Background: an optimization exercise with open tools, aiming at small area, a short achievable clock period and few clock cycles. Do not read the settings as production practice.
At most, simulation tests tie the RTL to the original design; equivalence was not proved.
The series may have gaps, and a smaller design here may also do less where the tests do not look.
Function not checked in run 4: the RTL went through the layout flow alone.

$ cat constraint.sdc
create_clock -name core_clock -period 10.0 [get_ports {clk}]
set_input_delay 2.0000 -clock core_clock [delete_from_list [all_inputs] [get_ports {clk}]]
set_output_delay 2.0000 -clock core_clock [all_outputs]
set_load 0.01 [all_outputs]
$ cat flow/fastroute.tcl
# Global routing layers as the platform's fastroute.tcl sets them, but with less of
# met1 and met2 offered to the global router, so that more of the routing goes to
# met3 and met4 and the cell pins on met1 stay reachable for the detailed router.
set_global_routing_layer_adjustment $::env(MIN_ROUTING_LAYER)-$::env(MAX_ROUTING_LAYER) 0.2
set_global_routing_layer_adjustment met1 0.6
set_global_routing_layer_adjustment met2 0.4

set_routing_layers -clock $::env(MIN_CLK_ROUTING_LAYER)-$::env(MAX_ROUTING_LAYER)
set_routing_layers -signal $::env(MIN_ROUTING_LAYER)-$::env(MAX_ROUTING_LAYER)
$ cat flow/abc.tcl
# Technology mapping with Yosys's ABC mapping script (delay target 2.5 ns) without its
# buffering and sizing steps (the resizer does those later) instead of ORFS's script;
# same arguments otherwise (liberty, don't-use cells, constraints).
proc abc {args} {
  set out [list]
  for {set i 0} {$i < [llength $args]} {incr i} {
    set a [lindex $args $i]
    if {$a eq "-script" || $a eq "-D"} { incr i; continue }
    lappend out $a
  }
  yosys abc -script "+strash;&get,-n;&fraig,-x;&put;scorr;dc2;dretime;strash;&get,-n;&dch,-f;&nf,{D};&put" {*}$out -D 2500
}
$ cat flow/place_array.tcl
# Structured placement of the state array's flip-flops, run before global placement.
# The 256 words sit in a 16 x 16 grid of tiles: 16 blocks of 4 x 4, one per upper
# address nibble (the read ports' first level), in snake order, so that word p and
# word p+1 (which feeds it) are mostly neighbours; a word's 8 bits are stacked in the
# middle of its tile, one per row. The flip-flops are fixed (FIRM) so that global
# placement puts each bit's logic and the read trees around them.
set block [ord::get_db_block]
set core [$block getCoreArea]
set cx0 [$core xMin]; set cy0 [$core yMin]; set cx1 [$core xMax]; set cy1 [$core yMax]

# rows by y
set rowlist {}
foreach row [$block getRows] {
  set bb [$row getBBox]
  lappend rowlist [list [$bb yMin] [$bb xMin] [$bb xMax] [$row getOrient] [[$row getSite] getWidth] [[$row getSite] getHeight]]
}
set rowlist [lsort -integer -index 0 $rowlist]
set nrows [llength $rowlist]
set sitew [lindex [lindex $rowlist 0] 4]
set rowh [lindex [lindex $rowlist 0] 5]

# occupied sites of each row (tap cells and anything already placed)
array unset ::occ; array set ::occ {}
foreach inst [$block getInsts] {
  if {[lsearch {PLACED FIRM LOCKED COVER} [$inst getPlacementStatus]] < 0} { continue }
  set bb [$inst getBBox]
  set ri [expr {([$bb yMin] - [lindex [lindex $rowlist 0] 0]) / $rowh}]
  if {$ri < 0 || $ri >= $nrows} { continue }
  set rx0 [lindex [lindex $rowlist $ri] 1]
  for {set s [expr {([$bb xMin] - $rx0) / $sitew}]} {$s < ([$bb xMax] - $rx0 + $sitew - 1) / $sitew} {incr s} {
    set ::occ($ri,$s) 1
  }
}

proc free_span {ri s w} {
  # keep two free sites on each side
  for {set k -2} {$k <= $w + 1} {incr k} {
    if {[info exists ::occ($ri,[expr {$s + $k}])]} { return 0 }
  }
  return 1
}

set tw [expr {($cx1 - $cx0) / 16.0}]
set th [expr {($cy1 - $cy0) / 16.0}]
set rows_per_tile [expr {int($th / $rowh)}]
set placed 0
foreach inst [$block getInsts] {
  set name [$inst getName]
  if {![regexp {^s\.sw\\?\[([0-9]+)\\?\]\\?\[([0-9]+)\\?\]} $name -> p b]} { continue }
  # 16 blocks of 4 x 4 tiles, one block per upper address nibble; snake order
  # within a block and from block to block
  set h [expr {$p / 16}]; set l [expr {$p % 16}]
  set br [expr {$h / 4}]; set bc [expr {($br % 2 == 0) ? ($h % 4) : (3 - $h % 4)}]
  set lr [expr {$l / 4}]; set lc [expr {($lr % 2 == 0) ? ($l % 4) : (3 - $l % 4)}]
  set R [expr {4 * $br + $lr}]
  set C [expr {4 * $bc + $lc}]
  set w [expr {([[$inst getMaster] getWidth] + $sitew - 1) / $sitew}]
  # tile origin; bits in rows centred in the tile
  set r0 [expr {int(($cy0 + $R * $th - [lindex [lindex $rowlist 0] 0]) / $rowh) + ($rows_per_tile - 8) / 2}]
  set ri [expr {$r0 + $b}]
  if {$ri >= $nrows} { set ri [expr {$nrows - 1}] }
  set row [lindex $rowlist $ri]
  set rx0 [lindex $row 1]
  set target [expr {int(($cx0 + ($C + 0.5) * $tw - $rx0) / $sitew) - $w / 2}]
  set found -1
  for {set d 0} {$d < 200} {incr d} {
    foreach s [list [expr {$target + $d}] [expr {$target - $d}]] {
      if {$s >= 0 && ($rx0 + ($s + $w) * $sitew) <= [lindex $row 2] && [free_span $ri $s $w]} { set found $s; break }
    }
    if {$found >= 0} { break }
  }
  if {$found < 0} { continue }
  for {set k 0} {$k < $w} {incr k} { set ::occ($ri,[expr {$found + $k}]) 1 }
  $inst setOrient [lindex $row 3]
  $inst setLocation [expr {$rx0 + $found * $sitew}] [lindex $row 0]
  $inst setPlacementStatus FIRM
  incr placed
}
puts "place_array: fixed $placed state flip-flops in a 16x16 tile grid"
$ cat flow/run.sh
#!/bin/bash
# Own flow: the standard layout with four changes:
#  - synthesis maps with Yosys's ABC mapping script less its buffering (abc.tcl);
#  - repair_timing aims for 6.4 ns of slack at the 10 ns clock (a 3.6 ns target);
#  - before global placement, place_array.tcl places the state array's flip-flops
#    in a grid (ORFS's PRE_GLOBAL_PLACE_SKIP_IO_TCL hook);
#  - global routing is offered less of met1 and met2 (fastroute.tcl).
# Everything else is standard.sh's. make's output goes to flow_make.log, and each
# ORFS step keeps its own log under orfs/logs.
set -euo pipefail
W=$(pwd)
cat flow/abc.tcl synth_recipe.tcl > my_synth.tcl
sed -e "s|SYNTH_SCRIPT=[^ ]*|SYNTH_SCRIPT=$W/my_synth.tcl PRE_GLOBAL_PLACE_SKIP_IO_TCL=$W/flow/place_array.tcl SETUP_SLACK_MARGIN=6.4 FASTROUTE_TCL=$W/flow/fastroute.tcl|" standard.sh > my_standard.sh
grep -q "SYNTH_SCRIPT=$W/my_synth.tcl" my_standard.sh
bash my_standard.sh > flow_make.log 2>&1
$ cat config.mk
export PLATFORM = sky130hd
export DESIGN_NAME = crack
export DESIGN_NICKNAME = crack
export VERILOG_FILES = /design/flow/design.v
export SDC_FILE = /design/flow/constraint.sdc
export NUM_CORES = 4
export LEC_CHECK = 0
export CAP_MARGIN = 20
export CELL_PAD_IN_SITES_GLOBAL_PLACEMENT = 1
export CORE_MARGIN = 2
export CORE_UTILIZATION = 25
export PLACE_DENSITY = 0.31
export SLEW_MARGIN = 20
$ cat design.v
module s_mem(input logic clk,
             input logic init,
             input logic [15:0] wlo, input logic [15:0] whi, input logic w0,
             input logic [15:0] ulo, input logic [15:0] uhi, input logic u0,
             output logic [7:0] a0,      
             output logic [7:0] a1,      
             output logic [7:0] a255,    
             output logic [7:0] sj,      
             output logic [7:0] ks);     
    logic [7:0] sw [0:255];
    logic [15:0] whi_e;
    assign whi_e = whi & {16{!init}};
    logic [255:0] e, f, ne, nf;
    always_comb begin
        for (int p = 0; p < 256; p++) begin
            e[p] = wlo[(p + 1) % 16] && whi_e[((p + 1) % 256) / 16];           
            f[p] = !(wlo[(p + 1) % 16] && whi[((p + 1) % 256) / 16]) && !init;  
            ne[p] = !e[p];
            nf[p] = !f[p];
        end
    end
    logic [7:0] ga_ev [0:15];
    logic [7:0] ga_od [0:15];
    logic [7:0] gb_ev [0:15];
    logic [7:0] gb_od [0:15];
    logic [7:0] sj_ev, sj_od, ks_ev, ks_od;
    always_comb begin
        for (int h = 0; h < 16; h++) begin
            ga_ev[h] = 8'h00; ga_od[h] = 8'h00;
            gb_ev[h] = 8'h00; gb_od[h] = 8'h00;
            for (int l = 0; l < 16; l += 2) begin
                ga_ev[h] = ga_ev[h] | ({8{wlo[l]}} & sw[16 * h + l]);
                ga_od[h] = ga_od[h] | ({8{wlo[l + 1]}} & sw[16 * h + l + 1]);
                gb_ev[h] = gb_ev[h] | ({8{ulo[l]}} & sw[16 * h + l]);
                gb_od[h] = gb_od[h] | ({8{ulo[l + 1]}} & sw[16 * h + l + 1]);
            end
        end
        sj_ev = 8'h00; sj_od = 8'h00;
        ks_ev = 8'h00; ks_od = 8'h00;
        for (int h = 0; h < 16; h++) begin
            sj_ev = sj_ev | ({8{whi[h]}} & ga_ev[h]);
            sj_od = sj_od | ({8{whi[h]}} & ga_od[h]);
            ks_ev = ks_ev | ({8{uhi[h]}} & gb_ev[h]);
            ks_od = ks_od | ({8{uhi[h]}} & gb_od[h]);
        end
    end
    assign sj = w0 ? ~sj_od : sj_ev;
    assign ks = u0 ? ~ks_od : ks_ev;
    logic [7:0] a0_t, a0_n;
    assign a0_t = sw[0];
    assign a0_n = ~sw[0];
    assign a0 = a0_t;
    assign a1 = ~sw[1];
    assign a255 = ~sw[255];
    genvar g, b;
    generate
        for (g = 0; g < 255; g++) begin : g_word
            for (b = 0; b < 8; b++) begin : g_bit
                localparam bit INIT1 = ((g >> b) & 1) != (g & 1);
                logic x;
                assign x = (g & 1) ? a0_t[b] : a0_n[b];
                always_ff @(posedge clk)
                    if (INIT1) sw[g][b] <= !((e[g] && x) || (f[g] && sw[g + 1][b]));
                    else       sw[g][b] <= !((ne[g] || x) && (nf[g] || sw[g + 1][b]));
            end
        end
    endgenerate
    always_ff @(posedge clk)
        if (init) sw[255] <= 8'd0;
        else      sw[255] <= ~sj;
endmodule
module crack(input logic clk, input logic rst_n,
             input logic en, output logic rdy,
             input logic [23:0] key_start,
             output logic [23:0] key, output logic key_valid,
             output logic [7:0] ct_addr, input logic [7:0] ct_rddata);
    localparam logic [1:0] IDLE = 2'd0, RUN = 2'd2, DONE = 2'd3;
    logic [1:0] state;
    logic [9:0] cnt;
    logic [1:0] m3;              
    logic [7:0] w, vm, ksq, ctq;
    logic [7:0] kbm;             
    logic [15:0] wlo, whi, ulo, uhi;
    logic u0;
    logic [9:0] tlast;           
    logic chk, last, keymax;     
    logic wspec;                 
    logic init, reject, initn;
    logic [7:0] si, s1, sj, ks, a255, kbn, wn, wsum, us, wm1, u2;
    logic [7:0] pt;
    logic good;
    logic [1:0] m3n;
    logic [9:0] cntn;
    logic [1:0] staten;
    assign pt     = ksq ^ ctq;
    assign good   = (pt >= 8'h20) && (pt <= 8'h7E);
    assign reject = chk && !good && !keymax;
    assign initn  = ((state == IDLE) && en) || reject;
    s_mem s(.clk(clk), .init(init),
            .wlo(wlo), .whi(whi), .w0(w[0]),
            .ulo(ulo), .uhi(uhi), .u0(u0),
            .a0(si), .a1(s1), .a255(a255), .sj(sj), .ks(ks));
    always_comb begin
        staten = state;
        cntn = cnt;
        case (state)
            IDLE: if (en) begin staten = RUN; cntn = 10'd0; end
            RUN: begin
                if (chk && !good) begin
                    if (keymax) staten = DONE;
                    else cntn = 10'd0;
                end else if (last) begin
                    staten = DONE;
                end else begin
                    cntn = cnt + 10'd1;
                end
            end
            default: ;
        endcase
    end
    assign m3n = init ? 2'd1 : (m3 == 2'd2) ? 2'd0 : m3 + 2'd1;
    always_comb begin
        if (cntn <= 10'd255) begin
            case (m3n)
                2'd0:    kbn = key[23:16] - 8'd1;
                2'd1:    kbn = key[15:8] - 8'd1;
                default: kbn = key[7:0] - 8'd1;
            endcase
        end else
            kbn = 8'hFF;
    end
    assign wsum = (w == 8'd1) ? (w + kbm + si) : (w + kbm + s1);
    always_comb begin
        if (init)
            wn = key[23:16];
        else if (wspec)
            wn = 8'h00;
        else
            wn = wsum;
    end
    assign us  = vm + a255;
    assign wm1 = w - 8'd1;
    assign u2  = (us == 8'hFF) ? wm1 : (us == wm1) ? 8'hFF : us;
    always_ff @(posedge clk) begin
        w <= wn;
        for (int k = 0; k < 16; k++) begin
            wlo[k] <= (wn[3:0] == k[3:0]);
            whi[k] <= (wn[7:4] == k[3:0]);
            ulo[k] <= (u2[3:0] == k[3:0]);
            uhi[k] <= (u2[7:4] == k[3:0]);
        end
        u0 <= u2[0];
        ksq <= ks;
        ctq <= ct_rddata;
        vm <= si - cnt[7:0] - 8'd1;
        keymax <= (key == 24'hFFFFFF);
        m3 <= m3n;
        kbm <= kbn;
        wspec <= (cntn == 10'd256);
        chk <= (staten == RUN) && (cntn >= 10'd261);
        last <= (staten == RUN) && (cntn >= 10'd261) && (cntn == tlast);
        if (cnt == 10'd100)
            tlast <= {2'b00, ctq} + 10'd260;
        if (cnt >= 10'd258)
            ct_addr <= ct_addr + 8'd1;
        else
            ct_addr <= 8'd0;
    end
    always_ff @(posedge clk or negedge rst_n) begin
        if (!rst_n) begin
            state <= IDLE;
            cnt <= 10'd0;
            key <= 24'd0;
            init <= 1'b0;
            rdy <= 1'b0;
            key_valid <= 1'b0;
        end else begin
            state <= staten;
            cnt <= cntn;
            init <= initn;
            if (state == IDLE)
                key <= key_start;
            else if (reject)
                key <= key + 24'd1;
            if (state == RUN && staten == DONE) begin
                rdy <= 1'b1;
                key_valid <= good;
            end
        end
    end
endmodule
$ cat standard.sh
#!/bin/bash
# synth_recipe.tcl (not shown) runs the flow's synth.tcl, then flattens the netlist and writes it again
# the make line also repeats each setting of config.mk as NAME=value (left out here)
make -C /OpenROAD-flow-scripts/flow DESIGN_CONFIG=/design/flow/config.mk WORK_HOME=/design/flow/orfs CLKGATE_MAP_FILE= SYNTH_SCRIPT=/design/flow/synth_recipe.tcl "${@:-finish}"
**Run 1: supply network**

Pins as bars on the die edge. Tap cells in gray.
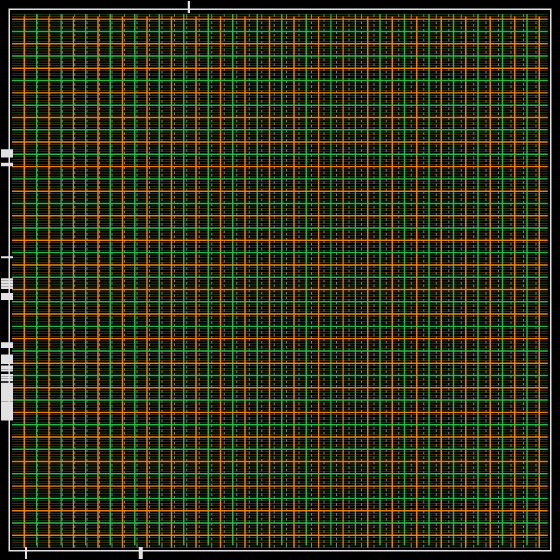
Orange marks VSS. Green marks VDD.
43 straps on met4. 218 met1 rails follow the rows. 4599 tap cells.
Die X-Extent: 598 microns
Std-Cell Core Area: 0.350 sq mm
Die Y: 598 microns

**Run 1: M1 wires**

(1 px per micron) Supply wires on this layer in gray.
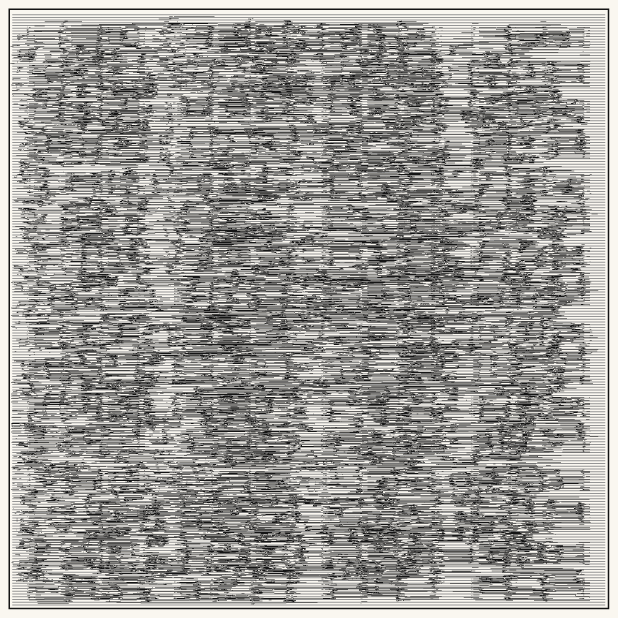
The layer carries 242 mm of wire. The longest straight run is 145 microns. 9473 nets have wire on it. The layer holds 28% of the routed length.
DR vias: 106000
met1 usage: 0.682
final wirelength: 879000 microns

==> metrics.md, run 1 <==
| Metric | Value |
|---|---|
| Met3 usage | `0.553` |
| Critical Path End | `s.sw[255][1]$_SDFF_PP0_` |
| Synth Register Bits | `around 2200` |
| Endpoint class of the critical path | `flop` |
| Hold Path Class | `reg2reg` |
| F_max | `0.230 GHz` |
| Final slew viol count | `0` |
| Outcome | `no timing/DRC/antenna violations` |
| Netlist cell types | `61` |
| Fin nets | `9829` |
| Startpoint types | `flop` |
| Routed WL per cell | `59.5 microns` |
| Register-to-Register Path Depth | `8` |
| I/O Buffers | `68` |
| Worst reg2reg path startpoint | `wlo[2]$_DFF_P_` |
| Synthesized cell area | `0.0881 sq mm` |
| Setup crit start | `wlo[2]$_DFF_P_` |
| Initial Utilization | `0.252` |
| 1st-iter DRT viols | `about 13000` |
| Initial antenna violation count | `between 150 and 200` |
| Met2 Use GR | `0.737` |
| # hold bufs at CTS | `0` |
| Clock slew at reported path FFs | `60 ps` |
| Synth Flop Type | `dfxtp_1` |
| Final hold vios | `0` |
| Register area share after synthesis | `0.507` |
| Crit path time final | `4340 ps` |
| Most common cell after layout, fill and taps aside | `dfxtp_1` |
| Ports | `69` |
| Number of synthesized flops with an enable pin | `10` |
| Setup violations, final | `0` |
| Critical path class | `reg2reg` |
| Syn_area_per_cell | `10.0 sq um` |
| Clk Tree Root Cell | `clkbuf_16` |
| Post-synth ARST share | `0.0176` |
| Worst Path Max Fanout | `6` |
| CTS tree | `yes` |
| Placer Congestion | `1.14` |
| GRT overflow | `0` |
| Number of max-cap violations | `0` |
| WP data required | `10790 ps` |
| First-pass GRT wire length | `1100000 microns` |
| # DRC | `0` |
| CTS buffer count | `269` |
| Syn_nets | `approximately 9000` |
| Clock sinks | `roughly 2200` |
| Commonest cells after routing, fill and taps aside | `dfxtp_1 (2091), o22ai_1 (1099), a222oi_1 (1088)` |
| Top-area cell type share of the netlist area | `0.492` |
| Rows | `between 200 and 250` |
| Synth warn | `7` |
| Post-detail-place hpwl | `600000 microns` |
| Worst-Margin Slew | `1370 ps` |
| H-tree Lvls | `5` |
| RSZ-0062 raised after global routing | `true` |
| Final antenna-violating net count | `0` |
| Vias in the first global route | `111000` |
| Worst EP arrival | `around 5100 ps` |
| Vias per cell | `7.20` |
| Setup tns final | `0 ps` |
| Post-synth top area cell | `dfxtp_1` |
| Total track usage | `0.624` |
| Rel. slew slack | `0.0831` |
| Fin crit share | `0.434` |
| Reg-to-Reg End | `s.sw[255][1]$_SDFF_PP0_` |
| Layout cell share with drive strength beyond 1 | `0.139` |
| R2r setup slk | `roughly 5700 ps` |
| Syn Inst Count | `8797` |
| CTS Buffer Depth | `4` |
| Gr busiest metal | `met2` |
| Die area | `about 0.36 sq mm` |
| Synth area leaders | `dfxtp_1 (49%), a222oi_1 (12%), o22ai_1 (7.8%), a22oi_1 (7.7%), a21oi_1 (4.2%)` |
| Final Util | `0.324` |
| Drt first pass iters | `14` |
| Largest net degree at the start of global routing | `156` |
| Area Growth Syn to Fin | `28.7%` |
Testbench counts for the RTL of run 1, summed over its fixed seeds: cycles 482,772.
**Run 1: clock nets**

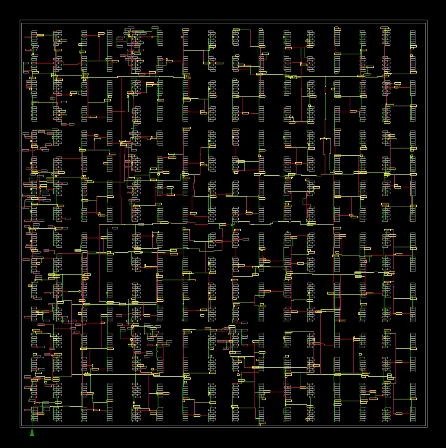
seq_cells: 2216
Worst Skew: 64.4 ps

**Run 1: clock network drawn from the DEF**

(1 px per micron)
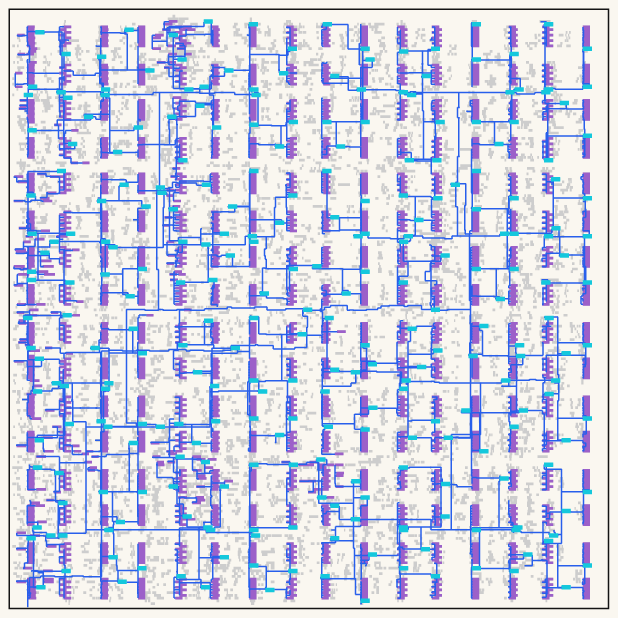
Blue marks clock wires, length 27.0 mm. Cyan marks cells driving clock nets, count 269. Purple marks flip-flops, count 2216.
Position of the flops: widely spread. There are 270 routed clock nets.
Clock Latency Late Sink: 1010 ps

run 1: kinds of logic (layout without fill, tap and decap cells):
kind of cell    Yosys count  after routing  share of synthesized area
xor+xnor                 58             58                    0.00592
flops                  2216           2216                      0.507
simple gates           2059           2059                      0.113
compound gates         4342           4343                      0.365
buf+inv                  81           1231                    0.00345
other cells               0            234                          0
fa+ha+maj                41             41                    0.00616
run 1: cell usage after synthesis, types with 8 or more instances:
cell and instances:
a222oi_1 1088, a31oi_1 11, xnor2_1 37, or2_0 119, nor3_1 22, o21ai_0 96
a21o_1 148, nand3b_1 121, xor2_1 20, nor4_1 11, dfrtp_1 39, nor4b_1 13
and3_1 18, edfxtp_1 10, and4_1 15, nand2_1 354, clkinv_1 81, a21oi_1 738
a22oi_1 908, nand4_1 44, o22a_1 8, nor2_1 650, nand2b_1 125, nand3_1 534
dfxtp_1 2167, o22ai_1 1099, ha_1 37, a211oi_1 11, a221oi_1 88, a22o_1 75
a32oi_1 16, and2_0 10
run 1: worst max-delay path, cell delays in order (launching register included):
cell      delay, ps
dfxtp_4         400
buf_16          180
a222oi_1        520
nand3_2         560
a222oi_1       1100
nand4_1         280
a221oi_2        240
nand2_1         130
a21oi_4         630
run 1: state kept, by name, indices dropped and copies added (netlist names), 2 cells and up:
signal / flops
key: 24
ct_addr: 8
whi: 16
vm: 8
uhi: 16
kbm: 8
w: 8
m3: 2
s.sw: 2048
ctq: 8
cnt: 10
wlo: 16
state: 2
tlast: 10
ksq: 8
ulo: 16
run 1: worst min-delay path by stage:
stage	start	depth (start not counted)	endpoint
2_1_floorplan	s.sw[15][6]$_DFF_P_	1	s.sw[14][6]$_DFF_P_
3_3_place_gp	ct_addr[0]$_SDFF_PN0_	1	ct_addr[0]$_SDFF_PN0_
3_5_place_dp	s.sw[182][0]$_DFF_P_	1	s.sw[181][0]$_DFF_P_
4_1_cts	s.sw[182][0]$_DFF_P_	1	s.sw[181][0]$_DFF_P_
5_1_grt	s.sw[182][0]$_DFF_P_	1	s.sw[181][0]$_DFF_P_
6_report	s.sw[182][0]$_DFF_P_	1	s.sw[181][0]$_DFF_P_
run 1: metal layers:
metal	routed length, microns	vias up
li1	-	40100
met3	196000	4679
met5	13300	-
met4	119000	295
met2	308000	12700
met1	242000	48600
run 1: timing repair:
action                                  CTS  global route
pin swaps                               103           140
endpoints found under the hold margin     0             0
cloned                                   27            22
gates resized for setup                 466           195
endpoints found under the setup margin  175           100
setup buffers                           125           135
run 1: per-stage QoR:
step | hold WS [ps] | cell area (sq um) | setup WS (ps) | std cells
2_1_floorplan | 423 | 88200 | 3710 | 8797
3_3_place_gp | 453 | 97400 | 4150 | 13800
3_5_place_dp | 458 | 97500 | 5180 | 13800
4_1_cts | 465 | 110000 | 5980 | 14400
5_1_grt | 491 | 113000 | 5890 | 14700
6_report | 467 | 113000 | 5660 | 14800
run 1: layout make-up:
class | count | area, sq um
Tap cell | 4599 | 5750
Multi-Input combinational cell | 6501 | 44400
Fill cell | 35600 | 237000
Antenna cell | 234 | 586
Sequential cell | 2216 | 44900
Clock inverter | 100 | 1360
Inverter | 81 | 362
Timing Repair Buffer | 684 | 8290
Clock buffer | 366 | 7780
**Run 1: where the registers sit**

(1 px per micron)
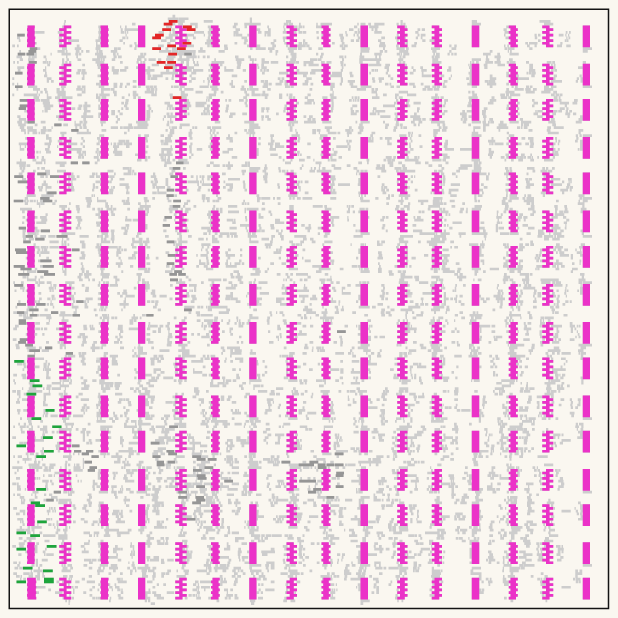

==> run 2, diff against run 1 <==
==> flow/run.sh (replaced) <==
#!/bin/bash
# Own flow: the standard layout with four changes:
#  - synthesis maps with Yosys's ABC mapping script less its buffering (abc.tcl);
#  - repair_timing aims for 6 ns of slack at the 10 ns clock (a 4 ns target);
#  - before global placement, place_array.tcl places the state array's flip-flops
#    in a grid (ORFS's PRE_GLOBAL_PLACE_SKIP_IO_TCL hook);
#  - global routing is offered less of met1 and met2 (fastroute.tcl).
# Everything else is standard.sh's. make's output goes to flow_make.log, and each
# ORFS step keeps its own log under orfs/logs.
set -euo pipefail
W=$(pwd)
cat flow/abc.tcl synth_recipe.tcl > my_synth.tcl
sed -e "s|SYNTH_SCRIPT=[^ ]*|SYNTH_SCRIPT=$W/my_synth.tcl PRE_GLOBAL_PLACE_SKIP_IO_TCL=$W/flow/place_array.tcl SETUP_SLACK_MARGIN=6 FASTROUTE_TCL=$W/flow/fastroute.tcl|" standard.sh > my_standard.sh
grep -q "SYNTH_SCRIPT=$W/my_synth.tcl" my_standard.sh
bash my_standard.sh > flow_make.log 2>&1
**Run 2: where the registers sit**

(1 px per micron)
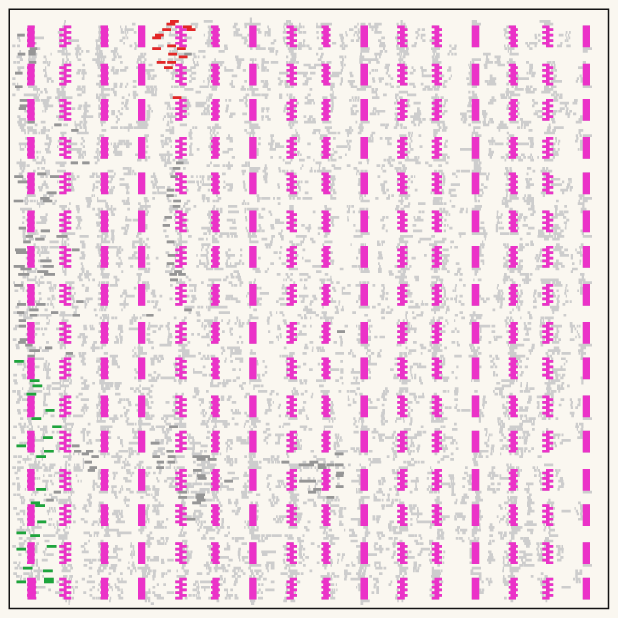
Red marks ulo, placed flops 16, where top left. Magenta marks s.sw, placed flops 2048, where widely spread. Green marks key, placed flops 24, where bottom left.
Another 128 sequential cells are not colored.
Final Util: 0.312

**Run 2: clock network drawn from the DEF**

(1 px per micron)
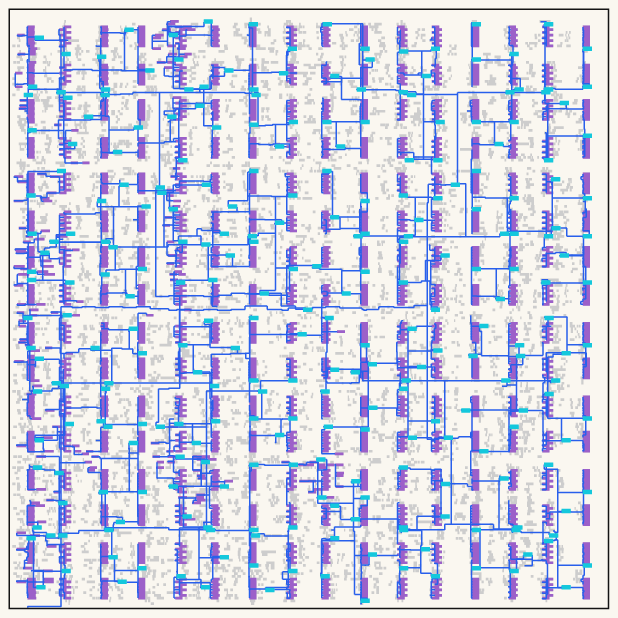
Cyan marks cells driving clock nets, count 269. Purple marks flip-flops, count 2216. Blue marks clock wires, length 26.8 mm.
Position of the flops: widely spread. There are 270 routed clock nets.
Clock Latency Late Sink: 990 ps

==> run 2 against run 1 <==
Net effect:
- still clean
- final area down 3.6%
- wire length down 5.0%
- cell count down 1.9%
- via count down 3.1%
- sequential share of layout area up 1.5 points
- setup slack better by 14 ps
- largest cell class unchanged
==> metrics.md, run 2 <==
| Metric | Value |
|---|---|
| Outcome | `no timing/DRC/antenna violations` |
| Worst Path Max Fanout | `70 (+64)` |
| Worst Skew | `58.5 ps (-5.92 ps)` |
| Vias in the first global route | `110000 (-1.3%)` |
| Crit path time final | `4330 ps (-14.1 ps)` |
| Clk Tree Root Cell | `clkbuf_16` |
| Fin crit share | `0.433 (-0.00141)` |
| Worst Path Buf+Inv | `1 (unchanged)` |
| Syn_nets | `8873 (unchanged)` |
| Area Growth Syn to Fin | `24.1%` |
| Vias per cell | `7.12 (-1.2%)` |
| Setup tns final | `0 ps (unchanged)` |
| Synth warn | `7 (unchanged)` |
| Endpoint class of the critical path | `flop` |
| Top-area cell type share of the netlist area | `0.492 (unchanged)` |
| R2r setup slk | `5670 ps (about the same)` |
| Top Registers | `s.sw x2048, key x24` |
| Startpoint types | `flop` |
| Largest net degree at the start of global routing | `156 (unchanged)` |
| First-pass GRT wire length | `1070000 microns (-3.0%)` |
| Routed WL per cell | `57.6 microns (-3.1%)` |
| Drt first pass iters | `12 (-2)` |
| Number of synthesized flops with an enable pin | `10 (unchanged)` |
| Final hold slack | `456 ps (-11.3 ps)` |
| Biggest register | `s.sw` |
| Commonest cells after routing, fill and taps aside | `dfxtp_1 (2102), o22ai_1 (1099), a222oi_1 (1088)` |
| Most common cell after layout, fill and taps aside | `dfxtp_1` |
| Initial antenna violation count | `174 (-7.9%)` |
| Clock slew at reported path FFs | `60 ps (about the same)` |
| Worst-Margin Slew | `1430 ps (+61.6 ps)` |
| Worst Hold Path Cells | `1 (unchanged)` |
| HP Start | `s.sw[182][0]$_DFF_P_` |
| I/O Buffers | `68 (unchanged)` |
| Worst reg2reg path startpoint | `wlo[8]$_DFF_P_` |
| Initial Utilization | `0.252 (unchanged)` |
| Die X-Extent | `598 microns (unchanged)` |
| Worst EP arrival | `5130 ps (about the same)` |
| Syn Inst Count | `8797 (unchanged)` |
| Critical path class | `reg2reg` |
| Total track usage | `0.603 (-0.0212)` |
| Ports | `69 (unchanged)` |
| Final antenna-violating net count | `0 (unchanged)` |
| Clock sinks | `2216 (unchanged)` |
| Final wirelength | `835000 microns (-5.0%)` |
| RSZ-0062 raised after global routing | `true` |
| Synth Register Bits | `2216 (unchanged)` |
| Filler cells | `35900 (+0.70%)` |
| # DRC | `0 (unchanged)` |
| Fin nets | `9607 (-2.3%)` |
| Register area share after synthesis | `0.507 (unchanged)` |
| Hold Path End | `s.sw[181][0]$_DFF_P_` |
| Syn_area_per_cell | `10.0 sq um (unchanged)` |
| Cell with the most instances after synthesis | `dfxtp_1` |
| Max reg flops | `2048 (unchanged)` |
| Layout cell share with drive strength beyond 1 | `0.107 (-0.0323)` |
| CTS buffer count | `269 (unchanged)` |
| Placer Congestion | `1.14 (unchanged)` |
| Number of max-cap violations | `0 (unchanged)` |
| GRT overflow | `0 (unchanged)` |
| Final hold vios | `0 (unchanged)` |
| CTS tree | `yes` |
| Crit-path slowest cell | `a222oi_1` |
| Top post-synthesis cells by count | `dfxtp_1 (2167), o22ai_1 (1099), a222oi_1 (1088)` |
| H-tree Lvls | `5 (unchanged)` |
| Setup violations, final | `0 (unchanged)` |
| Final slew viol count | `0 (unchanged)` |
| Synth Flop Type | `dfxtp_1` |
| Post-synth ARST share | `0.0176 (unchanged)` |
| Synth area leaders | `dfxtp_1 (49%), a222oi_1 (12%), o22ai_1 (7.8%), a22oi_1 (7.7%), a21oi_1 (4.2%)` |
| Post-detail-place hpwl | `600000 microns (unchanged)` |
| Die Y | `598 microns (unchanged)` |
| Register-to-Register Path Depth | `9 (+1)` |
| CP delay by family, top | `compound AO/OA/AOI/OAI gates` |
| Rel. slew slack | `0.0419 (-0.0412)` |
| CTS Buffer Depth | `4 (unchanged)` |
| WP data required | `10800 ps (about the same)` |
| Rows | `217 (unchanged)` |
| Post-synth top area cell | `dfxtp_1` |
| Synthesized cell area | `0.0881 sq mm (unchanged)` |
| Reg-to-Reg End | `s.sw[255][6]$_SDFF_PP0_` |
| Critical-path cell list | `buf_12, a222oi_1, and2_0, nand2_2, a222oi_1, nand4_1, a221oi_2, nand2_1, a21oi_4` |
| Netlist cell types | `61 (unchanged)` |
| CP peak stage delay | `1110 ps (about the same)` |
| Std-Cell Core Area | `0.350 sq mm (unchanged)` |
| 1st-iter DRT viols | `12100 (-7.2%)` |
| F_max | `0.231 GHz (+0.33%)` |
| Die area | `0.357 sq mm (unchanged)` |
| DR vias | `103000 (-3.1%)` |
| Hold Path Class | `reg2reg` |
| Most frequent CP cell | `a222oi_1` |
## run 2: kinds of logic after synthesis
kind of cell | Yosys count | synth area share
AO/OA/AOI/OAI | 4342 | 0.365
XOR/XNOR | 58 | 0.00592
adder cells (fa/ha/maj) | 41 | 0.00616
buffers and inverters | 81 | 0.00345
flip-flops | 2216 | 0.507
AND/OR/NAND/NOR | 2059 | 0.113
## run 2: stage by stage
stage,std cells,util,cell area (sq um),setup slack [ps]
2_1_floorplan,8797,-,88200,3710
3_3_place_gp,13800,0.278,97400,4150
3_5_place_dp,13800,0.278,97500,5180
4_1_cts,14300,0.308,108000,5850
5_1_grt,14400,0.312,109000,5690
6_report,14500,0.312,109000,5670
## run 2: timing repair
| item | in CTS | in global routing |
|---|---|---|
| buffers inserted | 38 | 33 |
| gates resized for setup | 148 | 116 |
| setup endpoints to repair | 99 | 70 |
| cloned | 7 | 8 |
| pin swaps | 39 | 59 |
| hold endpoints to repair | 0 | 0 |
| hold buffers | 0 | 0 |
## run 2: worst max path at each step
stage	start	to	slack (ps)	cells past startpoint
after floorplan	init$_DFF_PN0_	s.sw[38][1]$_DFF_P_	3710	4
after global placement	w[6]$_DFF_P_	whi[0]$_DFF_P_	4150	14
after detailed placement	en	last$_DFF_P_	5180	6
after CTS	wlo[12]$_DFF_P_	s.sw[255][6]$_SDFF_PP0_	5850	9
after global routing	wlo[2]$_DFF_P_	s.sw[255][3]$_SDFF_PP0_	5690	8
final	wlo[8]$_DFF_P_	s.sw[255][6]$_SDFF_PP0_	5670	9
## run 2: cell type report
| class | instances | area (sq um) | share of cell area |
|---|---|---|---|
| multi-input combinational | 6500 | 43800 | 0.401 |
| inverter | 81 | 357 | 0.00326 |
| antenna | 172 | 430 | 0.00394 |
| timing repair buffer | 463 | 4930 | 0.0451 |
| clock inverter | 100 | 1360 | 0.0124 |
| sequential | 2216 | 44900 | 0.411 |
| tap | 4599 | 5750 | 0.0526 |
| clock buffer | 366 | 7780 | 0.0711 |
## run 2: worst reg2reg max path: stages (launching register included)
cell and delay (ps):
dfxtp_4 450, buf_12 280, a222oi_1 520, and2_0 200
nand2_2 180, a222oi_1 1120, nand4_1 500, a221oi_2 310
nand2_1 130, a21oi_4 470
## run 2: layer usage
metal	wire [microns]	vias up	GRT usage	share of wire
li1	-	39600	-	-
met5	11200	-	0.259	0.013
met3	185000	4270	0.525	0.22
met1	233000	47300	0.679	0.28
met2	296000	11800	0.719	0.35
met4	110000	260	0.529	0.13
==> run 3, diff against run 2 <==
==> flow/run.sh (replaced) <==
#!/bin/bash
# Own flow: the standard layout with three changes:
#  - synthesis maps with Yosys's default ABC script (abc.tcl) instead of ORFS's;
#  - repair_timing aims for 6 ns of slack at the 10 ns clock (a 4 ns target);
#  - before global placement, place_array.tcl places the state array's flip-flops
#    in a grid (ORFS's PRE_GLOBAL_PLACE_SKIP_IO_TCL hook).
# Everything else is standard.sh's. make's output goes to flow_make.log, and each
# ORFS step keeps its own log under orfs/logs.
set -euo pipefail
W=$(pwd)
cat flow/abc.tcl synth_recipe.tcl > my_synth.tcl
sed -e "s|SYNTH_SCRIPT=[^ ]*|SYNTH_SCRIPT=$W/my_synth.tcl PRE_GLOBAL_PLACE_SKIP_IO_TCL=$W/flow/place_array.tcl SETUP_SLACK_MARGIN=6|" standard.sh > my_standard.sh
grep -q "SYNTH_SCRIPT=$W/my_synth.tcl" my_standard.sh
bash my_standard.sh > flow_make.log 2>&1
==> flow/abc.tcl (replaced) <==
# Technology mapping with Yosys's default ABC script (delay target 2.5 ns) instead of
# ORFS's: same arguments otherwise (liberty, don't-use cells, constraints).
proc abc {args} {
  set out [list]
  for {set i 0} {$i < [llength $args]} {incr i} {
    set a [lindex $args $i]
    if {$a eq "-script" || $a eq "-D"} { incr i; continue }
    lappend out $a
  }
  yosys abc {*}$out -D 2500
}
--- a/flow/place_array.tcl
+++ b/flow/place_array.tcl
@@ -34,6 +34,6 @@
 
 proc free_span {ri s w} {
-  # keep two free sites on each side
-  for {set k -2} {$k <= $w + 1} {incr k} {
+  # keep one free site on each side
+  for {set k -1} {$k <= $w} {incr k} {
     if {[info exists ::occ($ri,[expr {$s + $k}])]} { return 0 }
   }
--- a/config.mk
+++ b/config.mk
@@ -7,7 +7,11 @@
 export LEC_CHECK = 0
 export CAP_MARGIN = 20
+export CELL_PAD_IN_SITES_DETAIL_PLACEMENT = 1
 export CELL_PAD_IN_SITES_GLOBAL_PLACEMENT = 1
 export CORE_MARGIN = 2
-export CORE_UTILIZATION = 25
-export PLACE_DENSITY = 0.31
+export CORE_UTILIZATION = 30
+export CTS_BUF_LIST = sky130_fd_sc_hd__clkbuf_4 sky130_fd_sc_hd__clkbuf_8
+export CTS_CLUSTER_DIAMETER = 80
+export CTS_CLUSTER_SIZE = 20
+export PLACE_DENSITY = 0.36
 export SLEW_MARGIN = 20
removed: flow/fastroute.tcl
==> run 3 against run 2 <==
Net effect:
- the run now fails in 3_5_place_dp
- area after synthesis up 4.4%
- synthesized cell count is 11% higher
==> metrics.md, run 3 <==
| Metric | Value |
|---|---|
| Fail Step | `3_5_place_dp` |
| Placer Congestion | `1.09 (-4.6%)` |
| Synthesized cell area | `0.0920 sq mm (+4.4%)` |
| Syn_nets | `9878 (+11%)` |
| Synth Flop Type | `dfxtp_1` |
| Cell with the most instances after synthesis | `dfxtp_1` |
| Top post-synthesis cells by count | `dfxtp_1 (2167), o22ai_1 (1098), a222oi_1 (1088)` |
| Synth warn | `7 (unchanged)` |
| Register area share after synthesis | `0.485 (-0.0215)` |
| First Err | `[ERROR DPL-0033] detailed placement checks failed during check placement.` |
| Synth Register Bits | `2216 (unchanged)` |
| Post-detail-place hpwl | `558000 microns (-7.1%)` |
| Outcome | `did not finish` |
| Die Y | `558 microns (-6.7%)` |
| I/O Buffers | `68 (unchanged)` |
| Number of synthesized flops with an enable pin | `10 (unchanged)` |
| Synth area leaders | `dfxtp_1 (47%), a222oi_1 (12%), o22ai_1 (7.5%), a22oi_1 (7.4%), a21oi_1 (4.0%)` |
| Netlist cell types | `84 (+38%)` |
| Ports | `69 (unchanged)` |
| Post-synth ARST share | `0.0176 (unchanged)` |
| Initial Utilization | `0.301 (+0.0494)` |
| Top-area cell type share of the netlist area | `0.472 (-0.0209)` |
| Die X-Extent | `558 microns (-6.7%)` |
| Syn_area_per_cell | `9.39 sq um (-6.3%)` |
| Post-synth top area cell | `dfxtp_1` |
| Rows | `203 (-6.5%)` |
| Syn Inst Count | `9802 (+11%)` |
## run 3: cell count changes after synthesis, moves of 3 or more
cell | previous run | this run
and2_0 | 10 | 3
clkbuf_1 | 0 | 896
clkinv_1 | 81 | 0
o21ai_0 | 96 | 91
buf_2 | 0 | 3
inv_1 | 0 | 79
clkbuf_2 | 0 | 3
buf_1 | 0 | 101
o21ai_1 | 0 | 5
and2_1 | 0 | 6
or2_2 | 0 | 117
or2_0 | 119 | 0
## run 3: cells by family after synthesis
kind of cell    Yosys count  synth area share
fa+ha+maj                41           0.00590
xor+xnor                 58           0.00575
compound gates         4342             0.350
simple gates           2059             0.108
flops                  2216             0.485
buf+inv                1086            0.0446
## run 3: worst max path at each step
stage / start / to / slack [ps] / depth (start not counted)
after global placement: wlo[2]$_DFF_P_ / s.sw[255][6]$_SDFF_PP0_ / 4750 / 8
after floorplan: en / last$_DFF_P_ / 6430 / 7
## run 3: stage by stage
| stage | std cells | cell area [sq um] | worst slack (ps) | hold slack, ps |
|---|---|---|---|---|
| global placement | 13200 | 96500 | 4750 | 455 |
| floorplan | 9802 | 92000 | 6430 | 423 |
==> run 4: a larger rewrite; changed files in full <==
removed: flow/run.sh
removed: flow/abc.tcl
removed: flow/place_array.tcl
removed: standard.sh
==> design.v <==
module s_mem(input logic [7:0] address, input logic clock, input logic [7:0] data,
             input logic wren, output logic [7:0] q);
    logic [7:0] mem [0:255];
    logic [7:0] addr_q;
    always @(posedge clock) begin
        if (wren)
            mem[address] <= data;
        addr_q <= address;
    end
    assign q = mem[addr_q];
endmodule
module init(input logic clk, input logic rst_n,
            input logic en, output logic rdy,
            output logic [7:0] addr, output logic [7:0] wrdata, output logic wren);
logic done;
always @(posedge clk or negedge rst_n) begin
    if (rst_n == 0) begin
        addr <= 0;
        done <= 0;
    end else begin
        if (en == 1 && done == 0) begin
            if (addr == 255)
                done <= 1;
            else
                addr <= addr + 1;
        end
    end
end
assign wren = ~done;
assign wrdata = addr;
assign rdy = done;
endmodule
module ksa(input logic clk, input logic rst_n,
           input logic en, output logic rdy,
           input logic [23:0] key,
           output logic [7:0] addr, input logic [7:0] rddata, output logic [7:0] wrdata, output logic wren);
reg [4:0] seq_flag;
reg addr_plus_flag;
reg write_or_nah;
reg [7:0] j, j_new, temp_addr, si, sj, count;
reg stop;
always @(posedge clk or negedge rst_n) begin 
    if (rst_n == 0) begin
        stop <= 0;
        count =0;
        write_or_nah <=0;
        j <= 0;
        temp_addr <=0;
        si <= 8'b00000000;
        sj <= 8'b00000000;
        addr <= 8'b00000000;
        rdy <= 1'b0;
        wrdata <= 0;
        seq_flag <= 0;
        addr_plus_flag <= 0;
        addr <= 0;
    end else begin
    if (rdy == 1'b1) begin
        if (seq_flag == 31) begin
            seq_flag <= 0;
            addr_plus_flag <= 1;
            if (count == 255) begin
            rdy <= 1'b0;
            stop <= 1;
            write_or_nah <= 0;
            end else begin
            addr <= addr + 1;
            count <= count + 1;
            rdy <= 1'b0;
            write_or_nah <= 0;
            end
        end
        if (seq_flag < 31) begin
            if (seq_flag%5 ==4||seq_flag%5 ==3||seq_flag%5 ==2||seq_flag%5 ==1)
            rdy <= 1'b0;
            else
            rdy <= 1'b1;
            addr_plus_flag <= 0;
            seq_flag <= seq_flag + 1;
        end 
    end else begin
        if (addr <= 255 && en == 1 && stop == 0) begin
           if (seq_flag == 0) begin
           rdy <=1;
           if (en == 1) begin
           seq_flag <= seq_flag + 1;
           write_or_nah <= 0;
           end
           end 
           else if (seq_flag == 5) begin
           rdy <=1;
           if (en == 1) begin
           si <= rddata;
           seq_flag <= seq_flag + 1;
           write_or_nah <= 0;
           end
           end
           else if (seq_flag == 10) begin
           rdy <=1;
           if (en == 1) begin
           if (addr%3 == 0)
                j <= (j + si + key[23:16])%256;
           else if (addr%3 == 1)
                j <= (j + si + key[15:8])%256;
           else  
                j <= (j + si + key[7:0])%256;
           seq_flag <= seq_flag + 1;
           write_or_nah <= 0;
           end
           end
           else if (seq_flag == 15) begin 
           rdy <=1;
           if (en == 1) begin
           temp_addr <= addr;
           addr <= j;
           seq_flag <= seq_flag + 1;
           write_or_nah <= 0;
           end
           end
           else if (seq_flag == 20) begin
           rdy <=1;
           if (en == 1) begin
           sj <= rddata; 
           seq_flag <= seq_flag + 1;
           write_or_nah <= 0;
           end
           end
           else if (seq_flag == 25) begin
           rdy <=1;
           if (en == 1) begin
           wrdata <= si;
           seq_flag <= seq_flag + 1;
           write_or_nah <= 1;
           end
           end
           else if (seq_flag == 30) begin
           rdy <=1;
           if (en == 1) begin
           addr <= temp_addr;
           wrdata <= sj;
           seq_flag <= seq_flag + 1;
           write_or_nah <= 1;
           end
           end
           else if (seq_flag !=30 &&seq_flag !=25&&seq_flag !=20 &&seq_flag !=15 &&seq_flag !=10 &&seq_flag !=5 &&seq_flag !=0) begin
           if (en == 1) begin
           seq_flag <= seq_flag + 1;
           write_or_nah <= 0;
           end
           end
end
end
end
end
always_comb begin
    if ( en == 1'b1 && write_or_nah == 1'b1)
        wren = 1'b1;
    else 
        wren = 1'b0;
end
endmodule
module prga(input logic clk, input logic rst_n,
            input logic en, output logic rdy,
            input logic [23:0] key,
            output logic [7:0] s_addr, input logic [7:0] s_rddata, output logic [7:0] s_wrdata, output logic s_wren,
            output logic [7:0] ct_addr, input logic [7:0] ct_rddata,
            output logic [7:0] pt_addr, input logic [7:0] pt_rddata, output logic [7:0] pt_wrdata, output logic pt_wren);
reg [6:0] seq_flag;
reg write_or_nah_pt, write_or_nah_s;
reg [7:0] i, j, k, temp_addr, comb_addr, si, sj, scomb_add, ciphertext;
reg [7:0] pad;
assign s_wren = write_or_nah_s? 1:0;
assign pt_wren = write_or_nah_pt? 1:0;
always @(posedge clk or negedge rst_n) begin 
    if (rst_n == 0) begin
        rdy <= 1'b0;
        write_or_nah_pt <= 0;
        write_or_nah_s <= 0;
        i <= 8'b00000000;
        j <= 8'b00000000;
        k <= 8'b00000010;
        seq_flag <= 6'b000000;
        temp_addr <= 8'b00000000;
        si <= 8'b00000000;
        sj <= 8'b00000000;
        scomb_add <= 8'b00000000;
        s_addr <= 8'b00000000;
        ct_addr <= 8'b00000001;
        pt_addr <= 8'b00000001;
        comb_addr <= 8'b00000000;
        s_wrdata <= 8'b00000000;
        pt_wrdata <= 8'b00000000;
    end else begin
    if (rdy == 1'b1) begin
        if (seq_flag == 126) begin
            seq_flag <= 0;
            s_addr <= s_addr + 1;
            ct_addr <= ct_addr + 1;
            pt_addr <= pt_addr + 1;
            rdy <= 1'b0;
            write_or_nah_pt <= 0;
            write_or_nah_s <= 0;
        end
        if (seq_flag < 126) begin
            if (seq_flag%5 ==4||seq_flag%5 ==3||seq_flag%5 ==2||seq_flag%5 ==1)
            rdy <= 1'b0;
            else
            rdy <= 1'b1;
            seq_flag <= seq_flag + 1;
        end 
    end else begin
        if (ct_addr <= k && en == 1) begin
           if (seq_flag == 0) begin
           rdy <=1;
           if (en == 1) begin
           temp_addr <= ct_addr;
           seq_flag <= seq_flag + 1;
           write_or_nah_pt <= 0;
           write_or_nah_s <= 0;
           end
           end 
           else if (seq_flag == 5) begin
           rdy <=1;
           if (en == 1) begin
           ct_addr <= 0;
           seq_flag <= seq_flag + 1;
           write_or_nah_pt <= 0;
           write_or_nah_s <= 0;
           end
           end 
           else if (seq_flag == 10) begin
           rdy <=1;
           if (en == 1) begin
           k <= ct_rddata;
           seq_flag <= seq_flag + 1;
           write_or_nah_pt <= 0;
           write_or_nah_s <= 0;
           end
           end 
           else if (seq_flag == 15) begin
           rdy <=1;
           if (en == 1) begin
           ct_addr <= temp_addr;
           i <= (i + 1)%256;
           seq_flag <= seq_flag + 1;
           write_or_nah_pt <= 0;
           write_or_nah_s <= 0;
           end
           end 
           else if (seq_flag == 20) begin
           rdy <=1;
           if (en == 1) begin
           s_addr <= i;
           seq_flag <= seq_flag + 1;
           write_or_nah_pt <= 0;
           write_or_nah_s <= 0;
           end
           end 
           else if (seq_flag == 25) begin
           rdy <=1;
           if (en == 1) begin
           si <= s_rddata;
           seq_flag <= seq_flag + 1;
           write_or_nah_pt <= 0;
           write_or_nah_s <= 0;
           end
           end
           else if (seq_flag == 30) begin
           rdy <=1;
           if (en == 1) begin
           j <= (j + si)%256;
           seq_flag <= seq_flag + 1;
           write_or_nah_pt <= 0;
           write_or_nah_s <= 0;
           end
           end
           else if (seq_flag == 35) begin
           rdy <=1;
           if (en == 1) begin
           s_addr <= j;
           seq_flag <= seq_flag + 1;
           write_or_nah_pt <= 0;
           write_or_nah_s <= 0;
           end
           end 
           else if (seq_flag == 40) begin
           rdy <=1;
           if (en == 1) begin
           sj <= s_rddata;
           seq_flag <= seq_flag + 1;
           write_or_nah_pt <= 0;
           write_or_nah_s <= 0;
           end
           end 
           else if (seq_flag == 45) begin
           rdy <=1;
           if (en == 1) begin
           s_wrdata <= si;
           seq_flag <= seq_flag + 1;
           write_or_nah_pt <= 0;
           write_or_nah_s <= 1;
           end
           end
           else if (seq_flag == 50) begin
           rdy <=1;
           if (en == 1) begin
           s_addr <= i;
           s_wrdata <= sj;
           seq_flag <= seq_flag + 1;
           write_or_nah_pt <= 0;
           write_or_nah_s <= 1;
           end
           end
           else if (seq_flag == 55) begin
           rdy <=1;
           if (en == 1) begin
           ct_addr <= temp_addr;
           seq_flag <= seq_flag + 1;
           write_or_nah_pt <= 0;
           write_or_nah_s <= 0;
           end
           end
           else if (seq_flag == 60) begin
           rdy <=1;
           if (en == 1) begin
           s_addr <= i;
           seq_flag <= seq_flag + 1;
           write_or_nah_pt <= 0;
           write_or_nah_s <= 0;
           end
           end 
           else if (seq_flag == 65) begin
           rdy <=1;
           if (en == 1) begin
           si <= s_rddata;
           seq_flag <= seq_flag + 1;
           write_or_nah_pt <= 0;
           write_or_nah_s <= 0;
           end
           end
           else if (seq_flag == 70) begin
           rdy <=1;
           if (en == 1) begin
           s_addr <= j;
           seq_flag <= seq_flag + 1;
           write_or_nah_pt <= 0;
           write_or_nah_s <= 0;
           end
           end 
           else if (seq_flag == 75) begin
           rdy <=1;
           if (en == 1) begin
           sj <= s_rddata;
           seq_flag <= seq_flag + 1;
           write_or_nah_pt <= 0;
           write_or_nah_s <= 0;
           end
           end
           else if (seq_flag == 80) begin
           rdy <=1;
           if (en == 1) begin
           comb_addr <= si + sj;
           seq_flag <= seq_flag + 1;
           write_or_nah_pt <= 0;
           write_or_nah_s <= 0;
           end
           end
           else if (seq_flag == 85) begin
           rdy <=1;
           if (en == 1) begin
           s_addr <= comb_addr;
           seq_flag <= seq_flag + 1;
           write_or_nah_pt <= 0;
           write_or_nah_s <= 0;
           end
           end
           else if (seq_flag == 90) begin
           rdy <=1;
           if (en == 1) begin
           scomb_add <= s_rddata;
           seq_flag <= seq_flag + 1;
           write_or_nah_pt <= 0;
           write_or_nah_s <= 0;
           end
           end
           else if (seq_flag == 95) begin
           rdy <=1;
           if (en == 1) begin
           ct_addr <= temp_addr;
           pad <= scomb_add;
           seq_flag <= seq_flag + 1;
           write_or_nah_pt <= 0;
           write_or_nah_s <= 0;
           end
           end
           else if (seq_flag == 100) begin
           rdy <=1;
           if (en == 1) begin
           ciphertext <= ct_rddata;
           seq_flag <= seq_flag + 1;
           write_or_nah_pt <= 0;
           write_or_nah_s <= 0;
           end
           end
           else if (seq_flag == 105) begin
           rdy <=1;
           if (en == 1) begin
           pt_wrdata <= pad ^ ciphertext;
           seq_flag <= seq_flag + 1;
           write_or_nah_pt <= 1;
           write_or_nah_s <= 0;
           end
           end
           else if (seq_flag == 110) begin
           rdy <=1;
           if (en == 1) begin
           temp_addr <= pt_addr;
           seq_flag <= seq_flag + 1;
           write_or_nah_pt <= 0;
           write_or_nah_s <= 0;
           end
           end
           else if (seq_flag == 115) begin
           rdy <=1;
           if (en == 1) begin
           ct_addr <= 0;
           pt_addr <= 0;
           seq_flag <= seq_flag + 1;
           write_or_nah_pt <= 0;
           write_or_nah_s <= 0;
           end
           end
           else if (seq_flag == 120) begin
           rdy <=1;
           if (en == 1) begin
           pt_wrdata <= k;
           seq_flag <= seq_flag + 1;
           write_or_nah_pt <= 1;
           write_or_nah_s <= 0;
           end
           end
           else if (seq_flag == 125) begin
           rdy <=1;
           if (en == 1) begin
           pt_addr <= temp_addr;
           ct_addr <= temp_addr;
           seq_flag <= seq_flag + 1;
           write_or_nah_pt <= 0;
           write_or_nah_s <= 0;
           end
           end
           else if (seq_flag !=125 &&
                    seq_flag !=120 && seq_flag !=115 && seq_flag !=110 && seq_flag !=105 &&
                    seq_flag !=100 && seq_flag !=95 && seq_flag !=90 && seq_flag !=85 && seq_flag !=80 &&
                    seq_flag !=75 && seq_flag !=70 && seq_flag !=65 &&
                    seq_flag !=60 && seq_flag !=55 && seq_flag !=50 &&
                    seq_flag !=45 && seq_flag !=40 && seq_flag !=35 &&
                    seq_flag !=30 && seq_flag !=25 && seq_flag !=20 &&
                    seq_flag !=15 && seq_flag !=10 && seq_flag !=5 &&
                    seq_flag !=0) begin
           if (en == 1) begin
           seq_flag <= seq_flag + 1;
           write_or_nah_pt <= 0;
           write_or_nah_s <= 0;
           end
           end
end
end
end
end
endmodule
module arc4(input logic clk, input logic rst_n,
            input logic en, output logic rdy,
            input logic [23:0] key,
            output logic [7:0] ct_addr, input logic [7:0] ct_rddata,
            output logic [7:0] pt_addr, input logic [7:0] pt_rddata, output logic [7:0] pt_wrdata, output logic pt_wren);
    wire ksa_en, prga_en;
    wire [7:0] s_addr, s_wrdata, q;
    wire s_wren;
    wire rdy_init, wren_init;
    wire [7:0] addr_init, wrdata_init;
    wire rdy_ksa, wren_ksa;
    wire [7:0] addr_ksa, wrdata_ksa;
    wire rdy_prga, wren_prga;
    wire [7:0] addr_prga, wrdata_prga;
    wire [9:0] counter_out;
    counter counter1(counter_out, wren_ksa, rst_n, clk);
    s_mem s(s_addr, clk, s_wrdata, s_wren, q);
    init i(clk, rst_n, en, rdy_init, 
           addr_init, wrdata_init, wren_init);
    ksa k(clk, rst_n, ksa_en, rdy_ksa, 
           key, addr_ksa, q, wrdata_ksa, wren_ksa);
    prga p(clk, rst_n, prga_en, 
           rdy_prga, key, addr_prga,
           q, wrdata_prga, wren_prga,
           ct_addr, ct_rddata, pt_addr,
           pt_rddata, pt_wrdata, pt_wren);
    assign ksa_en = wren_init ? 0 : 1;
    assign prga_en = (counter_out > 767)? 1 : 0;
    assign s_addr = (wren_init == 1)? addr_init: ((counter_out > 767)? addr_prga: addr_ksa);
    assign s_wrdata = (wren_init == 1)? wrdata_init: ((counter_out > 767)? wrdata_prga: wrdata_ksa);
    assign s_wren = (wren_init == 1)? wren_init: ((counter_out > 767)? wren_prga: wren_ksa);
endmodule
module counter(out, enable, reset, clk);
input enable, reset, clk;
output reg [9:0] out;
always @(posedge clk) begin
    if (reset == 1'b0) begin
        out <= 10'b0000000000;
    end else begin
        if (enable == 1) begin
        out <= out + 1;
        end 
        end
end
endmodule
module crack(input logic clk, input logic rst_n,
             input logic en, output logic rdy,
             input logic [23:0] key_start,
             output logic [23:0] key, output logic key_valid,
             output logic [7:0] ct_addr, input logic [7:0] ct_rddata);
    logic [7:0] pt_addr, pt_wrdata, pt_rddata, temp_addr;
    logic pt_wren, drop_out, arc_en, we_good, arc_rdy, start_flag, reset_arc;
    logic [10:0] str_len;
    integer maxval;
    assign maxval = 24'b111111111111111111111111;
    reg [3:0] present_state, next_state;
    reg [23:0] key_next;
    reg [10:0] str_len_next;
    assign pt_rddata = 8'b0;
    logic reset_arc_q;
    always@ (posedge clk or negedge rst_n) begin
        if (rst_n == 0)
            reset_arc_q <= 1;
        else
            reset_arc_q <= (next_state != 4'b0010) && (next_state != 4'b0100);
    end
    arc4 a4(clk, (rst_n && reset_arc_q), arc_en, 
            arc_rdy, key, ct_addr, 
            ct_rddata, pt_addr, pt_rddata,
            pt_wrdata, pt_wren);
    always@ (posedge clk or negedge rst_n) begin
    if (rst_n == 0) begin
        present_state <= 4'b0000;
        key <= 0;
        str_len <=0;
    end else begin
        present_state <= next_state;
        key <= key_next;
        str_len <= str_len_next;
end
end
  always@(*) begin
    case (present_state)
            4'b0000: if (en == 1) begin
                        next_state = 4'b0001;
                    end else begin
                        next_state = 4'b0000;
                        end
           4'b0001: if ((pt_addr == 0) && (pt_wren ==1)) begin  
                            next_state = 4'b0010;
                            end else begin
                            next_state = 4'b0001;
                        end
           4'b0010: next_state = 4'b0011;
           4'b0011: if (key == maxval && (pt_wrdata<'h20 || pt_wrdata>'h7E)&&(pt_addr != 0) && (pt_wren ==1)) begin
                            next_state = 4'b0111;
                        end else begin
                        if ((pt_wrdata <'h20 || pt_wrdata>'h7E) && (pt_addr != 0) && (pt_wren ==1)) begin
                            next_state = 4'b0100;
                        end else begin
                        if (pt_addr == str_len && pt_wrdata>='h20 && pt_wrdata<='h7E && (pt_wren ==1)) begin
                            next_state = 4'b0101;
                        end else begin
                            next_state = 4'b0011;
                end
                end
                end
           4'b0100: next_state = 4'b0011;
           4'b0101: if (rst_n == 0)
                        next_state = 4'b0000;
                    else
                        next_state = 4'b0101;
           4'b0111: if (rst_n == 0)
                        next_state = 4'b0000;
                    else
                        next_state = 4'b0111;
            default: next_state = 4'b0000;
    endcase
end
always_comb begin
    case (present_state)
            4'b0000: begin
            rdy = 0;
            arc_en = 0;
            key_valid = 0;
            str_len_next = 0;
            key_next = key_start;
            reset_arc = 1;
            end
            4'b0001: begin
            rdy = 0;
            arc_en = 1;
            key_valid = 0;
            str_len_next = pt_wrdata;
            key_next = key;
            reset_arc = 1;
            end
            4'b0010: begin
            rdy = 0;
            arc_en = 1;
            key_valid = 0;
            str_len_next = str_len;
            key_next = key;
            reset_arc = 0;
            end
           4'b0011: begin
            rdy = 0;
            arc_en = 1;
            key_valid = 0;
            str_len_next = str_len;
            key_next = key;
            reset_arc = 1;
            end
            4'b0100: begin
            rdy = 0;
            arc_en = 0;
            key_valid = 0;
            str_len_next = str_len;
            key_next = key + 1;
            reset_arc = 0;  
            end
           4'b0101: begin
            rdy = 1;
            arc_en = 1;
            key_valid = 1;
            str_len_next = str_len;
            key_next = key;
            reset_arc = 1;
            end
           4'b0111: begin
            rdy = 1;
            arc_en = 1;
            key_valid = 0;
            str_len_next = str_len;
            key_next = key;
            reset_arc = 1;
            end
            default: begin
            rdy = 0;
            arc_en = 0;
            key_valid = 0;
            str_len_next = 0;  
            key_next = 0;
            reset_arc = 1;
            end
    endcase
end
endmodule
==> run.sh <==
#!/bin/bash
# synth_recipe.tcl (not shown) runs the flow's synth.tcl, then flattens the netlist and writes it again
# the make line also repeats each setting of config.mk as NAME=value (left out here)
make -C /OpenROAD-flow-scripts/flow DESIGN_CONFIG=/design/flow/config.mk WORK_HOME=/design/flow/orfs CLKGATE_MAP_FILE= SYNTH_SCRIPT=/design/flow/synth_recipe.tcl finish
==> config.mk <==
export PLATFORM = sky130hd
export DESIGN_NAME = crack
export DESIGN_NICKNAME = crack
export VERILOG_FILES = /design/flow/design.v
export SDC_FILE = /design/flow/constraint.sdc
export NUM_CORES = 4
export LEC_CHECK = 0
export CAP_MARGIN = 20
export CORE_MARGIN = 2
export CORE_UTILIZATION = 40
export SLEW_MARGIN = 20
**Run 4: M1 wires**

(1 px per micron) Supply wires on this layer in gray.
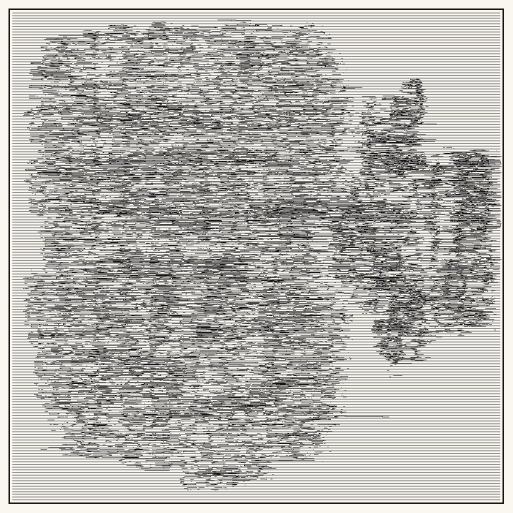
The layer holds 43% of the routed length. The longest straight run is 85.6 microns. 5168 nets have wire on it. The layer carries 94.9 mm of wire. The wires run mostly horizontal.
met1 usage: 0.256
final wirelength: 219000 microns
DR vias: 48500

==> run 4 against run 3 <==
Net effect:
- the run now finishes clean
- synthesized cell count fell by 47%
- area after synthesis rose by 3.8%
==> metrics.md, run 4 <==
| Metric | Value |
|---|---|
| Outcome | `no timing/DRC/antenna violations` |
| Total track usage | `0.179` |
| Critical path class | `reg2reg` |
| Final slew viol count | `0` |
| 1st-iter DRT viols | `between 4000 and 5000` |
| Final Util | `0.452` |
| Clock slew at reported path FFs | `60 ps` |
| Routed WL per cell | `about 25 microns` |
| H-tree Lvls | `4` |
| Die area | `0.243 sq mm` |
| Synth Register Bits | `2305 (+4.0%)` |
| Post-synth top area cell | `edfxtp_1` |
| Clock sinks | `2305` |
| Fin nets | `5347` |
| CTS tree | `yes` |
| # DRC | `0` |
| Cell with the most instances after synthesis | `edfxtp_1` |
| Synth Flop Type | `edfxtp_1` |
| Placer Congestion | `0.817 (-25%)` |
| Initial antenna violation count | `4` |
| Vias in the first global route | `48500` |
| Syn_area_per_cell | `18.5 sq um (+98%)` |
| Post-synth ARST share | `0.0967 (+0.0791)` |
| Clock Latency Late Sink | `890 ps` |
| Worst Path Max Fanout | `16` |
| Std-Cell Core Area | `about 0.24 sq mm` |
| Top Registers | `a4.s.mem x2048, key x24, a4.counter1.out x10` |
| Number of max-cap violations | `0` |
| I/O Buffers | `68 (unchanged)` |
| Met3 usage | `0.0242` |
| Biggest register | `a4.s.mem` |
| Max reg flops | `2048` |
| Met2 Use GR | `0.292` |
| Post-CTS setup buffer count | `0` |
| Worst-Margin Slew | `between 1000 and 1500 ps` |
| Crit-path slowest cell | `dfrtp_1` |
| Ports | `69 (unchanged)` |
| RSZ-0062 raised after global routing | `false` |
| Commonest cells after routing, fill and taps aside | `edfxtp_1 (2064), mux4_2 (680), nor2_1 (430)` |
| Final antenna-violating net count | `0` |
| Number of synthesized flops with an enable pin | `2064 (+2054)` |
| Drt first pass iters | `5` |
| Crit path time final | `between 7000 and 8000 ps` |
| Synth warn | `6 (-1)` |
| Setup tns final | `0 ps` |
| CP peak stage delay | `690 ps` |
| Startpoint types | `flop` |
| Hold Path Class | `reg2reg` |
| F_max | `0.125 GHz` |
| Layout cell share with drive strength beyond 1 | `0.224` |
| Gr busiest metal | `met2` |
| Cts repair resizes | `0` |
| Top-area cell type share of the netlist area | `0.649 (+0.178)` |
| Rel. slew slack | `0.204` |
| Setup violations, final | `0` |
| Endpoint class of the critical path | `flop` |
| Netlist cell types | `90 (+7.1%)` |
| CTS Buffer Depth | `3` |
| Final hold vios | `0` |
| Clk Tree Root Cell | `clkbuf_16` |
| Top post-synthesis cells by count | `edfxtp_1 (2064), mux4_2 (680), nor2_1 (430)` |
| Vias per cell | `~5.6` |
| WP data required | `roughly 11000 ps` |
| Fin crit share | `0.800` |
| Area Growth Syn to Fin | `12.4%` |
| Register area share after synthesis | `0.712 (+0.226)` |
| Syn_nets | `5259 (-47%)` |
| GRT overflow | `0` |
| Die X-Extent | `493 microns (-12%)` |
| Worst EP arrival | `8790 ps` |
| Rows | `179 (-12%)` |
| Largest net degree at the start of global routing | `256` |
| Post-detail-place hpwl | `132000 microns (-76%)` |
| Most common cell after layout, fill and taps aside | `edfxtp_1` |
| Die Y | `493 microns (-12%)` |
| # hold bufs at CTS | `0` |
| Synth area leaders | `edfxtp_1 (65%), mux4_2 (16%), dfrtp_1 (5.7%), nor2_1 (1.7%), nand2_1 (1.0%)` |
| Syn Inst Count | `5149 (-47%)` |
| Most frequent CP cell | `ha_1` |
| Synthesized cell area | `0.0955 sq mm (+3.8%)` |
| Initial Utilization | `0.402 (+0.101)` |
| First-pass GRT wire length | `about 330000 microns` |
**Run 4: clock nets**

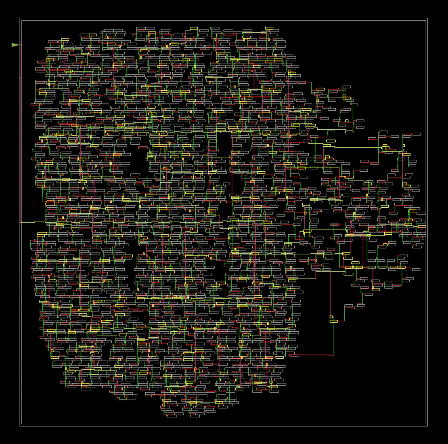
CTS buffer count: 232
Worst Skew: 99.2 ps
seq_cells: 2305
clock buffers: 302

-- run 4: cell families (layout without fill, tap and decap cells) --
group | count (synthesis) | after routing | synth area share
compound gates | 515 | 515 | 0.0339
xor+xnor | 93 | 93 | 0.00861
fa+ha+maj | 75 | 75 | 0.0101
buf+inv | 352 | 634 | 0.0142
flops | 2305 | 2305 | 0.712
mux | 807 | 807 | 0.175
other cells | 0 | 2 | 0
simple gates | 1002 | 1002 | 0.0467
-- run 4: path summary, 6_finish.rpt --
| path | start | end | slack (ps) | cells past startpoint |
|---|---|---|---|---|
| min | a4.p.scomb_add[6]$_DFFE_PN0P_ | a4.p.pad[6]$_DFFE_PP_ | 450 | 0 |
| max reg2reg | a4.k.addr[6]$_DFFE_PN0P_ | a4.k.j[7]$_DFFE_PN0P_ | 2000 | 31 |
| min in group asynchronous | reset_arc_q$_DFF_PN1_ | a4.p.s_addr[6]$_DFFE_PN0P_ | 1080 | 2 |
| max in group asynchronous | rst_n | a4.k.addr[2]$_DFFE_PN0P_ | 6230 | 6 |
| min reg2reg | a4.p.scomb_add[6]$_DFFE_PN0P_ | a4.p.pad[6]$_DFFE_PP_ | 450 | 0 |
| max | a4.k.addr[6]$_DFFE_PN0P_ | a4.k.j[7]$_DFFE_PN0P_ | 2000 | 31 |
-- run 4: worst max-delay path: cells and delay by family, from the launching register on --
family          cells  cell delay [ps]
fa+ha+maj           4             1200
xor+xnor            3              400
compound gates     14             2880
flops               1              690
buf+inv             1               90
mux                 2              640
simple gates        7             2070
-- run 4: layout make-up --
type | count | area, sq um
inverter | 62 | 240
fill | 20000 | 130000
sequential | 2305 | 67900
multi-input combinational | 2492 | 26300
clock buffer | 302 | 6200
antenna | 2 | 5.00
clock inverter | 126 | 1190
tap | 3167 | 3960
timing repair buffer | 144 | 1440
-- run 4: stage by stage --
stage | worst slack, ps | cell area (sq um) | hold WS (ps) | std cells
finish | 2000 | 107000 | 447 | 8600
global route | 1230 | 107000 | 472 | 8599
CTS | 2120 | 107000 | 447 | 8596
detailed placement | 2090 | 99900 | 436 | 8168
global placement | 2180 | 99900 | 430 | 8168
floorplan | 2630 | 95500 | 419 | 5149
-- run 4: routing by layer --
| layer | share of wire | up-vias |
|---|---|---|
| met3 | 0.052 | 289 |
| li1 | - | 21000 |
| met5 | 0.00012 | - |
| met4 | 0.022 | 4 |
| met1 | 0.43 | 25800 |
| met2 | 0.49 | 1468 |

[port drivers added, routing unchanged]
No port has a modelled driver above. Below, the same layouts with a new extraction and two added sets of constraints. Step 1, drivers: a clkbuf_16 drives clk and a buf_2 each remaining input, both assumed. Step 2 times the ports against the registers' clock, not the clock port: input delays grow and output delays shrink by t, the midpoint of the rising clock arrivals with the driver on. Three values: no drivers, after step 1, after step 2; two values: the first two.
run	shift t [ns]	setup WS [ns]	hold WS [ns]	worst setup path after step 2	pins driven straight from the clock port
run 1	1.109	5.660 / 5.660 / 5.602	0.467 / 0.467 / 0.467	input to register	1
run 2	1.082	5.674 / 5.674 / 5.501	0.456 / 0.456 / 0.456	input to register	1
run 4	0.931	2.004 / 2.004 / 2.004	0.447 / 0.447 / 0.447	register to register	1
After both steps setup and hold are still met in every run listed. For run 2, which loses most, drivers alone change the setup slack by 0.000 ns; drivers and shift together by -0.173 ns.
